What follows belongs to an exercise in optimizing a design on an open flow for small area; a production flow would make more cautious choices. Where RTL was checked, it was by simulation tests only, not by an equivalence proof against the original. Not every run is shown, and edits may drop behaviour that the tests do not exercise. Only the layout flow was run in run 2; the RTL was not checked for function there. Power figures rest on the tool's default switching activity, not on a simulated workload.

### flow/config.mk
export PLATFORM = sky130hd
export DESIGN_NAME = ALU_sync
export DESIGN_NICKNAME = ALU_sync
export VERILOG_FILES = /design/flow/design.v
export SDC_FILE = /design/flow/constraint.sdc
export NUM_CORES = 4
export LEC_CHECK = 0
export CAP_MARGIN = 20
export CORE_MARGIN = 2
export CORE_UTILIZATION = 40
export SLEW_MARGIN = 20
### flow/constraint.sdc
create_clock -name core_clock -period 35.0 [get_ports {clk}]
set_input_delay 7.0000 -clock core_clock [delete_from_list [all_inputs] [get_ports {clk}]]
set_output_delay 7.0000 -clock core_clock [all_outputs]
set_load 0.01 [all_outputs]
### flow/design.v
module ALU_sync (
  input  wire        clk,           
  input  wire [15:0] A, B,          
  input  wire [3:0]  ALU_FUN,       
  output reg  [15:0] ALU_OUT,       
  output reg         Carry_flag,    
  output reg         Arith_flag,    
  output reg         Logic_flag,    
  output reg         CMP_flag,      
  output reg         Shift_flag     
);
always @(posedge clk ) begin
    Carry_flag  <= 0;
    Arith_flag  <= 0;
    Logic_flag  <= 0;
    CMP_flag    <= 0;
    Shift_flag  <= 0;
    case (ALU_FUN)
        4'b0000:begin  
        {Carry_flag,ALU_OUT} <= A+B;
        Arith_flag<=1;
        end
        4'b0001: begin   
        {Carry_flag, ALU_OUT} <= {1'b0, A} - {1'b0, B};
        Arith_flag <= 1;
      end
        4'b0010: begin   
        ALU_OUT <= A*B;
        Arith_flag <= 1;
      end
        4'b0011: begin   
        ALU_OUT <= (B != 0) ? A / B : 16'b0;   
        Arith_flag <= 1;
      end
      4'b0100: begin   
        ALU_OUT <= A & B;
        Logic_flag <= 1;
      end
      4'b0101: begin   
        ALU_OUT <= A | B;
        Logic_flag <= 1;
      end  
      4'b0110: begin   
        ALU_OUT <= ~(A & B);
        Logic_flag <= 1;
      end
      4'b0111: begin   
        ALU_OUT <= ~(A | B);
        Logic_flag <= 1;
      end        
      4'b1000: begin   
        ALU_OUT <= A ^ B;
        Logic_flag <= 1;
      end  
      4'b1001: begin   
        ALU_OUT <= ~(A ^ B);
        Logic_flag <= 1;
      end        
      4'b1010: begin   
        if (A==B) 
            ALU_OUT<=1;
            else
            ALU_OUT<=0;
        CMP_flag <= 1;
      end
      4'b1011: begin   
       if (A>B) 
            ALU_OUT<=2;
            else
            ALU_OUT<=0;
        CMP_flag <= 1;
      end 
      4'b1100: begin   
        if (A<B) 
            ALU_OUT<=3;
            else
            ALU_OUT<=0;
        CMP_flag <= 1;
      end
      4'b1101: begin   
        ALU_OUT <= A >> 1;
        Shift_flag <= 1;
      end
      4'b1110: begin   
        ALU_OUT <= A << 1;
        Shift_flag <= 1;
      end
      default: begin
        ALU_OUT <= 16'b0;
      end 
    endcase
end
endmodule
### flow/run.sh
#!/bin/bash
# synth_recipe.tcl (not shown) runs the flow's synth.tcl, then flattens the netlist and writes it again
# the make line also repeats each setting of config.mk as NAME=value (left out here)
make -C /OpenROAD-flow-scripts/flow DESIGN_CONFIG=/design/flow/config.mk WORK_HOME=/design/flow/orfs CLKGATE_MAP_FILE= SYNTH_SCRIPT=/design/flow/synth_recipe.tcl finish
### Pin placement, run 1

Pins as bars across the die edge, other pins in gray.
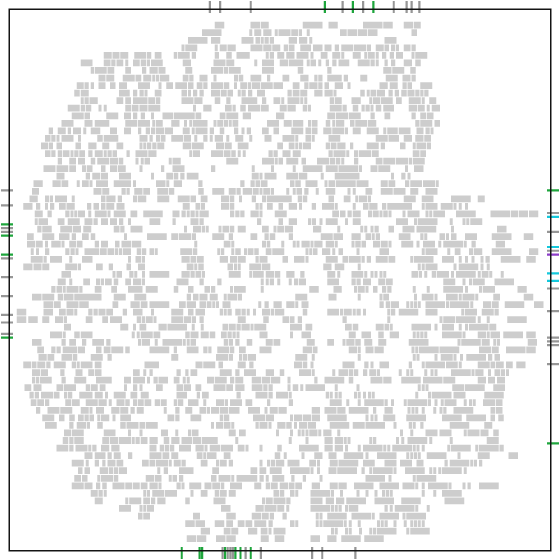
Key: Arith_flag = purple [pins 1, direction output, edge east]; ALU_FUN = cyan [pins 4, direction input, edge east]; B = green [pins 16, direction input, edge 7 south, 4 west, 3 north, 2 east]
All pins by edge: 16 east, 16 south, 14 west, 12 north.

### Layout detail, run 1

Window x 121 to 171, y 24 to 74 um. Cells in gray, sequential cells in the stronger gray; small squares are vias.
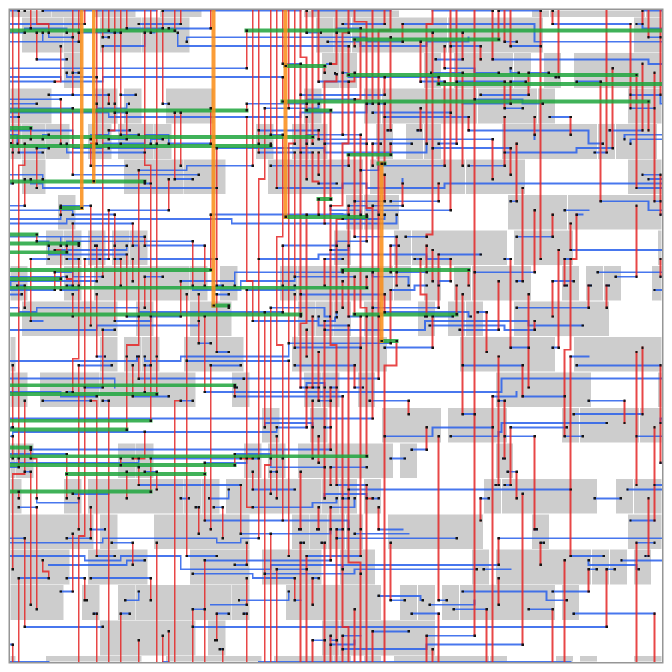
Key: M4 = orange; M3 = green; M1 = blue; M2 = red
Most frequent: inv_1 (44), fa_1 (33), nand2_1 (29). Sequential cells in the window: 0. 163 logic cells have their middle in the window.

### The metal 2 layer, run 1

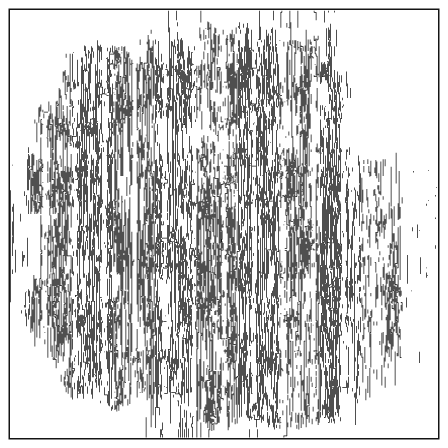
The wires run mostly vertical. 1993 nets have wire on it. The longest straight run is 75.7 um. The layer carries 25.6 mm of wire. The layer holds 44% of the routed length.
grt met2 use: 48.02%
Detailed Route WL: 57750 um
Via Count: 15670

==> flow_summary.yaml, run 1 <==
status:
  status: "no timing/DRC/antenna violations"
grt:
  grt_pass1_wl_um: 88150
  grt.busiest_layer: "met2"
  grt_overflow: 0
  grt_pass1_vias: 15290
  antenna_found_initial: 1
  track_usage_pct: 29.62
final_layout:
  n_antenna_cell: 1
  largest_class: "multi-input combinational cells"
  clock_buffers: 4
  utilization_pct: 44.97
  inv_count: 195
  final_cell_mix: "ha_1 (236), nand2_1 (200), inv_1 (189), nor2_1 (187), a21oi_1 (114)"
  final_common_cell: "ha_1"
  finish.instance_area_um2: 16030
  fillCellCount: 3678
  buffers: 130
  largest_reg_flops: 16
  syn2layout_area_growth_pct: 10.45
power:
  seq_power_w: 0.0000320
  clkPwrFrac_pct: 4.4
  max-vdd-ir-drop_mv: 0.03710
  power.internal_w: 0.0002805
  p_sw_share_pct: 56.62
  sequentialPowerShare_pct: 5.0
  power_leader: "combinational logic"
  powerClk_w: 0.0000282
  combPwrFrac_pct: 90.7
place:
  place_ws_ns: -0.4506
  dp_hpwl_um: 44420
  place_inst: 2479
worst_setup_path:
  cp.arrival_ns: 34.00
  path_delay_family: "compound AO/OA/AOI/OAI gates"
  end_kind: "flip-flop"
  cp_data_required_time_ns: 35.15
  crit_path_top_delay_cell: "clkdlybuf4s50_1"
  cp-startpoint: "B[13]"
  crit_path_frequent_cell: "ha_1"
yosys:
  synth-edff-count: 0
  ys_ff_latch: 21
  async_flop_share_pct: 0
  seq_area_frac_synth_pct: 2.896
  synth_cell_types: 96
  synth_warnings: 1
  ys_top_cells_by_area: "ha_1 (20%), fa_1 (11%), nand2_1 (5.2%)"
  synthSimpleGateAreaFrac_pct: 19.72
  synthAdderAreaFrac_pct: 31.65
  synth_compound_area_share_pct: 29.06
  netlist_area_um2: 14520
  synth_top_family_by_area: "adder cells"
  ys.flop_type: "dfxtp_1"
  yosysTopAreaCell: "ha_1"
die:
  fp.dieH_um: 194.5
  start_util_pct: 40.71
clock_network:
  cts_tree: "built"
  numCtsBuffers: 3
  clock-sinks: 21
  path_clk_slew_ns: 0.08
timing:
  hold_slack_ns: 7.620
  maxSlewViolCount: 0
  layout_setup_ws_ns: 1.149
routing:
  wl_met3_um: 4976
  ant_nets: 0
  drc_errors: 0
-- run 1: synthesized netlist by cell type, types with 11 or more instances --
| cell | count |
|---|---|
| nand3_1 | 33 |
| inv_1 | 189 |
| xnor2_1 | 80 |
| o221ai_1 | 15 |
| clkbuf_1 | 70 |
| or2_2 | 12 |
| o211ai_1 | 25 |
| nor2_1 | 189 |
| a221oi_1 | 21 |
| fa_1 | 82 |
| dfxtp_1 | 21 |
| o22ai_1 | 12 |
| and2_1 | 13 |
| a31oi_1 | 28 |
| o21ai_0 | 111 |
| a211oi_1 | 23 |
| nand2_1 | 201 |
| nor3_1 | 63 |
| xor2_1 | 33 |
| a21o_1 | 41 |
| o31ai_1 | 11 |
| nand2b_1 | 18 |
| o21a_1 | 42 |
| o21bai_1 | 13 |
| or3_1 | 22 |
| ha_1 | 236 |
| nor4_1 | 15 |
| a21oi_1 | 122 |
| mux2i_1 | 13 |
| nor2b_1 | 13 |
-- run 1: repair_timing --
action                                  4_1_cts  5_1_grt
gates resized for setup                       5       49
buffers inserted                              0        6
hold endpoints to repair                      0        0
pin swaps                                     0        7
endpoints found under the setup margin        1        2
--- run 2 (changed files replaced; the others as in run 1) ---
removed: flow/run.sh
==> flow/design.v <==
module ALU_sync (
  input  wire        clk,
  input  wire [15:0] A, B,
  input  wire [3:0]  ALU_FUN,
  output reg  [15:0] ALU_OUT,
  output reg         Carry_flag,
  output reg         Arith_flag,
  output reg         Logic_flag,
  output reg         CMP_flag,
  output reg         Shift_flag
);
  wire op_add = (ALU_FUN == 4'b0000);
  wire op_sub = (ALU_FUN == 4'b0001);
  wire op_mul = (ALU_FUN == 4'b0010);
  wire op_div = (ALU_FUN == 4'b0011);
  wire op_eq  = (ALU_FUN == 4'b1010);
  wire op_gt  = (ALU_FUN == 4'b1011);
  wire op_lt  = (ALU_FUN == 4'b1100);
  wire op_shr = (ALU_FUN == 4'b1101);
  wire op_shl = (ALU_FUN == 4'b1110);
  wire op_cmp = op_eq | op_gt | op_lt;
  wire sub0 = op_sub | op_cmp | op_div;
  wire fresh_en = ~op_mul;
  wire [15:0] bz;
  assign bz[0] = 1'b1;
  assign bz[1] = ~|B[15:15];
  assign bz[2] = ~|B[15:14];
  assign bz[3] = ~|B[15:13];
  assign bz[4] = ~|B[15:12];
  assign bz[5] = ~|B[15:11];
  assign bz[6] = ~|B[15:10];
  assign bz[7] = ~|B[15:9];
  assign bz[8] = ~|B[15:8];
  assign bz[9] = ~|B[15:7];
  assign bz[10] = ~|B[15:6];
  assign bz[11] = ~|B[15:5];
  assign bz[12] = ~|B[15:4];
  assign bz[13] = ~|B[15:3];
  assign bz[14] = ~|B[15:2];
  assign bz[15] = ~|B[15:1];
  wire bnz = |B;
  wire [15:0] ya = op_mul ? A : ~B;
  wire [0:0] x15, y15, s15;
  wire c15, q15;
  assign x15 = A[15] & fresh_en;
  assign y15 = ya[0:0];
  wire [1:0] k15;
  assign k15[0] = ~op_mul;
  assign s15[0] = x15[0] ^ y15[0] ^ k15[0];
  assign k15[1] = (x15[0] & y15[0]) | (k15[0] & (x15[0] ^ y15[0]));
  assign c15 = k15[1];
  assign q15 = c15 & bz[15];
  wire sel15 = (op_mul & B[15]) | (op_div & q15);
  wire [0:0] o15 = sel15 ? s15 : x15;
  wire [1:0] x14, y14, s14;
  wire c14, q14;
  assign x14 = {o15, A[14] & fresh_en};
  assign y14 = ya[1:0];
  wire [2:0] k14;
  assign k14[0] = ~op_mul;
  assign s14[0] = x14[0] ^ y14[0] ^ k14[0];
  assign k14[1] = (x14[0] & y14[0]) | (k14[0] & (x14[0] ^ y14[0]));
  assign s14[1] = x14[1] ^ y14[1] ^ k14[1];
  assign k14[2] = (x14[1] & y14[1]) | (k14[1] & (x14[1] ^ y14[1]));
  assign c14 = k14[2];
  assign q14 = c14 & bz[14];
  wire sel14 = (op_mul & B[14]) | (op_div & q14);
  wire [1:0] o14 = sel14 ? s14 : x14;
  wire [2:0] x13, y13, s13;
  wire c13, q13;
  assign x13 = {o14, A[13] & fresh_en};
  assign y13 = ya[2:0];
  wire [3:0] k13;
  assign k13[0] = ~op_mul;
  assign s13[0] = x13[0] ^ y13[0] ^ k13[0];
  assign k13[1] = (x13[0] & y13[0]) | (k13[0] & (x13[0] ^ y13[0]));
  assign s13[1] = x13[1] ^ y13[1] ^ k13[1];
  assign k13[2] = (x13[1] & y13[1]) | (k13[1] & (x13[1] ^ y13[1]));
  assign s13[2] = x13[2] ^ y13[2] ^ k13[2];
  assign k13[3] = (x13[2] & y13[2]) | (k13[2] & (x13[2] ^ y13[2]));
  assign c13 = k13[3];
  assign q13 = c13 & bz[13];
  wire sel13 = (op_mul & B[13]) | (op_div & q13);
  wire [2:0] o13 = sel13 ? s13 : x13;
  wire [3:0] x12, y12, s12;
  wire c12, q12;
  assign x12 = {o13, A[12] & fresh_en};
  assign y12 = ya[3:0];
  wire [4:0] k12;
  assign k12[0] = ~op_mul;
  assign s12[0] = x12[0] ^ y12[0] ^ k12[0];
  assign k12[1] = (x12[0] & y12[0]) | (k12[0] & (x12[0] ^ y12[0]));
  assign s12[1] = x12[1] ^ y12[1] ^ k12[1];
  assign k12[2] = (x12[1] & y12[1]) | (k12[1] & (x12[1] ^ y12[1]));
  assign s12[2] = x12[2] ^ y12[2] ^ k12[2];
  assign k12[3] = (x12[2] & y12[2]) | (k12[2] & (x12[2] ^ y12[2]));
  assign s12[3] = x12[3] ^ y12[3] ^ k12[3];
  assign k12[4] = (x12[3] & y12[3]) | (k12[3] & (x12[3] ^ y12[3]));
  assign c12 = k12[4];
  assign q12 = c12 & bz[12];
  wire sel12 = (op_mul & B[12]) | (op_div & q12);
  wire [3:0] o12 = sel12 ? s12 : x12;
  wire [4:0] x11, y11, s11;
  wire c11, q11;
  assign x11 = {o12, A[11] & fresh_en};
  assign y11 = ya[4:0];
  wire [5:0] k11;
  assign k11[0] = ~op_mul;
  assign s11[0] = x11[0] ^ y11[0] ^ k11[0];
  assign k11[1] = (x11[0] & y11[0]) | (k11[0] & (x11[0] ^ y11[0]));
  assign s11[1] = x11[1] ^ y11[1] ^ k11[1];
  assign k11[2] = (x11[1] & y11[1]) | (k11[1] & (x11[1] ^ y11[1]));
  assign s11[2] = x11[2] ^ y11[2] ^ k11[2];
  assign k11[3] = (x11[2] & y11[2]) | (k11[2] & (x11[2] ^ y11[2]));
  assign s11[3] = x11[3] ^ y11[3] ^ k11[3];
  assign k11[4] = (x11[3] & y11[3]) | (k11[3] & (x11[3] ^ y11[3]));
  assign s11[4] = x11[4] ^ y11[4] ^ k11[4];
  assign k11[5] = (x11[4] & y11[4]) | (k11[4] & (x11[4] ^ y11[4]));
  assign c11 = k11[5];
  assign q11 = c11 & bz[11];
  wire sel11 = (op_mul & B[11]) | (op_div & q11);
  wire [4:0] o11 = sel11 ? s11 : x11;
  wire [5:0] x10, y10, s10;
  wire c10, q10;
  assign x10 = {o11, A[10] & fresh_en};
  assign y10 = ya[5:0];
  wire [6:0] k10;
  assign k10[0] = ~op_mul;
  assign s10[0] = x10[0] ^ y10[0] ^ k10[0];
  assign k10[1] = (x10[0] & y10[0]) | (k10[0] & (x10[0] ^ y10[0]));
  assign s10[1] = x10[1] ^ y10[1] ^ k10[1];
  assign k10[2] = (x10[1] & y10[1]) | (k10[1] & (x10[1] ^ y10[1]));
  assign s10[2] = x10[2] ^ y10[2] ^ k10[2];
  assign k10[3] = (x10[2] & y10[2]) | (k10[2] & (x10[2] ^ y10[2]));
  assign s10[3] = x10[3] ^ y10[3] ^ k10[3];
  assign k10[4] = (x10[3] & y10[3]) | (k10[3] & (x10[3] ^ y10[3]));
  assign s10[4] = x10[4] ^ y10[4] ^ k10[4];
  assign k10[5] = (x10[4] & y10[4]) | (k10[4] & (x10[4] ^ y10[4]));
  assign s10[5] = x10[5] ^ y10[5] ^ k10[5];
  assign k10[6] = (x10[5] & y10[5]) | (k10[5] & (x10[5] ^ y10[5]));
  assign c10 = k10[6];
  assign q10 = c10 & bz[10];
  wire sel10 = (op_mul & B[10]) | (op_div & q10);
  wire [5:0] o10 = sel10 ? s10 : x10;
  wire [6:0] x9, y9, s9;
  wire c9, q9;
  assign x9 = {o10, A[9] & fresh_en};
  assign y9 = ya[6:0];
  wire [7:0] k9;
  assign k9[0] = ~op_mul;
  assign s9[0] = x9[0] ^ y9[0] ^ k9[0];
  assign k9[1] = (x9[0] & y9[0]) | (k9[0] & (x9[0] ^ y9[0]));
  assign s9[1] = x9[1] ^ y9[1] ^ k9[1];
  assign k9[2] = (x9[1] & y9[1]) | (k9[1] & (x9[1] ^ y9[1]));
  assign s9[2] = x9[2] ^ y9[2] ^ k9[2];
  assign k9[3] = (x9[2] & y9[2]) | (k9[2] & (x9[2] ^ y9[2]));
  assign s9[3] = x9[3] ^ y9[3] ^ k9[3];
  assign k9[4] = (x9[3] & y9[3]) | (k9[3] & (x9[3] ^ y9[3]));
  assign s9[4] = x9[4] ^ y9[4] ^ k9[4];
  assign k9[5] = (x9[4] & y9[4]) | (k9[4] & (x9[4] ^ y9[4]));
  assign s9[5] = x9[5] ^ y9[5] ^ k9[5];
  assign k9[6] = (x9[5] & y9[5]) | (k9[5] & (x9[5] ^ y9[5]));
  assign s9[6] = x9[6] ^ y9[6] ^ k9[6];
  assign k9[7] = (x9[6] & y9[6]) | (k9[6] & (x9[6] ^ y9[6]));
  assign c9 = k9[7];
  assign q9 = c9 & bz[9];
  wire sel9 = (op_mul & B[9]) | (op_div & q9);
  wire [6:0] o9 = sel9 ? s9 : x9;
  wire [7:0] x8, y8, s8;
  wire c8, q8;
  assign x8 = {o9, A[8] & fresh_en};
  assign y8 = ya[7:0];
  wire [8:0] k8;
  assign k8[0] = ~op_mul;
  assign s8[0] = x8[0] ^ y8[0] ^ k8[0];
  assign k8[1] = (x8[0] & y8[0]) | (k8[0] & (x8[0] ^ y8[0]));
  assign s8[1] = x8[1] ^ y8[1] ^ k8[1];
  assign k8[2] = (x8[1] & y8[1]) | (k8[1] & (x8[1] ^ y8[1]));
  assign s8[2] = x8[2] ^ y8[2] ^ k8[2];
  assign k8[3] = (x8[2] & y8[2]) | (k8[2] & (x8[2] ^ y8[2]));
  assign s8[3] = x8[3] ^ y8[3] ^ k8[3];
  assign k8[4] = (x8[3] & y8[3]) | (k8[3] & (x8[3] ^ y8[3]));
  assign s8[4] = x8[4] ^ y8[4] ^ k8[4];
  assign k8[5] = (x8[4] & y8[4]) | (k8[4] & (x8[4] ^ y8[4]));
  assign s8[5] = x8[5] ^ y8[5] ^ k8[5];
  assign k8[6] = (x8[5] & y8[5]) | (k8[5] & (x8[5] ^ y8[5]));
  assign s8[6] = x8[6] ^ y8[6] ^ k8[6];
  assign k8[7] = (x8[6] & y8[6]) | (k8[6] & (x8[6] ^ y8[6]));
  assign s8[7] = x8[7] ^ y8[7] ^ k8[7];
  assign k8[8] = (x8[7] & y8[7]) | (k8[7] & (x8[7] ^ y8[7]));
  assign c8 = k8[8];
  assign q8 = c8 & bz[8];
  wire sel8 = (op_mul & B[8]) | (op_div & q8);
  wire [7:0] o8 = sel8 ? s8 : x8;
  wire [8:0] x7, y7, s7;
  wire c7, q7;
  assign x7 = {o8, A[7] & fresh_en};
  assign y7 = ya[8:0];
  wire [9:0] k7;
  assign k7[0] = ~op_mul;
  assign s7[0] = x7[0] ^ y7[0] ^ k7[0];
  assign k7[1] = (x7[0] & y7[0]) | (k7[0] & (x7[0] ^ y7[0]));
  assign s7[1] = x7[1] ^ y7[1] ^ k7[1];
  assign k7[2] = (x7[1] & y7[1]) | (k7[1] & (x7[1] ^ y7[1]));
  assign s7[2] = x7[2] ^ y7[2] ^ k7[2];
  assign k7[3] = (x7[2] & y7[2]) | (k7[2] & (x7[2] ^ y7[2]));
  assign s7[3] = x7[3] ^ y7[3] ^ k7[3];
  assign k7[4] = (x7[3] & y7[3]) | (k7[3] & (x7[3] ^ y7[3]));
  assign s7[4] = x7[4] ^ y7[4] ^ k7[4];
  assign k7[5] = (x7[4] & y7[4]) | (k7[4] & (x7[4] ^ y7[4]));
  assign s7[5] = x7[5] ^ y7[5] ^ k7[5];
  assign k7[6] = (x7[5] & y7[5]) | (k7[5] & (x7[5] ^ y7[5]));
  assign s7[6] = x7[6] ^ y7[6] ^ k7[6];
  assign k7[7] = (x7[6] & y7[6]) | (k7[6] & (x7[6] ^ y7[6]));
  assign s7[7] = x7[7] ^ y7[7] ^ k7[7];
  assign k7[8] = (x7[7] & y7[7]) | (k7[7] & (x7[7] ^ y7[7]));
  assign s7[8] = x7[8] ^ y7[8] ^ k7[8];
  assign k7[9] = (x7[8] & y7[8]) | (k7[8] & (x7[8] ^ y7[8]));
  assign c7 = k7[9];
  assign q7 = c7 & bz[7];
  wire sel7 = (op_mul & B[7]) | (op_div & q7);
  wire [8:0] o7 = sel7 ? s7 : x7;
  wire [9:0] x6, y6, s6;
  wire c6, q6;
  assign x6 = {o7, A[6] & fresh_en};
  assign y6 = ya[9:0];
  wire [10:0] k6;
  assign k6[0] = ~op_mul;
  assign s6[0] = x6[0] ^ y6[0] ^ k6[0];
  assign k6[1] = (x6[0] & y6[0]) | (k6[0] & (x6[0] ^ y6[0]));
  assign s6[1] = x6[1] ^ y6[1] ^ k6[1];
  assign k6[2] = (x6[1] & y6[1]) | (k6[1] & (x6[1] ^ y6[1]));
  assign s6[2] = x6[2] ^ y6[2] ^ k6[2];
  assign k6[3] = (x6[2] & y6[2]) | (k6[2] & (x6[2] ^ y6[2]));
  assign s6[3] = x6[3] ^ y6[3] ^ k6[3];
  assign k6[4] = (x6[3] & y6[3]) | (k6[3] & (x6[3] ^ y6[3]));
  assign s6[4] = x6[4] ^ y6[4] ^ k6[4];
  assign k6[5] = (x6[4] & y6[4]) | (k6[4] & (x6[4] ^ y6[4]));
  assign s6[5] = x6[5] ^ y6[5] ^ k6[5];
  assign k6[6] = (x6[5] & y6[5]) | (k6[5] & (x6[5] ^ y6[5]));
  assign s6[6] = x6[6] ^ y6[6] ^ k6[6];
  assign k6[7] = (x6[6] & y6[6]) | (k6[6] & (x6[6] ^ y6[6]));
  assign s6[7] = x6[7] ^ y6[7] ^ k6[7];
  assign k6[8] = (x6[7] & y6[7]) | (k6[7] & (x6[7] ^ y6[7]));
  assign s6[8] = x6[8] ^ y6[8] ^ k6[8];
  assign k6[9] = (x6[8] & y6[8]) | (k6[8] & (x6[8] ^ y6[8]));
  assign s6[9] = x6[9] ^ y6[9] ^ k6[9];
  assign k6[10] = (x6[9] & y6[9]) | (k6[9] & (x6[9] ^ y6[9]));
  assign c6 = k6[10];
  assign q6 = c6 & bz[6];
  wire sel6 = (op_mul & B[6]) | (op_div & q6);
  wire [9:0] o6 = sel6 ? s6 : x6;
  wire [10:0] x5, y5, s5;
  wire c5, q5;
  assign x5 = {o6, A[5] & fresh_en};
  assign y5 = ya[10:0];
  wire [11:0] k5;
  assign k5[0] = ~op_mul;
  assign s5[0] = x5[0] ^ y5[0] ^ k5[0];
  assign k5[1] = (x5[0] & y5[0]) | (k5[0] & (x5[0] ^ y5[0]));
  assign s5[1] = x5[1] ^ y5[1] ^ k5[1];
  assign k5[2] = (x5[1] & y5[1]) | (k5[1] & (x5[1] ^ y5[1]));
  assign s5[2] = x5[2] ^ y5[2] ^ k5[2];
  assign k5[3] = (x5[2] & y5[2]) | (k5[2] & (x5[2] ^ y5[2]));
  assign s5[3] = x5[3] ^ y5[3] ^ k5[3];
  assign k5[4] = (x5[3] & y5[3]) | (k5[3] & (x5[3] ^ y5[3]));
  assign s5[4] = x5[4] ^ y5[4] ^ k5[4];
  assign k5[5] = (x5[4] & y5[4]) | (k5[4] & (x5[4] ^ y5[4]));
  assign s5[5] = x5[5] ^ y5[5] ^ k5[5];
  assign k5[6] = (x5[5] & y5[5]) | (k5[5] & (x5[5] ^ y5[5]));
  assign s5[6] = x5[6] ^ y5[6] ^ k5[6];
  assign k5[7] = (x5[6] & y5[6]) | (k5[6] & (x5[6] ^ y5[6]));
  assign s5[7] = x5[7] ^ y5[7] ^ k5[7];
  assign k5[8] = (x5[7] & y5[7]) | (k5[7] & (x5[7] ^ y5[7]));
  assign s5[8] = x5[8] ^ y5[8] ^ k5[8];
  assign k5[9] = (x5[8] & y5[8]) | (k5[8] & (x5[8] ^ y5[8]));
  assign s5[9] = x5[9] ^ y5[9] ^ k5[9];
  assign k5[10] = (x5[9] & y5[9]) | (k5[9] & (x5[9] ^ y5[9]));
  assign s5[10] = x5[10] ^ y5[10] ^ k5[10];
  assign k5[11] = (x5[10] & y5[10]) | (k5[10] & (x5[10] ^ y5[10]));
  assign c5 = k5[11];
  assign q5 = c5 & bz[5];
  wire sel5 = (op_mul & B[5]) | (op_div & q5);
  wire [10:0] o5 = sel5 ? s5 : x5;
  wire [11:0] x4, y4, s4;
  wire c4, q4;
  assign x4 = {o5, A[4] & fresh_en};
  assign y4 = ya[11:0];
  wire [12:0] k4;
  assign k4[0] = ~op_mul;
  assign s4[0] = x4[0] ^ y4[0] ^ k4[0];
  assign k4[1] = (x4[0] & y4[0]) | (k4[0] & (x4[0] ^ y4[0]));
  assign s4[1] = x4[1] ^ y4[1] ^ k4[1];
  assign k4[2] = (x4[1] & y4[1]) | (k4[1] & (x4[1] ^ y4[1]));
  assign s4[2] = x4[2] ^ y4[2] ^ k4[2];
  assign k4[3] = (x4[2] & y4[2]) | (k4[2] & (x4[2] ^ y4[2]));
  assign s4[3] = x4[3] ^ y4[3] ^ k4[3];
  assign k4[4] = (x4[3] & y4[3]) | (k4[3] & (x4[3] ^ y4[3]));
  assign s4[4] = x4[4] ^ y4[4] ^ k4[4];
  assign k4[5] = (x4[4] & y4[4]) | (k4[4] & (x4[4] ^ y4[4]));
  assign s4[5] = x4[5] ^ y4[5] ^ k4[5];
  assign k4[6] = (x4[5] & y4[5]) | (k4[5] & (x4[5] ^ y4[5]));
  assign s4[6] = x4[6] ^ y4[6] ^ k4[6];
  assign k4[7] = (x4[6] & y4[6]) | (k4[6] & (x4[6] ^ y4[6]));
  assign s4[7] = x4[7] ^ y4[7] ^ k4[7];
  assign k4[8] = (x4[7] & y4[7]) | (k4[7] & (x4[7] ^ y4[7]));
  assign s4[8] = x4[8] ^ y4[8] ^ k4[8];
  assign k4[9] = (x4[8] & y4[8]) | (k4[8] & (x4[8] ^ y4[8]));
  assign s4[9] = x4[9] ^ y4[9] ^ k4[9];
  assign k4[10] = (x4[9] & y4[9]) | (k4[9] & (x4[9] ^ y4[9]));
  assign s4[10] = x4[10] ^ y4[10] ^ k4[10];
  assign k4[11] = (x4[10] & y4[10]) | (k4[10] & (x4[10] ^ y4[10]));
  assign s4[11] = x4[11] ^ y4[11] ^ k4[11];
  assign k4[12] = (x4[11] & y4[11]) | (k4[11] & (x4[11] ^ y4[11]));
  assign c4 = k4[12];
  assign q4 = c4 & bz[4];
  wire sel4 = (op_mul & B[4]) | (op_div & q4);
  wire [11:0] o4 = sel4 ? s4 : x4;
  wire [12:0] x3, y3, s3;
  wire c3, q3;
  assign x3 = {o4, A[3] & fresh_en};
  assign y3 = ya[12:0];
  wire [13:0] k3;
  assign k3[0] = ~op_mul;
  assign s3[0] = x3[0] ^ y3[0] ^ k3[0];
  assign k3[1] = (x3[0] & y3[0]) | (k3[0] & (x3[0] ^ y3[0]));
  assign s3[1] = x3[1] ^ y3[1] ^ k3[1];
  assign k3[2] = (x3[1] & y3[1]) | (k3[1] & (x3[1] ^ y3[1]));
  assign s3[2] = x3[2] ^ y3[2] ^ k3[2];
  assign k3[3] = (x3[2] & y3[2]) | (k3[2] & (x3[2] ^ y3[2]));
  assign s3[3] = x3[3] ^ y3[3] ^ k3[3];
  assign k3[4] = (x3[3] & y3[3]) | (k3[3] & (x3[3] ^ y3[3]));
  assign s3[4] = x3[4] ^ y3[4] ^ k3[4];
  assign k3[5] = (x3[4] & y3[4]) | (k3[4] & (x3[4] ^ y3[4]));
  assign s3[5] = x3[5] ^ y3[5] ^ k3[5];
  assign k3[6] = (x3[5] & y3[5]) | (k3[5] & (x3[5] ^ y3[5]));
  assign s3[6] = x3[6] ^ y3[6] ^ k3[6];
  assign k3[7] = (x3[6] & y3[6]) | (k3[6] & (x3[6] ^ y3[6]));
  assign s3[7] = x3[7] ^ y3[7] ^ k3[7];
  assign k3[8] = (x3[7] & y3[7]) | (k3[7] & (x3[7] ^ y3[7]));
  assign s3[8] = x3[8] ^ y3[8] ^ k3[8];
  assign k3[9] = (x3[8] & y3[8]) | (k3[8] & (x3[8] ^ y3[8]));
  assign s3[9] = x3[9] ^ y3[9] ^ k3[9];
  assign k3[10] = (x3[9] & y3[9]) | (k3[9] & (x3[9] ^ y3[9]));
  assign s3[10] = x3[10] ^ y3[10] ^ k3[10];
  assign k3[11] = (x3[10] & y3[10]) | (k3[10] & (x3[10] ^ y3[10]));
  assign s3[11] = x3[11] ^ y3[11] ^ k3[11];
  assign k3[12] = (x3[11] & y3[11]) | (k3[11] & (x3[11] ^ y3[11]));
  assign s3[12] = x3[12] ^ y3[12] ^ k3[12];
  assign k3[13] = (x3[12] & y3[12]) | (k3[12] & (x3[12] ^ y3[12]));
  assign c3 = k3[13];
  assign q3 = c3 & bz[3];
  wire sel3 = (op_mul & B[3]) | (op_div & q3);
  wire [12:0] o3 = sel3 ? s3 : x3;
  wire [13:0] x2, y2, s2;
  wire c2, q2;
  assign x2 = {o3, A[2] & fresh_en};
  assign y2 = ya[13:0];
  wire [14:0] k2;
  assign k2[0] = ~op_mul;
  assign s2[0] = x2[0] ^ y2[0] ^ k2[0];
  assign k2[1] = (x2[0] & y2[0]) | (k2[0] & (x2[0] ^ y2[0]));
  assign s2[1] = x2[1] ^ y2[1] ^ k2[1];
  assign k2[2] = (x2[1] & y2[1]) | (k2[1] & (x2[1] ^ y2[1]));
  assign s2[2] = x2[2] ^ y2[2] ^ k2[2];
  assign k2[3] = (x2[2] & y2[2]) | (k2[2] & (x2[2] ^ y2[2]));
  assign s2[3] = x2[3] ^ y2[3] ^ k2[3];
  assign k2[4] = (x2[3] & y2[3]) | (k2[3] & (x2[3] ^ y2[3]));
  assign s2[4] = x2[4] ^ y2[4] ^ k2[4];
  assign k2[5] = (x2[4] & y2[4]) | (k2[4] & (x2[4] ^ y2[4]));
  assign s2[5] = x2[5] ^ y2[5] ^ k2[5];
  assign k2[6] = (x2[5] & y2[5]) | (k2[5] & (x2[5] ^ y2[5]));
  assign s2[6] = x2[6] ^ y2[6] ^ k2[6];
  assign k2[7] = (x2[6] & y2[6]) | (k2[6] & (x2[6] ^ y2[6]));
  assign s2[7] = x2[7] ^ y2[7] ^ k2[7];
  assign k2[8] = (x2[7] & y2[7]) | (k2[7] & (x2[7] ^ y2[7]));
  assign s2[8] = x2[8] ^ y2[8] ^ k2[8];
  assign k2[9] = (x2[8] & y2[8]) | (k2[8] & (x2[8] ^ y2[8]));
  assign s2[9] = x2[9] ^ y2[9] ^ k2[9];
  assign k2[10] = (x2[9] & y2[9]) | (k2[9] & (x2[9] ^ y2[9]));
  assign s2[10] = x2[10] ^ y2[10] ^ k2[10];
  assign k2[11] = (x2[10] & y2[10]) | (k2[10] & (x2[10] ^ y2[10]));
  assign s2[11] = x2[11] ^ y2[11] ^ k2[11];
  assign k2[12] = (x2[11] & y2[11]) | (k2[11] & (x2[11] ^ y2[11]));
  assign s2[12] = x2[12] ^ y2[12] ^ k2[12];
  assign k2[13] = (x2[12] & y2[12]) | (k2[12] & (x2[12] ^ y2[12]));
  assign s2[13] = x2[13] ^ y2[13] ^ k2[13];
  assign k2[14] = (x2[13] & y2[13]) | (k2[13] & (x2[13] ^ y2[13]));
  assign c2 = k2[14];
  assign q2 = c2 & bz[2];
  wire sel2 = (op_mul & B[2]) | (op_div & q2);
  wire [13:0] o2 = sel2 ? s2 : x2;
  wire [14:0] x1, y1, s1;
  wire c1, q1;
  assign x1 = {o2, A[1] & fresh_en};
  assign y1 = ya[14:0];
  wire [15:0] k1;
  assign k1[0] = ~op_mul;
  assign s1[0] = x1[0] ^ y1[0] ^ k1[0];
  assign k1[1] = (x1[0] & y1[0]) | (k1[0] & (x1[0] ^ y1[0]));
  assign s1[1] = x1[1] ^ y1[1] ^ k1[1];
  assign k1[2] = (x1[1] & y1[1]) | (k1[1] & (x1[1] ^ y1[1]));
  assign s1[2] = x1[2] ^ y1[2] ^ k1[2];
  assign k1[3] = (x1[2] & y1[2]) | (k1[2] & (x1[2] ^ y1[2]));
  assign s1[3] = x1[3] ^ y1[3] ^ k1[3];
  assign k1[4] = (x1[3] & y1[3]) | (k1[3] & (x1[3] ^ y1[3]));
  assign s1[4] = x1[4] ^ y1[4] ^ k1[4];
  assign k1[5] = (x1[4] & y1[4]) | (k1[4] & (x1[4] ^ y1[4]));
  assign s1[5] = x1[5] ^ y1[5] ^ k1[5];
  assign k1[6] = (x1[5] & y1[5]) | (k1[5] & (x1[5] ^ y1[5]));
  assign s1[6] = x1[6] ^ y1[6] ^ k1[6];
  assign k1[7] = (x1[6] & y1[6]) | (k1[6] & (x1[6] ^ y1[6]));
  assign s1[7] = x1[7] ^ y1[7] ^ k1[7];
  assign k1[8] = (x1[7] & y1[7]) | (k1[7] & (x1[7] ^ y1[7]));
  assign s1[8] = x1[8] ^ y1[8] ^ k1[8];
  assign k1[9] = (x1[8] & y1[8]) | (k1[8] & (x1[8] ^ y1[8]));
  assign s1[9] = x1[9] ^ y1[9] ^ k1[9];
  assign k1[10] = (x1[9] & y1[9]) | (k1[9] & (x1[9] ^ y1[9]));
  assign s1[10] = x1[10] ^ y1[10] ^ k1[10];
  assign k1[11] = (x1[10] & y1[10]) | (k1[10] & (x1[10] ^ y1[10]));
  assign s1[11] = x1[11] ^ y1[11] ^ k1[11];
  assign k1[12] = (x1[11] & y1[11]) | (k1[11] & (x1[11] ^ y1[11]));
  assign s1[12] = x1[12] ^ y1[12] ^ k1[12];
  assign k1[13] = (x1[12] & y1[12]) | (k1[12] & (x1[12] ^ y1[12]));
  assign s1[13] = x1[13] ^ y1[13] ^ k1[13];
  assign k1[14] = (x1[13] & y1[13]) | (k1[13] & (x1[13] ^ y1[13]));
  assign s1[14] = x1[14] ^ y1[14] ^ k1[14];
  assign k1[15] = (x1[14] & y1[14]) | (k1[14] & (x1[14] ^ y1[14]));
  assign c1 = k1[15];
  assign q1 = c1 & bz[1];
  wire sel1 = (op_mul & B[1]) | (op_div & q1);
  wire [14:0] o1 = sel1 ? s1 : x1;
  wire [15:0] x0, y0, s0;
  wire c0, q0;
  assign x0 = {o1, A[0] & fresh_en};
  assign y0 = op_mul ? A : (B ^ {16{sub0}});
  wire [16:0] k0;
  assign k0[0] = sub0;
  assign s0[0] = x0[0] ^ y0[0] ^ k0[0];
  assign k0[1] = (x0[0] & y0[0]) | (k0[0] & (x0[0] ^ y0[0]));
  assign s0[1] = x0[1] ^ y0[1] ^ k0[1];
  assign k0[2] = (x0[1] & y0[1]) | (k0[1] & (x0[1] ^ y0[1]));
  assign s0[2] = x0[2] ^ y0[2] ^ k0[2];
  assign k0[3] = (x0[2] & y0[2]) | (k0[2] & (x0[2] ^ y0[2]));
  assign s0[3] = x0[3] ^ y0[3] ^ k0[3];
  assign k0[4] = (x0[3] & y0[3]) | (k0[3] & (x0[3] ^ y0[3]));
  assign s0[4] = x0[4] ^ y0[4] ^ k0[4];
  assign k0[5] = (x0[4] & y0[4]) | (k0[4] & (x0[4] ^ y0[4]));
  assign s0[5] = x0[5] ^ y0[5] ^ k0[5];
  assign k0[6] = (x0[5] & y0[5]) | (k0[5] & (x0[5] ^ y0[5]));
  assign s0[6] = x0[6] ^ y0[6] ^ k0[6];
  assign k0[7] = (x0[6] & y0[6]) | (k0[6] & (x0[6] ^ y0[6]));
  assign s0[7] = x0[7] ^ y0[7] ^ k0[7];
  assign k0[8] = (x0[7] & y0[7]) | (k0[7] & (x0[7] ^ y0[7]));
  assign s0[8] = x0[8] ^ y0[8] ^ k0[8];
  assign k0[9] = (x0[8] & y0[8]) | (k0[8] & (x0[8] ^ y0[8]));
  assign s0[9] = x0[9] ^ y0[9] ^ k0[9];
  assign k0[10] = (x0[9] & y0[9]) | (k0[9] & (x0[9] ^ y0[9]));
  assign s0[10] = x0[10] ^ y0[10] ^ k0[10];
  assign k0[11] = (x0[10] & y0[10]) | (k0[10] & (x0[10] ^ y0[10]));
  assign s0[11] = x0[11] ^ y0[11] ^ k0[11];
  assign k0[12] = (x0[11] & y0[11]) | (k0[11] & (x0[11] ^ y0[11]));
  assign s0[12] = x0[12] ^ y0[12] ^ k0[12];
  assign k0[13] = (x0[12] & y0[12]) | (k0[12] & (x0[12] ^ y0[12]));
  assign s0[13] = x0[13] ^ y0[13] ^ k0[13];
  assign k0[14] = (x0[13] & y0[13]) | (k0[13] & (x0[13] ^ y0[13]));
  assign s0[14] = x0[14] ^ y0[14] ^ k0[14];
  assign k0[15] = (x0[14] & y0[14]) | (k0[14] & (x0[14] ^ y0[14]));
  assign s0[15] = x0[15] ^ y0[15] ^ k0[15];
  assign k0[16] = (x0[15] & y0[15]) | (k0[15] & (x0[15] ^ y0[15]));
  assign c0 = k0[16];
  assign q0 = c0 & bz[0];
  wire [15:0] quo = {q15, q14, q13, q12, q11, q10, q9, q8, q7, q6, q5, q4, q3, q2, q1, q0};
  wire c0_out = c0;
  wire eq = &p0;
  wire lt = ~c0;
  wire gt = c0 & ~eq;
  wire [15:0] la = g0, lx = p0, lo = p0 | g0;
  reg [15:0] logic_out;
  always @(*) begin
    case (ALU_FUN)
      4'b0100: logic_out = la;
      4'b0101: logic_out = lo;
      4'b0110: logic_out = ~la;
      4'b0111: logic_out = ~lo;
      4'b1000: logic_out = lx;
      4'b1001: logic_out = ~lx;
      default: logic_out = 16'b0;
    endcase
  end
  wire arith0 = op_add | op_sub | (op_mul & B[0]);
  wire [15:0] res = ({16{arith0}} & s0)
                  | ({16{op_mul & ~B[0]}} & x0)
                  | ({16{op_div & bnz}} & quo)
                  | logic_out
                  | {14'b0, (op_gt & gt) | (op_lt & lt), (op_eq & eq) | (op_lt & lt)}
                  | ({16{op_shr}} & {1'b0, A[15:1]})
                  | ({16{op_shl}} & {A[14:0], 1'b0});
  always @(posedge clk) begin
    ALU_OUT    <= res;
    Carry_flag <= (op_add & c0) | (op_sub & ~c0);
    Arith_flag <= (ALU_FUN[3:2] == 2'b00);
    Logic_flag <= (ALU_FUN >= 4'b0100) & (ALU_FUN <= 4'b1001);
    CMP_flag   <= op_cmp;
    Shift_flag <= op_shr | op_shl;
  end
endmodule
==> flow/flow/run.sh <==
#!/bin/bash
# The standard layout with three changes:
# - synthesis leaves adders to ABC (no fixed full/half-adder cells), so ABC
#   sees whole paths from the inputs to the registers;
# - ABC's area script maps against a delay target (flow/abc_area.script);
# - the port buffers are the platform's smallest plain buffer.
# ORFS reads its scripts from a copy in this folder that differs from the
# installed one only in abc_area.script.
set -euo pipefail
here=$(pwd)
rm -rf "$here/orfs_scripts"
cp -r "$FLOW_HOME/scripts" "$here/orfs_scripts"
cp "$here/flow/abc_area.script" "$here/orfs_scripts/abc_area.script"
export BUFFER_PORTS_ARGS="-buffer_cell sky130_fd_sc_hd__buf_1"
bash standard.sh "SCRIPTS_DIR=$here/orfs_scripts" "ADDER_MAP_FILE=" \
  "BUFFER_PORTS_ARGS=-buffer_cell sky130_fd_sc_hd__buf_1" finish > standard.log 2>&1
==> flow/flow/abc_area.script <==
strash
dch
map -D 24000
topo
stime -c
buffer -c
upsize -c
dnsize -c
==> flow/standard.sh <==
#!/bin/bash
# synth_recipe.tcl (not shown) runs the flow's synth.tcl, then flattens the netlist and writes it again
# the make line also repeats each setting of config.mk as NAME=value (left out here)
make -C /OpenROAD-flow-scripts/flow DESIGN_CONFIG=/design/flow/config.mk WORK_HOME=/design/flow/orfs CLKGATE_MAP_FILE= SYNTH_SCRIPT=/design/flow/synth_recipe.tcl "${@:-finish}"
==> flow/config.mk <==
export PLATFORM = sky130hd
export DESIGN_NAME = ALU_sync
export DESIGN_NICKNAME = ALU_sync
export VERILOG_FILES = /design/flow/design.v
export SDC_FILE = /design/flow/constraint.sdc
export NUM_CORES = 4
export LEC_CHECK = 0
export ABC_AREA = 1
export CAP_MARGIN = 20
export CORE_MARGIN = 2
export CORE_UTILIZATION = 40
export GPL_TIMING_DRIVEN = 0
export SLEW_MARGIN = 20
### Clock wiring as the flow saved it, run 2

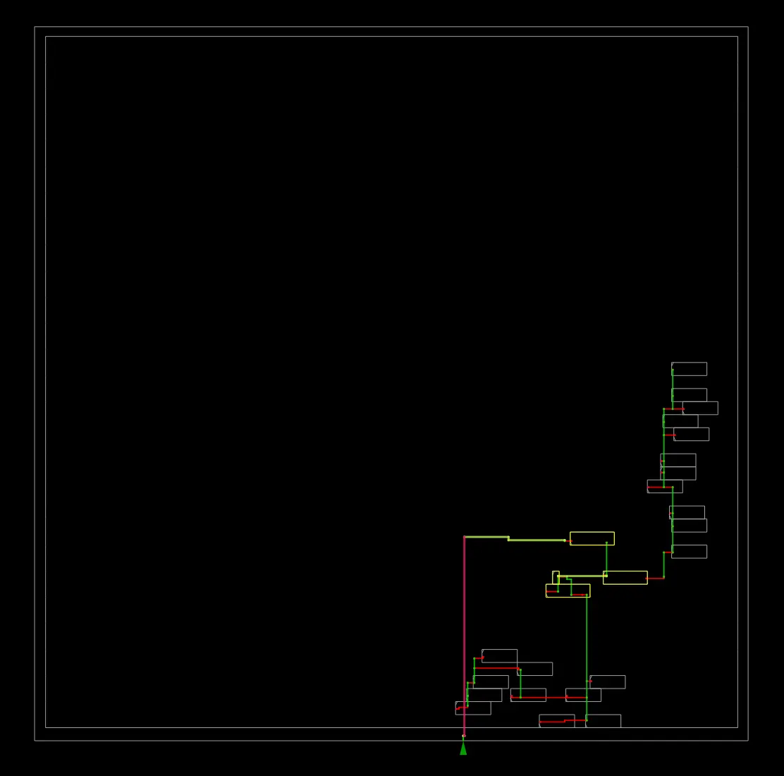
CTS Buf Count: 3
Sink Count: 21
Clk. pwr: 0.0000232 W
Clock Buffer Count: 4
FFs & Latches: 21

### Layout detail, run 2

Window x 87 to 137, y 12 to 62 um. Cells in gray, sequential cells in the stronger gray; small squares are vias.
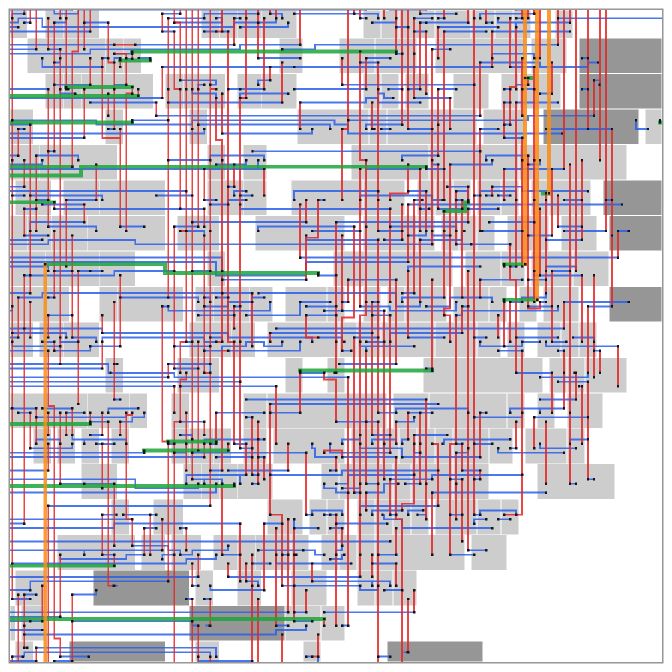

==> flow_summary.yaml, run 2 <==
timing:
  finalSetupTns_ns: -4.526
  min_period_ns: 35.61
  slew-limit-headroom_pct: 35.00
  maxSlewViolCount: 0
  layout_setup_ws_ns: -0.6100
  rsz0062_at_grt: "yes"
  fmax_ghz: 0.02808
  hold_viol: 0
  worst_pin_slew_ns: 0.9750
  period_share_pct: 101.7
  final-setup-viol-count: 10
  hold_slack_ns: 7.039
die:
  coreArea_um2: 20820
  ioPinCount: 58
  fp.dieW_um: 148.9
  fp.dieH_um: 148.9
  start_util_pct: 40.34
  rows: 53
  die-area_um2: 22170
yosys:
  yosys-top-cells-count: "nand2_1 (281), nor2_1 (151), inv_1 (137), o21ai_0 (88), xor2_1 (85)"
  syn_inst: 1324
  seq_area_frac_synth_pct: 5.005
  avgSynthCellArea_um2: 6.344
  yosysTopAreaCell: "nand2_1"
  synth_fp_nets: 1361
  ys_top_cells_by_area: "nand2_1 (13%), xor2_1 (8.9%), nor2_1 (6.7%)"
  synth_cell_types: 66
  netlist_area_um2: 8399
  async_flop_share_pct: 0
  synth-edff-count: 0
  synth_top_cell_area_share_pct: 12.56
  yosys.cell_count.top_type: "nand2_1"
  ys_ff_latch: 21
  synth_warnings: 5
  ys.flop_type: "dfxtp_1"
power:
  clkPwrFrac_pct: 6.3
  power.internal_w: 0.0001918
  pwr_density_cell_nw_per_um2: 30.11
  switching_power_w: 0.0001778
  max-vdd-ir-drop_mv: 0.02094
  power_leader: "combinational logic"
  p_leak_nw: 5.885
  p_sw_share_pct: 48.12
  combPwrFrac_pct: 86.2
  sequentialPowerShare_pct: 7.6
  power.total_w: 0.0003696
  powerComb_w: 0.000319
  seq_power_w: 0.0000279
routing:
  num_vias: 10620
  drt_first_pass_iters: 6
  ant_nets: 0
  vias_per_cell: 5.410
  drtIter0Drc: 780
  drc_errors: 0
  drt-total-wl_um: 32910
  avgRoutedWirePerCell_um: 16.77
final_layout:
  largest-register: "ALU_OUT"
  syn2layout_area_growth_pct: 46.16
  drive_gt1_share_pct: 41.79
  finish.instance_area_um2: 12280
  final_cell_mix: "buf_4 (296), nand2_1 (257), nor2_1 (147), inv_1 (132), xor2_1 (75)"
  final_common_cell: "buf_4"
  nNetsFinal: 1725
  n_antenna_cell: 0
  largest_reg_flops: 16
  utilization_pct: 58.96
  final_cells: 1962
worst_setup_path:
  path_delay_family: "compound AO/OA/AOI/OAI gates"
  crit_path_top_delay_cell: "a32oi_4"
  crit_path_frequent_cell: "buf_4"
  cp.arrival_ns: 35.70
  cp-startpoint: "B[13]"
  endpoint: "ALU_OUT[13]$_DFF_P_"
  cp_data_required_time_ns: 35.09
  path_max_fanout: 8
  cp.depth: 223
  cp-start-kind: "input pin"
  slowest_delay_ns: 0.36
  end_kind: "flip-flop"
  path_buf_inv: 60
  critPathKind: "in -> reg"
clock_network:
  htree_levels: 1
  cts-hold-fix-buffers: 0
  postCtsSetupBuffers: 231
  clock_path_buffers: 2
  post_cts_resized: 109
  path_clk_slew_ns: 0.05
  clockRootBuffer: "clkbuf_16"
  cts_tree: "built"
place:
  io_buffers: 57
  place_ws_ns: -4.101
  place_inst: 1656
  dp_hpwl_um: 21590
  place_congestion: 0.9347
  placed_area_um2: 8957
status:
  so_faults: "negative setup slack"
  status: "complete, but fails checks"
hold_path:
  holdPathEnd: "Arith_flag$_DFF_P_"
  min_path_cells: 2
  holdCritStartpoint: "ALU_FUN[2]"
  hold_path_class: "in -> reg"
grt:
  grt_max_degree: 12
  antenna_found_initial: 0
  grt_pass1_vias: 9662
  grt_overflow: 0
  track_usage_pct: 27.11
  grt_pass1_wl_um: 48470
job:
  cap_violations: 0
run 2: cell types whose count changed after synthesis, sizes merged, moves of 39 or more:
| cell | previous run | this run |
|---|---|---|
| ha | 236 | 0 |
| nand2 | 201 | 321 |
| fa | 82 | 0 |
| xor2 | 33 | 90 |
| clkbuf | 79 | 31 |
| inv | 190 | 142 |
| a21o | 43 | 0 |
| a21oi | 124 | 81 |
| o21a | 43 | 3 |
| nor3 | 64 | 25 |
run 2: cell type report:
class                           instances  area, um2
Sequential cell                        21      420.4
Fill cell                            1855       8546
Clock buffer                            4      78.83
Inverter                              147      564.3
Buffer                                 51      538.0
Multi-Input combinational cell       1105       7746
Timing Repair Buffer                  359       2585
Tap cell                              275      344.1
run 2: cells by family (layout without fill, tap and decap cells):
group,Yosys count,in the layout,synth area share (%)
buffers and inverters,198,561,12.97
adders and majority gates,2,2,0.2681
and+or+nand+nor,602,602,33.53
xor gates and xnor gates,137,137,15.13
DFF,21,21,5.005
AOI/OAI and AO/OA,364,364,33.08
run 2: per-layer routing:
layer  part of all wire, %  GRT usage, %  routed length (um)
met4                   4.6         8.381                1530
met2                    47         47.53               15540
met3                   7.3         2.905                2415
met1                    41         34.84               13420
met5                     0             0                   0
## Run 3: files that changed since run 2, shown whole
removed: flow/flow/abc_area.script
==> flow/design.v <==
module ALU_sync (
  input  wire        clk,
  input  wire [15:0] A, B,
  input  wire [3:0]  ALU_FUN,
  output reg  [15:0] ALU_OUT,
  output reg         Carry_flag,
  output reg         Arith_flag,
  output reg         Logic_flag,
  output reg         CMP_flag,
  output reg         Shift_flag
);
  wire op_add = (ALU_FUN == 4'b0000);
  wire op_sub = (ALU_FUN == 4'b0001);
  wire op_mul = (ALU_FUN == 4'b0010);
  wire op_div = (ALU_FUN == 4'b0011);
  wire op_eq  = (ALU_FUN == 4'b1010);
  wire op_gt  = (ALU_FUN == 4'b1011);
  wire op_lt  = (ALU_FUN == 4'b1100);
  wire op_shr = (ALU_FUN == 4'b1101);
  wire op_shl = (ALU_FUN == 4'b1110);
  wire op_cmp = op_eq | op_gt | op_lt;
  wire sub0 = op_sub | op_cmp | op_div;
  wire fresh_en = ~op_mul;
  wire [15:0] bz;
  assign bz[0] = 1'b1;
  assign bz[1] = ~|B[15:15];
  assign bz[2] = ~|B[15:14];
  assign bz[3] = ~|B[15:13];
  assign bz[4] = ~|B[15:12];
  assign bz[5] = ~|B[15:11];
  assign bz[6] = ~|B[15:10];
  assign bz[7] = ~|B[15:9];
  assign bz[8] = ~|B[15:8];
  assign bz[9] = ~|B[15:7];
  assign bz[10] = ~|B[15:6];
  assign bz[11] = ~|B[15:5];
  assign bz[12] = ~|B[15:4];
  assign bz[13] = ~|B[15:3];
  assign bz[14] = ~|B[15:2];
  assign bz[15] = ~|B[15:1];
  wire bnz = |B;
  wire [0:0] x15, y15, s15;
  wire c15, q15;
  assign x15 = A[15] & fresh_en;
  assign y15 = op_mul ? (A[0:0] & {1{B[15]}}) : ~B[0:0];
  wire [1:0] k15;
  assign k15[0] = ~op_mul;
  assign s15[0] = x15[0] ^ y15[0] ^ k15[0];
  assign k15[1] = (x15[0] & y15[0]) | (k15[0] & (x15[0] ^ y15[0]));
  assign c15 = k15[1];
  assign q15 = c15 & bz[15];
  wire sel15 = op_mul | (op_div & q15);
  wire [0:0] o15 = sel15 ? s15 : x15;
  wire [1:0] x14, y14, s14;
  wire c14, q14;
  assign x14 = {o15, A[14] & fresh_en};
  assign y14 = op_mul ? (A[1:0] & {2{B[14]}}) : ~B[1:0];
  wire [2:0] k14;
  assign k14[0] = ~op_mul;
  assign s14[0] = x14[0] ^ y14[0] ^ k14[0];
  assign k14[1] = (x14[0] & y14[0]) | (k14[0] & (x14[0] ^ y14[0]));
  assign s14[1] = x14[1] ^ y14[1] ^ k14[1];
  assign k14[2] = (x14[1] & y14[1]) | (k14[1] & (x14[1] ^ y14[1]));
  assign c14 = k14[2];
  assign q14 = c14 & bz[14];
  wire sel14 = op_mul | (op_div & q14);
  wire [1:0] o14 = sel14 ? s14 : x14;
  wire [2:0] x13, y13, s13;
  wire c13, q13;
  assign x13 = {o14, A[13] & fresh_en};
  assign y13 = op_mul ? (A[2:0] & {3{B[13]}}) : ~B[2:0];
  wire [2:0] p13 = x13 ^ y13;
  wire [2:0] g13;
  assign g13[0] = (x13[0] & y13[0]) | (~op_mul & p13[0]);
  assign g13[2:1] = x13[2:1] & y13[2:1];
  wire G13_0 = g13[1] | (p13[1] & g13[0]);
  wire G13_1 = g13[2] | (p13[2] & G13_0);
  assign s13[0] = p13[0] ^ ~op_mul;
  assign s13[1] = p13[1] ^ g13[0];
  assign s13[2] = p13[2] ^ G13_0;
  assign c13 = G13_1;
  assign q13 = c13 & bz[13];
  wire sel13 = op_mul | (op_div & q13);
  wire [2:0] o13 = sel13 ? s13 : x13;
  wire [3:0] x12, y12, s12;
  wire c12, q12;
  assign x12 = {o13, A[12] & fresh_en};
  assign y12 = op_mul ? (A[3:0] & {4{B[12]}}) : ~B[3:0];
  wire [3:0] p12 = x12 ^ y12;
  wire [3:0] g12;
  assign g12[0] = (x12[0] & y12[0]) | (~op_mul & p12[0]);
  assign g12[3:1] = x12[3:1] & y12[3:1];
  wire G12_0 = g12[1] | (p12[1] & g12[0]);
  wire G12_1 = g12[3] | (p12[3] & g12[2]);
  wire P12_1 = p12[3] & p12[2];
  wire G12_2 = g12[2] | (p12[2] & G12_0);
  wire G12_3 = G12_1 | (P12_1 & G12_0);
  assign s12[0] = p12[0] ^ ~op_mul;
  assign s12[1] = p12[1] ^ g12[0];
  assign s12[2] = p12[2] ^ G12_0;
  assign s12[3] = p12[3] ^ G12_2;
  assign c12 = G12_3;
  assign q12 = c12 & bz[12];
  wire sel12 = op_mul | (op_div & q12);
  wire [3:0] o12 = sel12 ? s12 : x12;
  wire [4:0] x11, y11, s11;
  wire c11, q11;
  assign x11 = {o12, A[11] & fresh_en};
  assign y11 = op_mul ? (A[4:0] & {5{B[11]}}) : ~B[4:0];
  wire [4:0] p11 = x11 ^ y11;
  wire [4:0] g11;
  assign g11[0] = (x11[0] & y11[0]) | (~op_mul & p11[0]);
  assign g11[4:1] = x11[4:1] & y11[4:1];
  wire G11_0 = g11[1] | (p11[1] & g11[0]);
  wire G11_1 = g11[3] | (p11[3] & g11[2]);
  wire P11_1 = p11[3] & p11[2];
  wire G11_2 = g11[2] | (p11[2] & G11_0);
  wire G11_3 = G11_1 | (P11_1 & G11_0);
  wire G11_4 = g11[4] | (p11[4] & G11_3);
  assign s11[0] = p11[0] ^ ~op_mul;
  assign s11[1] = p11[1] ^ g11[0];
  assign s11[2] = p11[2] ^ G11_0;
  assign s11[3] = p11[3] ^ G11_2;
  assign s11[4] = p11[4] ^ G11_3;
  assign c11 = G11_4;
  assign q11 = c11 & bz[11];
  wire sel11 = op_mul | (op_div & q11);
  wire [4:0] o11 = sel11 ? s11 : x11;
  wire [5:0] x10, y10, s10;
  wire c10, q10;
  assign x10 = {o11, A[10] & fresh_en};
  assign y10 = op_mul ? (A[5:0] & {6{B[10]}}) : ~B[5:0];
  wire [5:0] p10 = x10 ^ y10;
  wire [5:0] g10;
  assign g10[0] = (x10[0] & y10[0]) | (~op_mul & p10[0]);
  assign g10[5:1] = x10[5:1] & y10[5:1];
  wire G10_0 = g10[1] | (p10[1] & g10[0]);
  wire G10_1 = g10[3] | (p10[3] & g10[2]);
  wire P10_1 = p10[3] & p10[2];
  wire G10_2 = g10[5] | (p10[5] & g10[4]);
  wire P10_2 = p10[5] & p10[4];
  wire G10_3 = g10[2] | (p10[2] & G10_0);
  wire G10_4 = G10_1 | (P10_1 & G10_0);
  wire G10_5 = g10[4] | (p10[4] & G10_4);
  wire G10_6 = G10_2 | (P10_2 & G10_4);
  assign s10[0] = p10[0] ^ ~op_mul;
  assign s10[1] = p10[1] ^ g10[0];
  assign s10[2] = p10[2] ^ G10_0;
  assign s10[3] = p10[3] ^ G10_3;
  assign s10[4] = p10[4] ^ G10_4;
  assign s10[5] = p10[5] ^ G10_5;
  assign c10 = G10_6;
  assign q10 = c10 & bz[10];
  wire sel10 = op_mul | (op_div & q10);
  wire [5:0] o10 = sel10 ? s10 : x10;
  wire [6:0] x9, y9, s9;
  wire c9, q9;
  assign x9 = {o10, A[9] & fresh_en};
  assign y9 = op_mul ? (A[6:0] & {7{B[9]}}) : ~B[6:0];
  wire [6:0] p9 = x9 ^ y9;
  wire [6:0] g9;
  assign g9[0] = (x9[0] & y9[0]) | (~op_mul & p9[0]);
  assign g9[6:1] = x9[6:1] & y9[6:1];
  wire G9_0 = g9[1] | (p9[1] & g9[0]);
  wire G9_1 = g9[3] | (p9[3] & g9[2]);
  wire P9_1 = p9[3] & p9[2];
  wire G9_2 = g9[5] | (p9[5] & g9[4]);
  wire P9_2 = p9[5] & p9[4];
  wire G9_3 = g9[2] | (p9[2] & G9_0);
  wire G9_4 = G9_1 | (P9_1 & G9_0);
  wire G9_5 = g9[6] | (p9[6] & G9_2);
  wire P9_5 = p9[6] & P9_2;
  wire G9_6 = g9[4] | (p9[4] & G9_4);
  wire G9_7 = G9_2 | (P9_2 & G9_4);
  wire G9_8 = G9_5 | (P9_5 & G9_4);
  assign s9[0] = p9[0] ^ ~op_mul;
  assign s9[1] = p9[1] ^ g9[0];
  assign s9[2] = p9[2] ^ G9_0;
  assign s9[3] = p9[3] ^ G9_3;
  assign s9[4] = p9[4] ^ G9_4;
  assign s9[5] = p9[5] ^ G9_6;
  assign s9[6] = p9[6] ^ G9_7;
  assign c9 = G9_8;
  assign q9 = c9 & bz[9];
  wire sel9 = op_mul | (op_div & q9);
  wire [6:0] o9 = sel9 ? s9 : x9;
  wire [7:0] x8, y8, s8;
  wire c8, q8;
  assign x8 = {o9, A[8] & fresh_en};
  assign y8 = op_mul ? (A[7:0] & {8{B[8]}}) : ~B[7:0];
  wire [7:0] p8 = x8 ^ y8;
  wire [7:0] g8;
  assign g8[0] = (x8[0] & y8[0]) | (~op_mul & p8[0]);
  assign g8[7:1] = x8[7:1] & y8[7:1];
  wire G8_0 = g8[1] | (p8[1] & g8[0]);
  wire G8_1 = g8[3] | (p8[3] & g8[2]);
  wire P8_1 = p8[3] & p8[2];
  wire G8_2 = g8[5] | (p8[5] & g8[4]);
  wire P8_2 = p8[5] & p8[4];
  wire G8_3 = g8[7] | (p8[7] & g8[6]);
  wire P8_3 = p8[7] & p8[6];
  wire G8_4 = g8[2] | (p8[2] & G8_0);
  wire G8_5 = G8_1 | (P8_1 & G8_0);
  wire G8_6 = g8[6] | (p8[6] & G8_2);
  wire P8_6 = p8[6] & P8_2;
  wire G8_7 = G8_3 | (P8_3 & G8_2);
  wire P8_7 = P8_3 & P8_2;
  wire G8_8 = g8[4] | (p8[4] & G8_5);
  wire G8_9 = G8_2 | (P8_2 & G8_5);
  wire G8_10 = G8_6 | (P8_6 & G8_5);
  wire G8_11 = G8_7 | (P8_7 & G8_5);
  assign s8[0] = p8[0] ^ ~op_mul;
  assign s8[1] = p8[1] ^ g8[0];
  assign s8[2] = p8[2] ^ G8_0;
  assign s8[3] = p8[3] ^ G8_4;
  assign s8[4] = p8[4] ^ G8_5;
  assign s8[5] = p8[5] ^ G8_8;
  assign s8[6] = p8[6] ^ G8_9;
  assign s8[7] = p8[7] ^ G8_10;
  assign c8 = G8_11;
  assign q8 = c8 & bz[8];
  wire sel8 = op_mul | (op_div & q8);
  wire [7:0] o8 = sel8 ? s8 : x8;
  wire [8:0] x7, y7, s7;
  wire c7, q7;
  assign x7 = {o8, A[7] & fresh_en};
  assign y7 = op_mul ? (A[8:0] & {9{B[7]}}) : ~B[8:0];
  wire [8:0] p7 = x7 ^ y7;
  wire [8:0] g7;
  assign g7[0] = (x7[0] & y7[0]) | (~op_mul & p7[0]);
  assign g7[8:1] = x7[8:1] & y7[8:1];
  wire G7_0 = g7[1] | (p7[1] & g7[0]);
  wire G7_1 = g7[3] | (p7[3] & g7[2]);
  wire P7_1 = p7[3] & p7[2];
  wire G7_2 = g7[5] | (p7[5] & g7[4]);
  wire P7_2 = p7[5] & p7[4];
  wire G7_3 = g7[7] | (p7[7] & g7[6]);
  wire P7_3 = p7[7] & p7[6];
  wire G7_4 = g7[2] | (p7[2] & G7_0);
  wire G7_5 = G7_1 | (P7_1 & G7_0);
  wire G7_6 = g7[6] | (p7[6] & G7_2);
  wire P7_6 = p7[6] & P7_2;
  wire G7_7 = G7_3 | (P7_3 & G7_2);
  wire P7_7 = P7_3 & P7_2;
  wire G7_8 = g7[4] | (p7[4] & G7_5);
  wire G7_9 = G7_2 | (P7_2 & G7_5);
  wire G7_10 = G7_6 | (P7_6 & G7_5);
  wire G7_11 = G7_7 | (P7_7 & G7_5);
  wire G7_12 = g7[8] | (p7[8] & G7_11);
  assign s7[0] = p7[0] ^ ~op_mul;
  assign s7[1] = p7[1] ^ g7[0];
  assign s7[2] = p7[2] ^ G7_0;
  assign s7[3] = p7[3] ^ G7_4;
  assign s7[4] = p7[4] ^ G7_5;
  assign s7[5] = p7[5] ^ G7_8;
  assign s7[6] = p7[6] ^ G7_9;
  assign s7[7] = p7[7] ^ G7_10;
  assign s7[8] = p7[8] ^ G7_11;
  assign c7 = G7_12;
  assign q7 = c7 & bz[7];
  wire sel7 = op_mul | (op_div & q7);
  wire [8:0] o7 = sel7 ? s7 : x7;
  wire [9:0] x6, y6, s6;
  wire c6, q6;
  assign x6 = {o7, A[6] & fresh_en};
  assign y6 = op_mul ? (A[9:0] & {10{B[6]}}) : ~B[9:0];
  wire [9:0] p6 = x6 ^ y6;
  wire [9:0] g6;
  assign g6[0] = (x6[0] & y6[0]) | (~op_mul & p6[0]);
  assign g6[9:1] = x6[9:1] & y6[9:1];
  wire G6_0 = g6[1] | (p6[1] & g6[0]);
  wire G6_1 = g6[3] | (p6[3] & g6[2]);
  wire P6_1 = p6[3] & p6[2];
  wire G6_2 = g6[5] | (p6[5] & g6[4]);
  wire P6_2 = p6[5] & p6[4];
  wire G6_3 = g6[7] | (p6[7] & g6[6]);
  wire P6_3 = p6[7] & p6[6];
  wire G6_4 = g6[9] | (p6[9] & g6[8]);
  wire P6_4 = p6[9] & p6[8];
  wire G6_5 = g6[2] | (p6[2] & G6_0);
  wire G6_6 = G6_1 | (P6_1 & G6_0);
  wire G6_7 = g6[6] | (p6[6] & G6_2);
  wire P6_7 = p6[6] & P6_2;
  wire G6_8 = G6_3 | (P6_3 & G6_2);
  wire P6_8 = P6_3 & P6_2;
  wire G6_9 = g6[4] | (p6[4] & G6_6);
  wire G6_10 = G6_2 | (P6_2 & G6_6);
  wire G6_11 = G6_7 | (P6_7 & G6_6);
  wire G6_12 = G6_8 | (P6_8 & G6_6);
  wire G6_13 = g6[8] | (p6[8] & G6_12);
  wire G6_14 = G6_4 | (P6_4 & G6_12);
  assign s6[0] = p6[0] ^ ~op_mul;
  assign s6[1] = p6[1] ^ g6[0];
  assign s6[2] = p6[2] ^ G6_0;
  assign s6[3] = p6[3] ^ G6_5;
  assign s6[4] = p6[4] ^ G6_6;
  assign s6[5] = p6[5] ^ G6_9;
  assign s6[6] = p6[6] ^ G6_10;
  assign s6[7] = p6[7] ^ G6_11;
  assign s6[8] = p6[8] ^ G6_12;
  assign s6[9] = p6[9] ^ G6_13;
  assign c6 = G6_14;
  assign q6 = c6 & bz[6];
  wire sel6 = op_mul | (op_div & q6);
  wire [9:0] o6 = sel6 ? s6 : x6;
  wire [10:0] x5, y5, s5;
  wire c5, q5;
  assign x5 = {o6, A[5] & fresh_en};
  assign y5 = op_mul ? (A[10:0] & {11{B[5]}}) : ~B[10:0];
  wire [10:0] p5 = x5 ^ y5;
  wire [10:0] g5;
  assign g5[0] = (x5[0] & y5[0]) | (~op_mul & p5[0]);
  assign g5[10:1] = x5[10:1] & y5[10:1];
  wire G5_0 = g5[1] | (p5[1] & g5[0]);
  wire G5_1 = g5[3] | (p5[3] & g5[2]);
  wire P5_1 = p5[3] & p5[2];
  wire G5_2 = g5[5] | (p5[5] & g5[4]);
  wire P5_2 = p5[5] & p5[4];
  wire G5_3 = g5[7] | (p5[7] & g5[6]);
  wire P5_3 = p5[7] & p5[6];
  wire G5_4 = g5[9] | (p5[9] & g5[8]);
  wire P5_4 = p5[9] & p5[8];
  wire G5_5 = g5[2] | (p5[2] & G5_0);
  wire G5_6 = G5_1 | (P5_1 & G5_0);
  wire G5_7 = g5[6] | (p5[6] & G5_2);
  wire P5_7 = p5[6] & P5_2;
  wire G5_8 = G5_3 | (P5_3 & G5_2);
  wire P5_8 = P5_3 & P5_2;
  wire G5_9 = g5[10] | (p5[10] & G5_4);
  wire P5_9 = p5[10] & P5_4;
  wire G5_10 = g5[4] | (p5[4] & G5_6);
  wire G5_11 = G5_2 | (P5_2 & G5_6);
  wire G5_12 = G5_7 | (P5_7 & G5_6);
  wire G5_13 = G5_8 | (P5_8 & G5_6);
  wire G5_14 = g5[8] | (p5[8] & G5_13);
  wire G5_15 = G5_4 | (P5_4 & G5_13);
  wire G5_16 = G5_9 | (P5_9 & G5_13);
  assign s5[0] = p5[0] ^ ~op_mul;
  assign s5[1] = p5[1] ^ g5[0];
  assign s5[2] = p5[2] ^ G5_0;
  assign s5[3] = p5[3] ^ G5_5;
  assign s5[4] = p5[4] ^ G5_6;
  assign s5[5] = p5[5] ^ G5_10;
  assign s5[6] = p5[6] ^ G5_11;
  assign s5[7] = p5[7] ^ G5_12;
  assign s5[8] = p5[8] ^ G5_13;
  assign s5[9] = p5[9] ^ G5_14;
  assign s5[10] = p5[10] ^ G5_15;
  assign c5 = G5_16;
  assign q5 = c5 & bz[5];
  wire sel5 = op_mul | (op_div & q5);
  wire [10:0] o5 = sel5 ? s5 : x5;
  wire [11:0] x4, y4, s4;
  wire c4, q4;
  assign x4 = {o5, A[4] & fresh_en};
  assign y4 = op_mul ? (A[11:0] & {12{B[4]}}) : ~B[11:0];
  wire [11:0] p4 = x4 ^ y4;
  wire [11:0] g4;
  assign g4[0] = (x4[0] & y4[0]) | (~op_mul & p4[0]);
  assign g4[11:1] = x4[11:1] & y4[11:1];
  wire G4_0 = g4[1] | (p4[1] & g4[0]);
  wire G4_1 = g4[3] | (p4[3] & g4[2]);
  wire P4_1 = p4[3] & p4[2];
  wire G4_2 = g4[5] | (p4[5] & g4[4]);
  wire P4_2 = p4[5] & p4[4];
  wire G4_3 = g4[7] | (p4[7] & g4[6]);
  wire P4_3 = p4[7] & p4[6];
  wire G4_4 = g4[9] | (p4[9] & g4[8]);
  wire P4_4 = p4[9] & p4[8];
  wire G4_5 = g4[11] | (p4[11] & g4[10]);
  wire P4_5 = p4[11] & p4[10];
  wire G4_6 = g4[2] | (p4[2] & G4_0);
  wire G4_7 = G4_1 | (P4_1 & G4_0);
  wire G4_8 = g4[6] | (p4[6] & G4_2);
  wire P4_8 = p4[6] & P4_2;
  wire G4_9 = G4_3 | (P4_3 & G4_2);
  wire P4_9 = P4_3 & P4_2;
  wire G4_10 = g4[10] | (p4[10] & G4_4);
  wire P4_10 = p4[10] & P4_4;
  wire G4_11 = G4_5 | (P4_5 & G4_4);
  wire P4_11 = P4_5 & P4_4;
  wire G4_12 = g4[4] | (p4[4] & G4_7);
  wire G4_13 = G4_2 | (P4_2 & G4_7);
  wire G4_14 = G4_8 | (P4_8 & G4_7);
  wire G4_15 = G4_9 | (P4_9 & G4_7);
  wire G4_16 = g4[8] | (p4[8] & G4_15);
  wire G4_17 = G4_4 | (P4_4 & G4_15);
  wire G4_18 = G4_10 | (P4_10 & G4_15);
  wire G4_19 = G4_11 | (P4_11 & G4_15);
  assign s4[0] = p4[0] ^ ~op_mul;
  assign s4[1] = p4[1] ^ g4[0];
  assign s4[2] = p4[2] ^ G4_0;
  assign s4[3] = p4[3] ^ G4_6;
  assign s4[4] = p4[4] ^ G4_7;
  assign s4[5] = p4[5] ^ G4_12;
  assign s4[6] = p4[6] ^ G4_13;
  assign s4[7] = p4[7] ^ G4_14;
  assign s4[8] = p4[8] ^ G4_15;
  assign s4[9] = p4[9] ^ G4_16;
  assign s4[10] = p4[10] ^ G4_17;
  assign s4[11] = p4[11] ^ G4_18;
  assign c4 = G4_19;
  assign q4 = c4 & bz[4];
  wire sel4 = op_mul | (op_div & q4);
  wire [11:0] o4 = sel4 ? s4 : x4;
  wire [12:0] x3, y3, s3;
  wire c3, q3;
  assign x3 = {o4, A[3] & fresh_en};
  assign y3 = op_mul ? (A[12:0] & {13{B[3]}}) : ~B[12:0];
  wire [12:0] p3 = x3 ^ y3;
  wire [12:0] g3;
  assign g3[0] = (x3[0] & y3[0]) | (~op_mul & p3[0]);
  assign g3[12:1] = x3[12:1] & y3[12:1];
  wire G3_0 = g3[1] | (p3[1] & g3[0]);
  wire G3_1 = g3[3] | (p3[3] & g3[2]);
  wire P3_1 = p3[3] & p3[2];
  wire G3_2 = g3[5] | (p3[5] & g3[4]);
  wire P3_2 = p3[5] & p3[4];
  wire G3_3 = g3[7] | (p3[7] & g3[6]);
  wire P3_3 = p3[7] & p3[6];
  wire G3_4 = g3[9] | (p3[9] & g3[8]);
  wire P3_4 = p3[9] & p3[8];
  wire G3_5 = g3[11] | (p3[11] & g3[10]);
  wire P3_5 = p3[11] & p3[10];
  wire G3_6 = g3[2] | (p3[2] & G3_0);
  wire G3_7 = G3_1 | (P3_1 & G3_0);
  wire G3_8 = g3[6] | (p3[6] & G3_2);
  wire P3_8 = p3[6] & P3_2;
  wire G3_9 = G3_3 | (P3_3 & G3_2);
  wire P3_9 = P3_3 & P3_2;
  wire G3_10 = g3[10] | (p3[10] & G3_4);
  wire P3_10 = p3[10] & P3_4;
  wire G3_11 = G3_5 | (P3_5 & G3_4);
  wire P3_11 = P3_5 & P3_4;
  wire G3_12 = g3[4] | (p3[4] & G3_7);
  wire G3_13 = G3_2 | (P3_2 & G3_7);
  wire G3_14 = G3_8 | (P3_8 & G3_7);
  wire G3_15 = G3_9 | (P3_9 & G3_7);
  wire G3_16 = g3[12] | (p3[12] & G3_11);
  wire P3_16 = p3[12] & P3_11;
  wire G3_17 = g3[8] | (p3[8] & G3_15);
  wire G3_18 = G3_4 | (P3_4 & G3_15);
  wire G3_19 = G3_10 | (P3_10 & G3_15);
  wire G3_20 = G3_11 | (P3_11 & G3_15);
  wire G3_21 = G3_16 | (P3_16 & G3_15);
  assign s3[0] = p3[0] ^ ~op_mul;
  assign s3[1] = p3[1] ^ g3[0];
  assign s3[2] = p3[2] ^ G3_0;
  assign s3[3] = p3[3] ^ G3_6;
  assign s3[4] = p3[4] ^ G3_7;
  assign s3[5] = p3[5] ^ G3_12;
  assign s3[6] = p3[6] ^ G3_13;
  assign s3[7] = p3[7] ^ G3_14;
  assign s3[8] = p3[8] ^ G3_15;
  assign s3[9] = p3[9] ^ G3_17;
  assign s3[10] = p3[10] ^ G3_18;
  assign s3[11] = p3[11] ^ G3_19;
  assign s3[12] = p3[12] ^ G3_20;
  assign c3 = G3_21;
  assign q3 = c3 & bz[3];
  wire sel3 = op_mul | (op_div & q3);
  wire [12:0] o3 = sel3 ? s3 : x3;
  wire [13:0] x2, y2, s2;
  wire c2, q2;
  assign x2 = {o3, A[2] & fresh_en};
  assign y2 = op_mul ? (A[13:0] & {14{B[2]}}) : ~B[13:0];
  wire [13:0] p2 = x2 ^ y2;
  wire [13:0] g2;
  assign g2[0] = (x2[0] & y2[0]) | (~op_mul & p2[0]);
  assign g2[13:1] = x2[13:1] & y2[13:1];
  wire G2_0 = g2[1] | (p2[1] & g2[0]);
  wire G2_1 = g2[3] | (p2[3] & g2[2]);
  wire P2_1 = p2[3] & p2[2];
  wire G2_2 = g2[5] | (p2[5] & g2[4]);
  wire P2_2 = p2[5] & p2[4];
  wire G2_3 = g2[7] | (p2[7] & g2[6]);
  wire P2_3 = p2[7] & p2[6];
  wire G2_4 = g2[9] | (p2[9] & g2[8]);
  wire P2_4 = p2[9] & p2[8];
  wire G2_5 = g2[11] | (p2[11] & g2[10]);
  wire P2_5 = p2[11] & p2[10];
  wire G2_6 = g2[13] | (p2[13] & g2[12]);
  wire P2_6 = p2[13] & p2[12];
  wire G2_7 = g2[2] | (p2[2] & G2_0);
  wire G2_8 = G2_1 | (P2_1 & G2_0);
  wire G2_9 = g2[6] | (p2[6] & G2_2);
  wire P2_9 = p2[6] & P2_2;
  wire G2_10 = G2_3 | (P2_3 & G2_2);
  wire P2_10 = P2_3 & P2_2;
  wire G2_11 = g2[10] | (p2[10] & G2_4);
  wire P2_11 = p2[10] & P2_4;
  wire G2_12 = G2_5 | (P2_5 & G2_4);
  wire P2_12 = P2_5 & P2_4;
  wire G2_13 = g2[4] | (p2[4] & G2_8);
  wire G2_14 = G2_2 | (P2_2 & G2_8);
  wire G2_15 = G2_9 | (P2_9 & G2_8);
  wire G2_16 = G2_10 | (P2_10 & G2_8);
  wire G2_17 = g2[12] | (p2[12] & G2_12);
  wire P2_17 = p2[12] & P2_12;
  wire G2_18 = G2_6 | (P2_6 & G2_12);
  wire P2_18 = P2_6 & P2_12;
  wire G2_19 = g2[8] | (p2[8] & G2_16);
  wire G2_20 = G2_4 | (P2_4 & G2_16);
  wire G2_21 = G2_11 | (P2_11 & G2_16);
  wire G2_22 = G2_12 | (P2_12 & G2_16);
  wire G2_23 = G2_17 | (P2_17 & G2_16);
  wire G2_24 = G2_18 | (P2_18 & G2_16);
  assign s2[0] = p2[0] ^ ~op_mul;
  assign s2[1] = p2[1] ^ g2[0];
  assign s2[2] = p2[2] ^ G2_0;
  assign s2[3] = p2[3] ^ G2_7;
  assign s2[4] = p2[4] ^ G2_8;
  assign s2[5] = p2[5] ^ G2_13;
  assign s2[6] = p2[6] ^ G2_14;
  assign s2[7] = p2[7] ^ G2_15;
  assign s2[8] = p2[8] ^ G2_16;
  assign s2[9] = p2[9] ^ G2_19;
  assign s2[10] = p2[10] ^ G2_20;
  assign s2[11] = p2[11] ^ G2_21;
  assign s2[12] = p2[12] ^ G2_22;
  assign s2[13] = p2[13] ^ G2_23;
  assign c2 = G2_24;
  assign q2 = c2 & bz[2];
  wire sel2 = op_mul | (op_div & q2);
  wire [13:0] o2 = sel2 ? s2 : x2;
  wire [14:0] x1, y1, s1;
  wire c1, q1;
  assign x1 = {o2, A[1] & fresh_en};
  assign y1 = op_mul ? (A[14:0] & {15{B[1]}}) : ~B[14:0];
  wire [14:0] p1 = x1 ^ y1;
  wire [14:0] g1;
  assign g1[0] = (x1[0] & y1[0]) | (~op_mul & p1[0]);
  assign g1[14:1] = x1[14:1] & y1[14:1];
  wire G1_0 = g1[1] | (p1[1] & g1[0]);
  wire G1_1 = g1[3] | (p1[3] & g1[2]);
  wire P1_1 = p1[3] & p1[2];
  wire G1_2 = g1[5] | (p1[5] & g1[4]);
  wire P1_2 = p1[5] & p1[4];
  wire G1_3 = g1[7] | (p1[7] & g1[6]);
  wire P1_3 = p1[7] & p1[6];
  wire G1_4 = g1[9] | (p1[9] & g1[8]);
  wire P1_4 = p1[9] & p1[8];
  wire G1_5 = g1[11] | (p1[11] & g1[10]);
  wire P1_5 = p1[11] & p1[10];
  wire G1_6 = g1[13] | (p1[13] & g1[12]);
  wire P1_6 = p1[13] & p1[12];
  wire G1_7 = g1[2] | (p1[2] & G1_0);
  wire G1_8 = G1_1 | (P1_1 & G1_0);
  wire G1_9 = g1[6] | (p1[6] & G1_2);
  wire P1_9 = p1[6] & P1_2;
  wire G1_10 = G1_3 | (P1_3 & G1_2);
  wire P1_10 = P1_3 & P1_2;
  wire G1_11 = g1[10] | (p1[10] & G1_4);
  wire P1_11 = p1[10] & P1_4;
  wire G1_12 = G1_5 | (P1_5 & G1_4);
  wire P1_12 = P1_5 & P1_4;
  wire G1_13 = g1[14] | (p1[14] & G1_6);
  wire P1_13 = p1[14] & P1_6;
  wire G1_14 = g1[4] | (p1[4] & G1_8);
  wire G1_15 = G1_2 | (P1_2 & G1_8);
  wire G1_16 = G1_9 | (P1_9 & G1_8);
  wire G1_17 = G1_10 | (P1_10 & G1_8);
  wire G1_18 = g1[12] | (p1[12] & G1_12);
  wire P1_18 = p1[12] & P1_12;
  wire G1_19 = G1_6 | (P1_6 & G1_12);
  wire P1_19 = P1_6 & P1_12;
  wire G1_20 = G1_13 | (P1_13 & G1_12);
  wire P1_20 = P1_13 & P1_12;
  wire G1_21 = g1[8] | (p1[8] & G1_17);
  wire G1_22 = G1_4 | (P1_4 & G1_17);
  wire G1_23 = G1_11 | (P1_11 & G1_17);
  wire G1_24 = G1_12 | (P1_12 & G1_17);
  wire G1_25 = G1_18 | (P1_18 & G1_17);
  wire G1_26 = G1_19 | (P1_19 & G1_17);
  wire G1_27 = G1_20 | (P1_20 & G1_17);
  assign s1[0] = p1[0] ^ ~op_mul;
  assign s1[1] = p1[1] ^ g1[0];
  assign s1[2] = p1[2] ^ G1_0;
  assign s1[3] = p1[3] ^ G1_7;
  assign s1[4] = p1[4] ^ G1_8;
  assign s1[5] = p1[5] ^ G1_14;
  assign s1[6] = p1[6] ^ G1_15;
  assign s1[7] = p1[7] ^ G1_16;
  assign s1[8] = p1[8] ^ G1_17;
  assign s1[9] = p1[9] ^ G1_21;
  assign s1[10] = p1[10] ^ G1_22;
  assign s1[11] = p1[11] ^ G1_23;
  assign s1[12] = p1[12] ^ G1_24;
  assign s1[13] = p1[13] ^ G1_25;
  assign s1[14] = p1[14] ^ G1_26;
  assign c1 = G1_27;
  assign q1 = c1 & bz[1];
  wire sel1 = op_mul | (op_div & q1);
  wire [14:0] o1 = sel1 ? s1 : x1;
  wire [15:0] x0, y0, s0;
  wire c0, q0;
  assign x0 = {o1, A[0] & fresh_en};
  assign y0 = op_mul ? (A & {16{B[0]}}) : (B ^ {16{sub0}});
  wire [15:0] p0 = x0 ^ y0;
  wire [15:0] g0;
  assign g0[0] = (x0[0] & y0[0]) | (sub0 & p0[0]);
  assign g0[15:1] = x0[15:1] & y0[15:1];
  wire G0_0 = g0[1] | (p0[1] & g0[0]);
  wire G0_1 = g0[3] | (p0[3] & g0[2]);
  wire P0_1 = p0[3] & p0[2];
  wire G0_2 = g0[5] | (p0[5] & g0[4]);
  wire P0_2 = p0[5] & p0[4];
  wire G0_3 = g0[7] | (p0[7] & g0[6]);
  wire P0_3 = p0[7] & p0[6];
  wire G0_4 = g0[9] | (p0[9] & g0[8]);
  wire P0_4 = p0[9] & p0[8];
  wire G0_5 = g0[11] | (p0[11] & g0[10]);
  wire P0_5 = p0[11] & p0[10];
  wire G0_6 = g0[13] | (p0[13] & g0[12]);
  wire P0_6 = p0[13] & p0[12];
  wire G0_7 = g0[15] | (p0[15] & g0[14]);
  wire P0_7 = p0[15] & p0[14];
  wire G0_8 = g0[2] | (p0[2] & G0_0);
  wire G0_9 = G0_1 | (P0_1 & G0_0);
  wire G0_10 = g0[6] | (p0[6] & G0_2);
  wire P0_10 = p0[6] & P0_2;
  wire G0_11 = G0_3 | (P0_3 & G0_2);
  wire P0_11 = P0_3 & P0_2;
  wire G0_12 = g0[10] | (p0[10] & G0_4);
  wire P0_12 = p0[10] & P0_4;
  wire G0_13 = G0_5 | (P0_5 & G0_4);
  wire P0_13 = P0_5 & P0_4;
  wire G0_14 = g0[14] | (p0[14] & G0_6);
  wire P0_14 = p0[14] & P0_6;
  wire G0_15 = G0_7 | (P0_7 & G0_6);
  wire P0_15 = P0_7 & P0_6;
  wire G0_16 = g0[4] | (p0[4] & G0_9);
  wire G0_17 = G0_2 | (P0_2 & G0_9);
  wire G0_18 = G0_10 | (P0_10 & G0_9);
  wire G0_19 = G0_11 | (P0_11 & G0_9);
  wire G0_20 = g0[12] | (p0[12] & G0_13);
  wire P0_20 = p0[12] & P0_13;
  wire G0_21 = G0_6 | (P0_6 & G0_13);
  wire P0_21 = P0_6 & P0_13;
  wire G0_22 = G0_14 | (P0_14 & G0_13);
  wire P0_22 = P0_14 & P0_13;
  wire G0_23 = G0_15 | (P0_15 & G0_13);
  wire P0_23 = P0_15 & P0_13;
  wire G0_24 = g0[8] | (p0[8] & G0_19);
  wire G0_25 = G0_4 | (P0_4 & G0_19);
  wire G0_26 = G0_12 | (P0_12 & G0_19);
  wire G0_27 = G0_13 | (P0_13 & G0_19);
  wire G0_28 = G0_20 | (P0_20 & G0_19);
  wire G0_29 = G0_21 | (P0_21 & G0_19);
  wire G0_30 = G0_22 | (P0_22 & G0_19);
  wire G0_31 = G0_23 | (P0_23 & G0_19);
  assign s0[0] = p0[0] ^ sub0;
  assign s0[1] = p0[1] ^ g0[0];
  assign s0[2] = p0[2] ^ G0_0;
  assign s0[3] = p0[3] ^ G0_8;
  assign s0[4] = p0[4] ^ G0_9;
  assign s0[5] = p0[5] ^ G0_16;
  assign s0[6] = p0[6] ^ G0_17;
  assign s0[7] = p0[7] ^ G0_18;
  assign s0[8] = p0[8] ^ G0_19;
  assign s0[9] = p0[9] ^ G0_24;
  assign s0[10] = p0[10] ^ G0_25;
  assign s0[11] = p0[11] ^ G0_26;
  assign s0[12] = p0[12] ^ G0_27;
  assign s0[13] = p0[13] ^ G0_28;
  assign s0[14] = p0[14] ^ G0_29;
  assign s0[15] = p0[15] ^ G0_30;
  assign c0 = G0_31;
  assign q0 = c0 & bz[0];
  wire [15:0] quo = {q15, q14, q13, q12, q11, q10, q9, q8, q7, q6, q5, q4, q3, q2, q1, q0};
  wire c0_out = c0;
  wire eq = ~|s0;
  wire lt = ~c0;
  wire gt = c0 & ~eq;
  reg [15:0] logic_out;
  always @(*) begin
    case (ALU_FUN)
      4'b0100: logic_out = A & B;
      4'b0101: logic_out = A | B;
      4'b0110: logic_out = ~(A & B);
      4'b0111: logic_out = ~(A | B);
      4'b1000: logic_out = A ^ B;
      4'b1001: logic_out = ~(A ^ B);
      default: logic_out = 16'b0;
    endcase
  end
  wire arith0 = op_add | op_sub | op_mul;
  wire [15:0] res = ({16{arith0}} & s0)
                  | ({16{op_div & bnz}} & quo)
                  | logic_out
                  | {14'b0, (op_gt & gt) | (op_lt & lt), (op_eq & eq) | (op_lt & lt)}
                  | ({16{op_shr}} & {1'b0, A[15:1]})
                  | ({16{op_shl}} & {A[14:0], 1'b0});
  always @(posedge clk) begin
    ALU_OUT    <= res;
    Carry_flag <= (op_add & c0) | (op_sub & ~c0);
    Arith_flag <= (ALU_FUN[3:2] == 2'b00);
    Logic_flag <= (ALU_FUN >= 4'b0100) & (ALU_FUN <= 4'b1001);
    CMP_flag   <= op_cmp;
    Shift_flag <= op_shr | op_shl;
  end
endmodule
==> flow/flow/run.sh <==
#!/bin/bash
# The standard layout, with the input and output port buffers made from
# the platform's smallest plain buffer instead of the resizer's default pick,
# and after global routing, downsizing of gates on paths with slack to spare.
set -euo pipefail
export BUFFER_PORTS_ARGS="-buffer_cell sky130_fd_sc_hd__buf_1"
export RECOVER_POWER=100
bash standard.sh "BUFFER_PORTS_ARGS=-buffer_cell sky130_fd_sc_hd__buf_1" RECOVER_POWER=100 finish > standard.log 2>&1
==> flow/config.mk <==
export PLATFORM = sky130hd
export DESIGN_NAME = ALU_sync
export DESIGN_NICKNAME = ALU_sync
export VERILOG_FILES = /design/flow/design.v
export SDC_FILE = /design/flow/constraint.sdc
export NUM_CORES = 4
export LEC_CHECK = 0
export ABC_AREA = 1
export CAP_MARGIN = 20
export CORE_MARGIN = 2
export CORE_UTILIZATION = 40
export SLEW_MARGIN = 20
### Clock wiring as the flow saved it, run 3

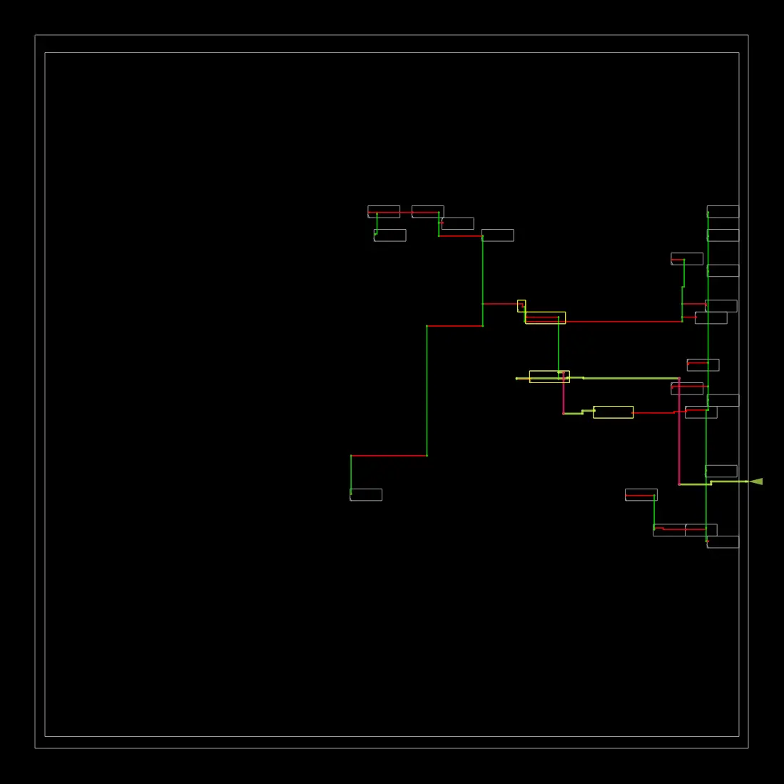
Clock Buffer Count: 3
Clk. pwr: 0.0000270 W

### Pin placement, run 3

Pins as bars across the die edge, other pins in gray.
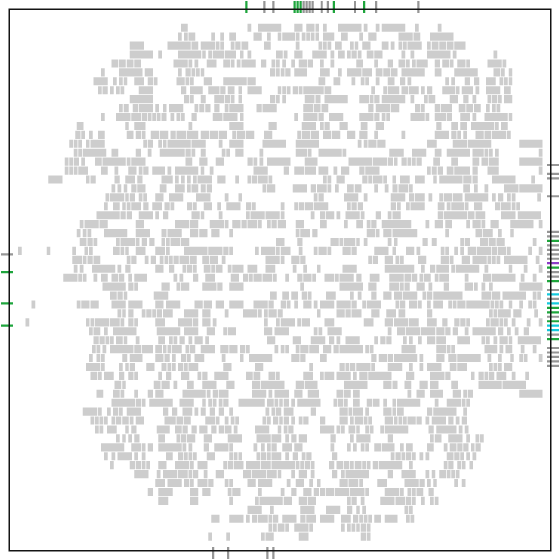
Key: ALU_FUN = cyan [pins 4, direction input, edge east]; B = green [pins 16, direction input, edge 7 east, 6 north, 3 west]; Arith_flag = purple [pins 1, direction output, edge east]
All pins by edge: 33 east, 17 north, 4 south, 4 west.
Port Buffers: 57
die height: 164.5 um
width of the die: 164.5 um

==> flow_summary.yaml, run 3 <==
clock_network:
  clockRootBuffer: "clkbuf_16"
  htree_levels: 1
  clock-sinks: 21
  clock_path_buffers: 2
final_layout:
  final_cell_mix: "nand2_1 (349), inv_1 (186), ha_1 (135), nor2_1 (92), o21ai_0 (83)"
  fillCellCount: 2691
  multi_input_area_um2: 8881
  n_antenna_cell: 0
  final_common_cell: "nand2_1"
  largest_reg_flops: 16
  largest_class: "multi-input combinational cells"
  multi_input_area_share_pct: 78.36
  seq_cells: 21
  buffers: 117
  final_cells: 1971
  utilization_pct: 44.88
timing:
  hold_slack_ns: 7.062
  final-setup-viol-count: 0
  finalSetupTns_ns: 0
  hold_viol: 0
  layout_setup_ws_ns: 2.016
grt:
  grt_pass1_wl_um: 59740
  grt_max_degree: 95
  grt_overflow: 0
die:
  nWellTaps: 330
  coreArea_um2: 25250
  ioPinCount: 58
  rows: 58
  die-area_um2: 27070
worst_setup_path:
  critPathKind: "in -> reg"
  cp-start-kind: "input pin"
  cp-startpoint: "ALU_FUN[2]"
  path_delay_family: "simple AND/OR/NAND/NOR gates"
  end_kind: "flip-flop"
power:
  pwr_density_cell_nw_per_um2: 30.74
  seq_power_w: 0.0000303
  sequentialPowerShare_pct: 8.7
  max-vdd-ir-drop_mv: 0.01905
  p_leak_nw: 5.517
  p_sw_share_pct: 56.49
  combPwrFrac_pct: 83.6
yosys:
  synth-edff-count: 0
  netlist_area_um2: 10310
  synth_top_cell_area_share_pct: 16.39
  yosysTopAreaCell: "ha_1"
  synth_fp_nets: 1801
  ys_top_cells_by_area: "ha_1 (16%), nand2_1 (13%), fa_1 (10%)"
routing:
  drtIter0Drc: 997
  drt_first_pass_iters: 7
  drc_errors: 0
  drt-total-wl_um: 40010
place:
  place_ws_ns: 0.3226
  dp_hpwl_um: 30230
status:
  status: "no timing/DRC/antenna violations"
job:
  cap_violations: 0
hold_path:
  hold_path_class: "in -> reg"
-- run 3: path summary, 6_finish.rpt --
check	endpoint	slack, ns	cells after the start
worst max-delay path	ALU_OUT[1]$_DFF_P_	2.02	171
worst min-delay path	Carry_flag$_DFF_P_	7.06	2
-- run 3: cell families after synthesis --
| kind of cell | after synthesis | synth area share, % |
|---|---|---|
| xor+xnor | 62 | 5.268 |
| simple gates | 647 | 29.25 |
| compound gates | 379 | 23.04 |
| buf+inv | 274 | 11.18 |
| mux | 5 | 0.4977 |
| fa+ha+maj | 188 | 26.68 |
| flops | 21 | 4.079 |
-- run 3: metal layers --
layer | GRT usage [%] | vias to the layer above | wire length [um]
met3 | 3.817 | 117 | 3148
li1 | - | 5512 | -
met5 | 0 | - | 0
met2 | 46.22 | 552 | 17910
met4 | 10.79 | 0 | 1699
met1 | 38.59 | 5417 | 17250
-- run 3: timing repair --
action | CTS | global route
gates resized for setup | 0 | 62
buffers inserted | 0 | 12
setup endpoints to repair | 0 | 17
==> run 4, diff against run 3 <==
==> flow/run.sh (new file) <==
#!/bin/bash
# synth_recipe.tcl (not shown) runs the flow's synth.tcl, then flattens the netlist and writes it again
# the make line also repeats each setting of config.mk as NAME=value (left out here)
make -C /OpenROAD-flow-scripts/flow DESIGN_CONFIG=/design/flow/config.mk WORK_HOME=/design/flow/orfs CLKGATE_MAP_FILE= SYNTH_SCRIPT=/design/flow/synth_recipe.tcl finish
removed: flow/flow/run.sh
removed: flow/standard.sh
### Clock wiring as the flow saved it, run 4

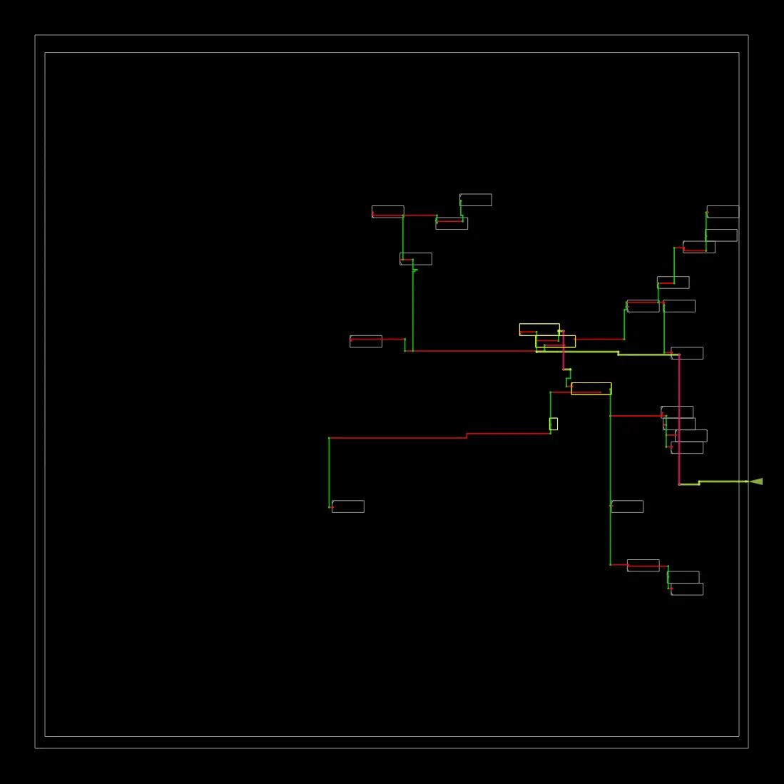
Clk. pwr: 0.0000274 W

### The metal 2 layer, run 4

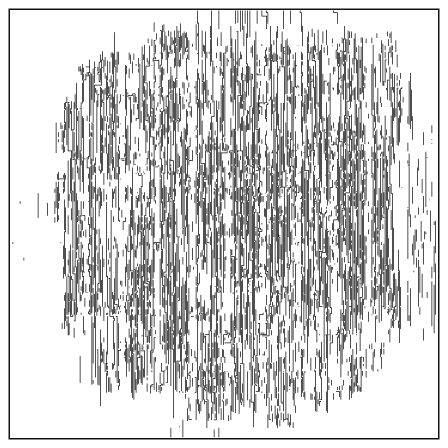
1540 nets have wire on it. The layer carries 18300 um of wire.

==> flow_summary.yaml, run 4 <==
routing:
  drtIter0Drc: 1295
  num_vias: 11800
  drt-total-wl_um: 41250
  drt_first_pass_iters: 6
  avgRoutedWirePerCell_um: 20.59
  drc_errors: 0
  vias_per_cell: 5.893
timing:
  hold_slack_ns: 7.537
  maxSlewViolCount: 0
  hold_viol: 0
  final-setup-viol-count: 0
  worst_pin_slew_ns: 0.9849
  period_share_pct: 94.54
  layout_setup_ws_ns: 1.911
  fmax_ghz: 0.03022
  finalSetupTns_ns: 0
  min_period_ns: 33.09
place:
  dp_hpwl_um: 30670
  place_congestion: 1.002
  place_ws_ns: -0.2652
  place_inst: 1957
  io_buffers: 57
yosys:
  synth_cell_types: 60
  yosysTopAreaCell: "ha_1"
  synth_warnings: 1
  syn_inst: 1576
  ys_top_cells_by_area: "ha_1 (16%), nand2_1 (13%), fa_1 (10%)"
  seq_area_frac_synth_pct: 4.079
  ys_ff_latch: 21
  ys.flop_type: "dfxtp_1"
  synth-edff-count: 0
  yosys-top-cells-count: "nand2_1 (349), inv_1 (192), ha_1 (135), o21ai_0 (105), nor2_1 (94)"
  synth_top_cell_area_share_pct: 16.39
  netlist_area_um2: 10310
  avgSynthCellArea_um2: 6.540
  synth_fp_nets: 1801
  yosys.cell_count.top_type: "nand2_1"
worst_setup_path:
  cp_data_required_time_ns: 35.14
  cp-start-kind: "input pin"
  critPathKind: "in -> reg"
  slowest_delay_ns: 0.55
  path_max_fanout: 9
  path_buf_inv: 20
  crit_path_top_delay_cell: "fa_1"
  end_kind: "flip-flop"
  path_delay_family: "simple AND/OR/NAND/NOR gates"
power:
  pwr_density_cell_nw_per_um2: 30.79
  p_leak_nw: 5.835
  max-vdd-ir-drop_mv: 0.01940
  powerComb_w: 0.000313
  switching_power_w: 0.0002042
  power.internal_w: 0.0001669
  power_leader: "combinational logic"
  seq_power_w: 0.0000306
  sequentialPowerShare_pct: 8.2
  p_sw_share_pct: 55.03
  combPwrFrac_pct: 84.4
  power.total_w: 0.0003710
clock_network:
  htree_levels: 1
  cts-hold-fix-buffers: 0
  post_cts_resized: 2
  path_clk_slew_ns: 0.07
  clock_path_buffers: 2
  clockRootBuffer: "clkbuf_16"
  numCtsBuffers: 3
  clock-sinks: 21
  postCtsSetupBuffers: 0
final_layout:
  final_cells: 2003
  syn2layout_area_growth_pct: 16.91
  largest_reg_flops: 16
  utilization_pct: 47.72
  n_antenna_cell: 0
  finish.instance_area_um2: 12050
  final_cell_mix: "nand2_1 (348), inv_1 (187), ha_1 (131), buf_4 (92), nor2_1 (90)"
  final_common_cell: "nand2_1"
  nNetsFinal: 1899
grt:
  grt.busiest_layer: "met2"
  met2_usage_pct: 47.20
  track_usage_pct: 29.78
  grt_use_met1_pct: 39.80
  antenna_found_initial: 0
  use_met3_pct: 4.897
  grt_overflow: 0
  grt_max_degree: 61
  grt_pass1_vias: 11180
  grt_pass1_wl_um: 62410
die:
  start_util_pct: 40.81
  coreArea_um2: 25250
  rows: 58
  fp.dieW_um: 164.5
  die-area_um2: 27070
  fp.dieH_um: 164.5
  ioPinCount: 58
status:
  status: "no timing/DRC/antenna violations"
hold_path:
  hold_path_class: "in -> reg"
job:
  cap_violations: 0
[run 4: cell count changes in the layout (fill, tap and decap cells not counted), sizes merged]
cell,delta
clkdlybuf4s50,+57
buf,-21
clkbuf,-4
[run 4: routing by layer]
layer	part of all wire (%)	vias to the layer above	wire, um
li1	-	5574	-
met1	42	5449	17130
met2	44	634	18350
met3	9.2	146	3775
met4	4.8	0	1994
met5	0	-	0
[run 4: kinds of logic after synthesis]
logic type	count (synthesis)	synth area share [%]
DFF	21	4.079
muxes	5	0.4977
adders and majority gates	188	26.68
buffers and inverters	274	11.18
and+or+nand+nor	647	29.25
xor gates and xnor gates	62	5.268
AOI/OAI and AO/OA	379	23.04
[run 4: path summary, 6_finish.rpt]
path,from,cells after the start,end
max,ALU_FUN[1],168,ALU_OUT[1]$_DFF_P_
min,ALU_FUN[3],3,Carry_flag$_DFF_P_
[run 4: layout make-up]
type / instances / area, um2
Timing Repair Buffer: 149 / 1261
Timing Repair inverter: 8 / 55.05
Multi-Input combinational cell: 1282 / 9011
Tap cell: 330 / 412.9
Clock inverter: 1 / 5.005
Sequential cell: 21 / 420.4
Fill cell: 2605 / 13200
Inverter: 209 / 809.5
Clock buffer: 3 / 75.07
==> run 5, diff against run 4 <==
==> flow/flow/run.sh (new file) <==
#!/bin/bash
# The standard layout, with the input and output port buffers made from
# the platform's smallest plain buffer instead of the resizer's default pick.
set -euo pipefail
export BUFFER_PORTS_ARGS="-buffer_cell sky130_fd_sc_hd__buf_1"
bash standard.sh "BUFFER_PORTS_ARGS=-buffer_cell sky130_fd_sc_hd__buf_1" finish > standard.log 2>&1
==> flow/standard.sh (new file) <==
#!/bin/bash
# synth_recipe.tcl (not shown) runs the flow's synth.tcl, then flattens the netlist and writes it again
# the make line also repeats each setting of config.mk as NAME=value (left out here)
make -C /OpenROAD-flow-scripts/flow DESIGN_CONFIG=/design/flow/config.mk WORK_HOME=/design/flow/orfs CLKGATE_MAP_FILE= SYNTH_SCRIPT=/design/flow/synth_recipe.tcl "${@:-finish}"
removed: flow/run.sh
### The metal 2 layer, run 5

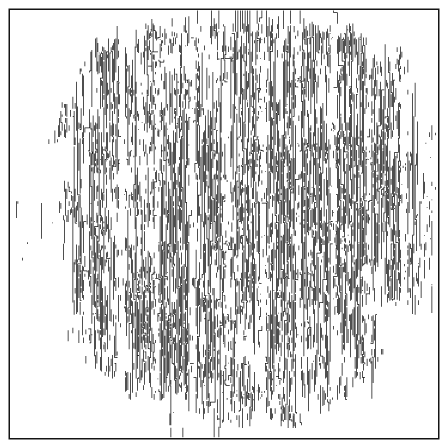
The longest straight run is 62.0 um. The layer holds 45% of the routed length.
grt met2 use: 46.22%
Detailed Route WL: 40030 um
Via Count: 11620

### Layout detail, run 5

Window x 98 to 148, y 16 to 66 um. Cells in gray, sequential cells in the stronger gray; small squares are vias.
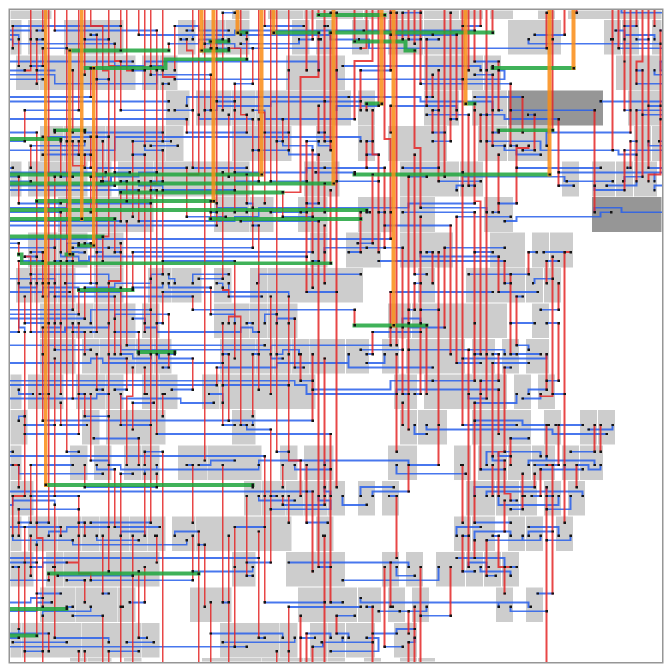
Key: M2 = red; M4 = orange; M3 = green; M1 = blue
207 logic cells have their middle in the window. Sequential cells in the window: 2. Most frequent: nand2_1 (52), inv_1 (32), nand3_1 (23). Netlist names of flops here include ALU_OUT (2).

==> flow_summary.yaml, run 5 <==
yosys:
  syn_inst: 1576
  synth_warnings: 1
  yosys-top-cells-count: "nand2_1 (349), inv_1 (192), ha_1 (135), o21ai_0 (105), nor2_1 (94)"
  synth_cell_types: 60
  synthSimpleGateAreaFrac_pct: 29.25
  synthXorXnorAreaFrac_pct: 5.268
  yosys.cell_count.top_type: "nand2_1"
  synth_top_cell_area_share_pct: 16.39
  synth_fp_nets: 1801
  yosysTopAreaCell: "ha_1"
  synth_compound_area_share_pct: 23.04
  synth-edff-count: 0
  avgSynthCellArea_um2: 6.540
  netlist_area_um2: 10310
clock_network:
  post_cts_resized: 0
  numCtsBuffers: 3
  htree_levels: 1
  cts-hold-fix-buffers: 0
  clockRootBuffer: "clkbuf_16"
worst_setup_path:
  end_kind: "flip-flop"
  path_delay_family: "simple AND/OR/NAND/NOR gates"
  path_buf_inv: 16
  path_max_fanout: 16
  critPathKind: "in -> reg"
  slowest_delay_ns: 0.54
routing:
  drt_first_pass_iters: 6
  avgRoutedWirePerCell_um: 20.31
final_layout:
  final_cells: 1971
  buffers: 117
  ff_latch_area_um2: 420.4
  finish.instance_area_um2: 11340
  syn2layout_area_growth_pct: 9.990
  final_common_cell: "nand2_1"
  nNetsFinal: 1867
  clock_buffers: 3
  largest_reg_flops: 16
grt:
  grt_pass1_wl_um: 59740
  track_usage_pct: 28.54
  grt_max_degree: 95
power:
  p_leak_nw: 5.521
die:
  start_util_pct: 40.81
  nWellTaps: 330
  coreArea_um2: 25250
timing:
  worst_pin_slew_ns: 0.9457
  finalSetupTns_ns: 0
  hold_viol: 0
place:
  place_ws_ns: 0.3226
  place_congestion: 1.013
  place_inst: 1946
  dp_hpwl_um: 30230
status:
  status: "no timing/DRC/antenna violations"
job:
  cap_violations: 0
-- run 5: final timing paths --
kind,cells past startpoint,slack [ns],to,from
worst max-delay path,171,1.99,ALU_OUT[1]$_DFF_P_,ALU_FUN[2]
worst min-delay path,2,7.06,Carry_flag$_DFF_P_,ALU_FUN[3]
-- run 5: kinds of logic (layout without fill, tap and decap cells) --
kind of cell,count (synthesis),in the layout
AND/OR/NAND/NOR,647,648
adder cells (fa/ha/maj),188,188
XOR/XNOR,62,62
multiplexers,5,5
AO/OA/AOI/OAI,379,379
buffers and inverters,274,338
flip-flops,21,21
-- run 5: where the power goes --
group	total (W)	switching, W	leakage (nW)	internal [W]
Clock	0.0000270	0.0000115	0.0409	0.0000155
Sequential	0.0000303	0.00000172	0.176	0.0000286
Combinational	0.000291	0.000184	5.30	0.000108
Total	0.000348	0.000197	5.52	0.000152
-- run 5: layer usage --
layer / share of wire [%] / GRT usage, % / vias to the layer above / wire length [um]
met3: 7.9 / 3.817 / 125 / 3149
met4: 4.3 / 10.79 / 0 / 1734
met5: 0 / 0 / - / 0
met2: 45 / 46.22 / 565 / 17870
met1: 43 / 38.59 / 5419 / 17280
li1: - / - / 5511 / -
==> run 6, diff against run 5 <==
--- a/flow/config.mk
+++ b/flow/config.mk
@@ -11,2 +11,3 @@
 export CORE_UTILIZATION = 40
+export GPL_TIMING_DRIVEN = 0
 export SLEW_MARGIN = 20
### Pin placement, run 6

Pins as bars across the die edge, other pins in gray.
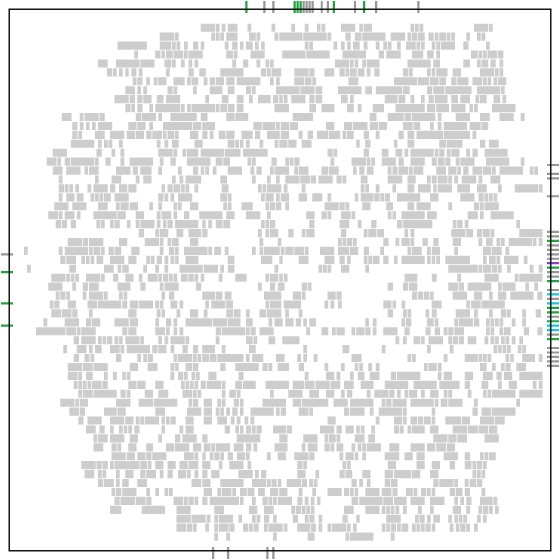

### Layout detail, run 6

Window x 98 to 148, y 16 to 66 um. Cells in gray, sequential cells in the stronger gray; small squares are vias.
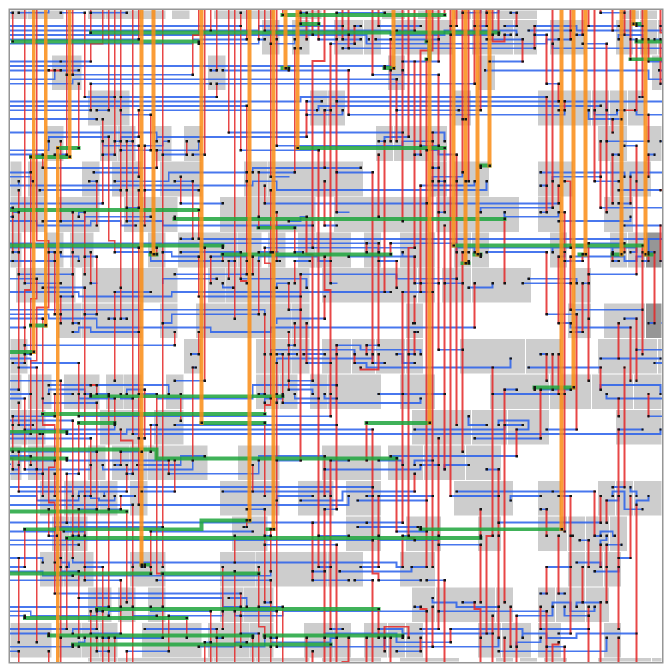
Key: M4 = orange; M1 = blue; M3 = green; M2 = red
187 logic cells have their middle in the window. Sequential cells in the window: 0. Most frequent: nand2_1 (47), inv_1 (20).

==> flow_summary.yaml, run 6 <==
grt:
  track_usage_pct: 31.76
  grt.busiest_layer: "met2"
  met2_usage_pct: 48.61
  grt_pass1_wl_um: 64320
  grt_max_degree: 24
timing:
  finalSetupTns_ns: 0
  worst_pin_slew_ns: 1.186
yosys:
  synthXorXnorAreaFrac_pct: 5.268
  yosys-top-cells-count: "nand2_1 (349), inv_1 (192), ha_1 (135), o21ai_0 (105), nor2_1 (94)"
  synthSimpleGateAreaFrac_pct: 29.25
  syn_inst: 1576
  synth_top_cell_area_share_pct: 16.39
  synth-edff-count: 0
  synth_compound_area_share_pct: 23.04
  synth_fp_nets: 1801
worst_setup_path:
  path_buf_inv: 26
  cp-startpoint: "ALU_FUN[1]"
  slowest_delay_ns: 0.47
  path_max_fanout: 10
  cp.depth: 183
job:
  cap_violations: 0
clock_network:
  htree_levels: 1
  post_cts_resized: 55
die:
  nWellTaps: 330
routing:
  wl_met3_um: 3543
  num_vias: 11820
  drt_first_pass_iters: 6
  top_layer: "met4"
  avgRoutedWirePerCell_um: 22.00
final_layout:
  clock_buffers: 3
  final_common_cell: "nand2_1"
  finish.instance_area_um2: 11690
  largest_reg_flops: 16
  ff_latch_area_um2: 420.4
  syn2layout_area_growth_pct: 13.37
  buffers: 154
power:
  combPwrFrac_pct: 84.2
  p_leak_nw: 5.626
  seq_power_w: 0.0000298
  power_leader: "combinational logic"
  p_sw_share_pct: 56.67
  sequentialPowerShare_pct: 8.2
  powerComb_w: 0.000307
status:
  status: "no timing/DRC/antenna violations"
## run 6: changes by cell type in the layout (fill, tap and decap cells not counted), sizes merged
cell           previous run  this run
clkinvlp                 14         1
clkbuf                    4        45
buf                     116       110
dlygate4sd3               0         1
clkdlybuf4s15             0         1
nand2                   413       412
clkinv                    9        11
inv                     195       198
## run 6: worst min-delay path by stage
stage / from / depth (start not counted) / slack [ns] / end
after floorplan: ALU_FUN[2] / 1 / 7.10 / Arith_flag$_DFF_P_
after global placement: ALU_FUN[1] / 3 / 7.37 / CMP_flag$_DFF_P_
after detailed placement: ALU_FUN[1] / 3 / 7.37 / CMP_flag$_DFF_P_
after CTS: ALU_FUN[1] / 3 / 7.08 / CMP_flag$_DFF_P_
after global routing: ALU_FUN[3] / 2 / 7.03 / Carry_flag$_DFF_P_
final: ALU_FUN[2] / 2 / 7.02 / Carry_flag$_DFF_P_
## run 6: through the flow
stage	instances	util, %	setup slack (ns)
floorplan	1576	-	2.567
global placement	1963	43.30	-3.300
detailed placement	1963	43.30	-2.976
CTS	1971	44.18	0.01655
global route	1999	46.27	-0.1903
finish	1999	46.27	1.649
==> run 7, diff against run 6 <==
--- a/flow/config.mk
+++ b/flow/config.mk
@@ -11,3 +11,3 @@
 export CORE_UTILIZATION = 40
-export GPL_TIMING_DRIVEN = 0
+export SETUP_SLACK_MARGIN = -1.1
 export SLEW_MARGIN = 20
### Wires at chosen ports, followed through buffers, run 7

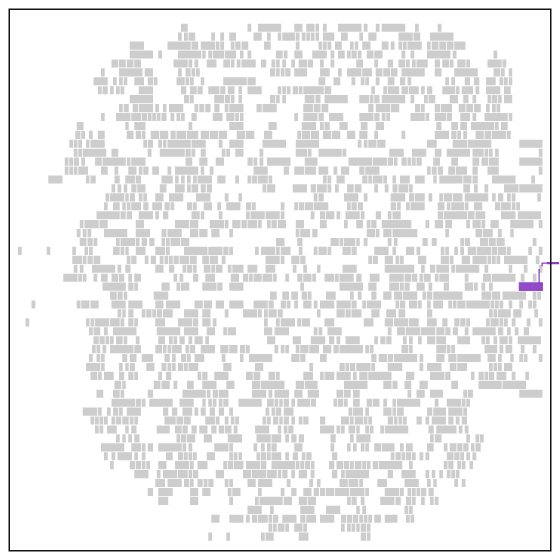
Key: Arith_flag = purple [direction output, edge east, end cells 1, buffers 1, wire 8.30 um]
# IOs: 58

### Layout detail, run 7

Window x 98 to 148, y 16 to 66 um. Cells in gray, sequential cells in the stronger gray; small squares are vias.
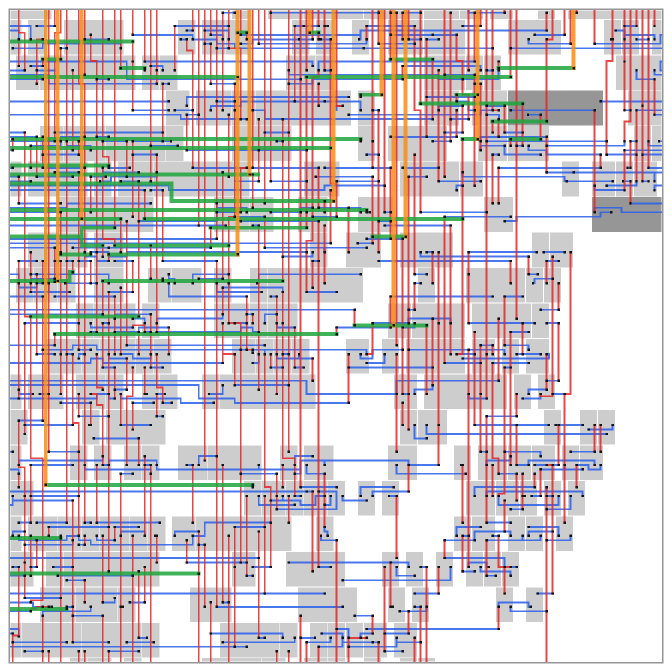
Key: M3 = green; M1 = blue; M4 = orange; M2 = red
Most frequent: nand2_1 (52), inv_1 (32), nand3_1 (23). Netlist names of flops here include ALU_OUT (2). Sequential cells in the window: 2. 202 logic cells have their middle in the window.

==> flow_summary.yaml, run 7 <==
grt:
  track_usage_pct: 28.54
  grt_overflow: 0
  grt_max_degree: 95
  grt_pass1_vias: 10600
  antenna_found_initial: 0
  grt_pass1_wl_um: 59740
final_layout:
  syn2layout_area_growth_pct: 8.193
  largest-register: "ALU_OUT"
  nonClkBufAreaFrac_pct: 5.475
  final_cell_mix: "nand2_1 (349), inv_1 (187), ha_1 (135), nor2_1 (94), o21ai_0 (89)"
  multi_input_area_share_pct: 78.83
  seq_cells: 21
  multi_input_cells: 1281
  n_antenna_cell: 0
  utilization_pct: 44.16
  sh_seq_area_pct: 3.770
  buffers: 108
  ff_latch_area_um2: 420.4
  final_common_cell: "nand2_1"
  largest_reg_flops: 16
  clk_share_pct: 0.7181
  multi_input_area_um2: 8791
  finish.instance_area_um2: 11150
  nNetsFinal: 1853
  drive_gt1_share_pct: 11.06
  fillCellCount: 2696
  largest_class: "multi-input combinational cells"
  clock_buffers: 3
  final_cells: 1957
worst_setup_path:
  slowest_delay_ns: 0.54
  end_kind: "flip-flop"
  cp.arrival_ns: 33.87
  crit_path_frequent_cell: "nand2_1"
  cp-start-kind: "input pin"
  path_max_fanout: 17
  cp_data_required_time_ns: 35.13
  critPathKind: "in -> reg"
timing:
  finalSetupTns_ns: 0
  layout_setup_ws_ns: 1.268
  hold_slack_ns: 7.058
  hold_viol: 0
  maxSlewViolCount: 0
  min_period_ns: 33.73
  worst_pin_slew_ns: 0.9484
  final-setup-viol-count: 0
  period_share_pct: 96.38
yosys:
  synth-edff-count: 0
  yosys-top-cells-count: "nand2_1 (349), inv_1 (192), ha_1 (135), o21ai_0 (105), nor2_1 (94)"
  syn_inst: 1576
  synth_top_cell_area_share_pct: 16.39
  yosys.cell_count.top_type: "nand2_1"
  avgSynthCellArea_um2: 6.540
  synth_cell_types: 60
  ys.flop_type: "dfxtp_1"
  seq_area_frac_synth_pct: 4.079
  yosysTopAreaCell: "ha_1"
  synth_warnings: 1
  synth_fp_nets: 1801
  netlist_area_um2: 10310
  ys_ff_latch: 21
  async_flop_share_pct: 0
place:
  place_ws_ns: 0.3226
  dp_hpwl_um: 30230
  place_congestion: 1.013
  placed_area_um2: 10950
  place_inst: 1946
  io_buffers: 57
clock_network:
  clock_path_buffers: 2
  cts-hold-fix-buffers: 0
  clockRootBuffer: "clkbuf_16"
  clock-sinks: 21
  htree_levels: 1
  cts_tree: "built"
power:
  switching_power_w: 0.0001942
  p_sw_share_pct: 56.44
  powerClk_w: 0.0000271
  combPwrFrac_pct: 83.3
  power.internal_w: 0.0001499
  powerComb_w: 0.000287
  clkPwrFrac_pct: 7.9
  seq_power_w: 0.0000303
  power_leader: "combinational logic"
  pwr_density_cell_nw_per_um2: 30.86
  power.total_w: 0.0003441
  p_leak_nw: 5.460
  sequentialPowerShare_pct: 8.8
die:
  fp.dieH_um: 164.5
  coreArea_um2: 25250
  nWellTaps: 330
  start_util_pct: 40.81
  rows: 58
  fp.dieW_um: 164.5
  die-area_um2: 27070
routing:
  drt-total-wl_um: 39600
  vias_per_cell: 5.854
  drt_first_pass_iters: 6
  drc_errors: 0
  num_vias: 11460
  avgRoutedWirePerCell_um: 20.24
hold_path:
  hold_path_class: "in -> reg"
  min_path_cells: 2
status:
  status: "no timing/DRC/antenna violations"
job:
  cap_violations: 0
-- run 7: cell counts after synthesis --
Identical to the previous run, type by type.
-- run 7: what timing repair did --
action                                  in CTS  in global routing
resized for setup                            0                 34
buffers inserted                             0                  3
endpoints found under the setup margin       0                 12
-- run 7: critical path, delay by kind of cell --
family	cells	cell delay (ns)
AOI/OAI and AO/OA	27	4.39
adders and majority gates	19	7.51
buffers and inverters	17	2.43
muxes	1	0.28
and+or+nand+nor	113	12.20
-- run 7: per-layer routing --
layer	part of all wire [%]	wire length [um]	track usage, %	vias up
met5	0	0	0	-
met4	4.3	1716	10.79	0
met3	8.8	3480	3.817	120
met2	45	17620	46.22	575
met1	42	16780	38.59	5275
li1	-	-	-	5486
-- run 7: worst paths after layout --
path | from | to | slack (ns)
max | ALU_FUN[2] | ALU_OUT[1]$_DFF_P_ | 1.27
min | ALU_FUN[3] | Carry_flag$_DFF_P_ | 7.06
-- run 7: cell families after synthesis --
kind of cell,synth area share (%)
mux,0.4977
simple gates,29.25
flops,4.079
fa+ha+maj,26.68
compound gates,23.04
buf+inv,11.18
xor+xnor,5.268

==> layout pictures side by side <==
The metal 2 layer.
panel A
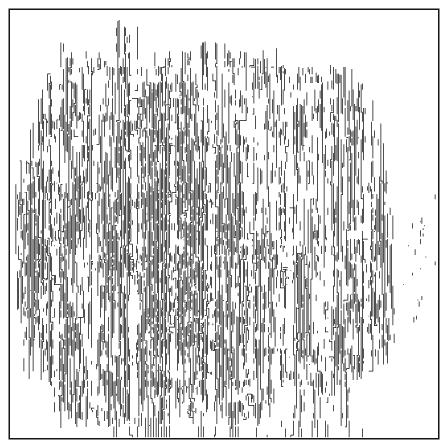
panel B
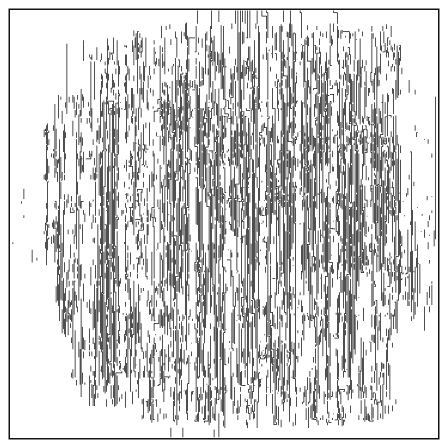
panel C
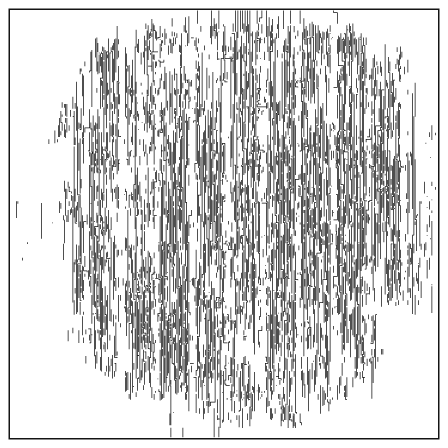
Panel C comes from run 3.
Panel A comes from run 2.
Panel B comes from run 6.


==> screenshots <==
Pin placement.
Pins as bars across the die edge, other pins in gray.
picture 1
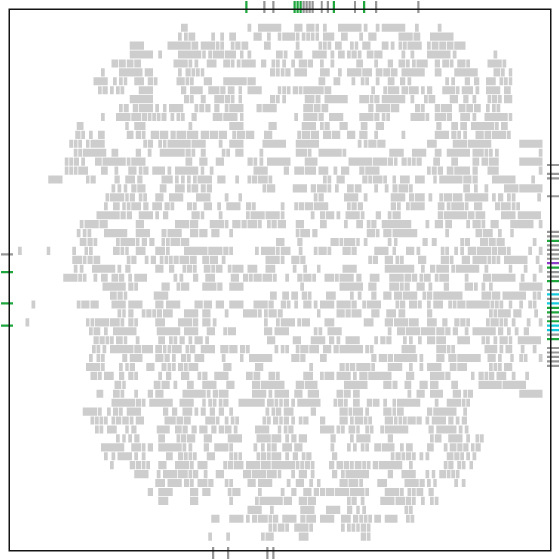
picture 2
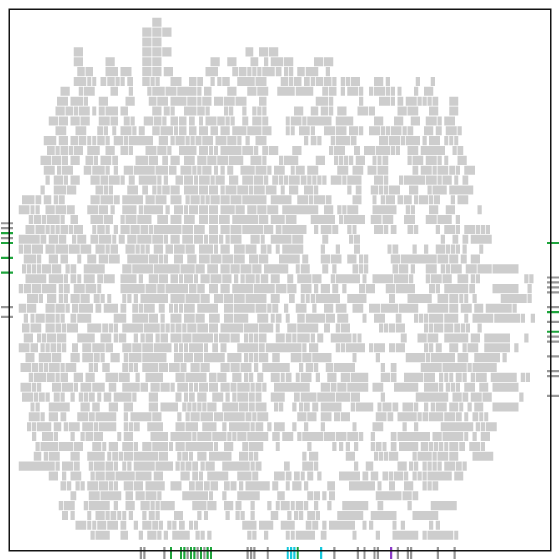
run 2: picture 2
run 5: picture 1

Key to picture 2:
Key: ALU_FUN = cyan [pins 4, direction input, edge south]; B = green [pins 16, direction input, edge 9 south, 4 west, 3 east]; Arith_flag = purple [pins 1, direction output, edge south]
All pins by edge: 34 south, 15 east, 9 west.

static timing again, ports no longer ideal:
No port has a modelled driver above. Below, the same layouts with a new extraction and two added sets of constraints.
Step 1 (the two cells are an assumption about what drives the block):
set clk [get_ports {clk}]
set_driving_cell -lib_cell sky130_fd_sc_hd__clkbuf_16 $clk
set_driving_cell -lib_cell sky130_fd_sc_hd__buf_2 [delete_from_list [all_inputs] $clk]
Step 2, shift: input delay + t, output delay - t, t = (earliest + latest rising clock arrival at the registers) / 2. This alone moves slack from input paths to output paths.
a / b / c = ideal ports / drivers / drivers and shift; a / b = the first two.
run | t (ns) | setup WS [ns] | hold slack, ns | worst register clock-pin slew, ns | cell pins on the clock port's net
run 1 | 0.309 | 1.149 / 1.164 / 0.855 | 7.620 / 7.628 / 7.752 | 0.08 / 0.08 | 1
run 2 | 0.279 | -0.610 / -0.627 / -0.906 | 7.039 / 7.033 / 7.312 | 0.05 / 0.05 | 1
run 3 | 0.303 | 2.016 / 2.027 / 1.724 | 7.062 / 7.049 / 7.352 | 0.08 / 0.08 | 1
run 4 | 0.302 | 1.911 / 1.921 / 1.618 | 7.537 / 7.525 / 7.761 | 0.08 / 0.08 | 1
run 5 | 0.303 | 1.994 / 2.005 / 1.701 | 7.057 / 7.044 / 7.348 | 0.08 / 0.08 | 1
run 6 | 0.312 | 1.649 / 1.662 / 1.350 | 7.022 / 7.008 / 7.320 | 0.07 / 0.07 | 1
run 7 | 0.305 | 1.268 / 1.278 / 0.973 | 7.058 / 7.045 / 7.350 | 0.08 / 0.08 | 1
The setup slack of run 6, which loses most, moves by +0.013 ns with the drivers and by -0.299 ns with both steps.
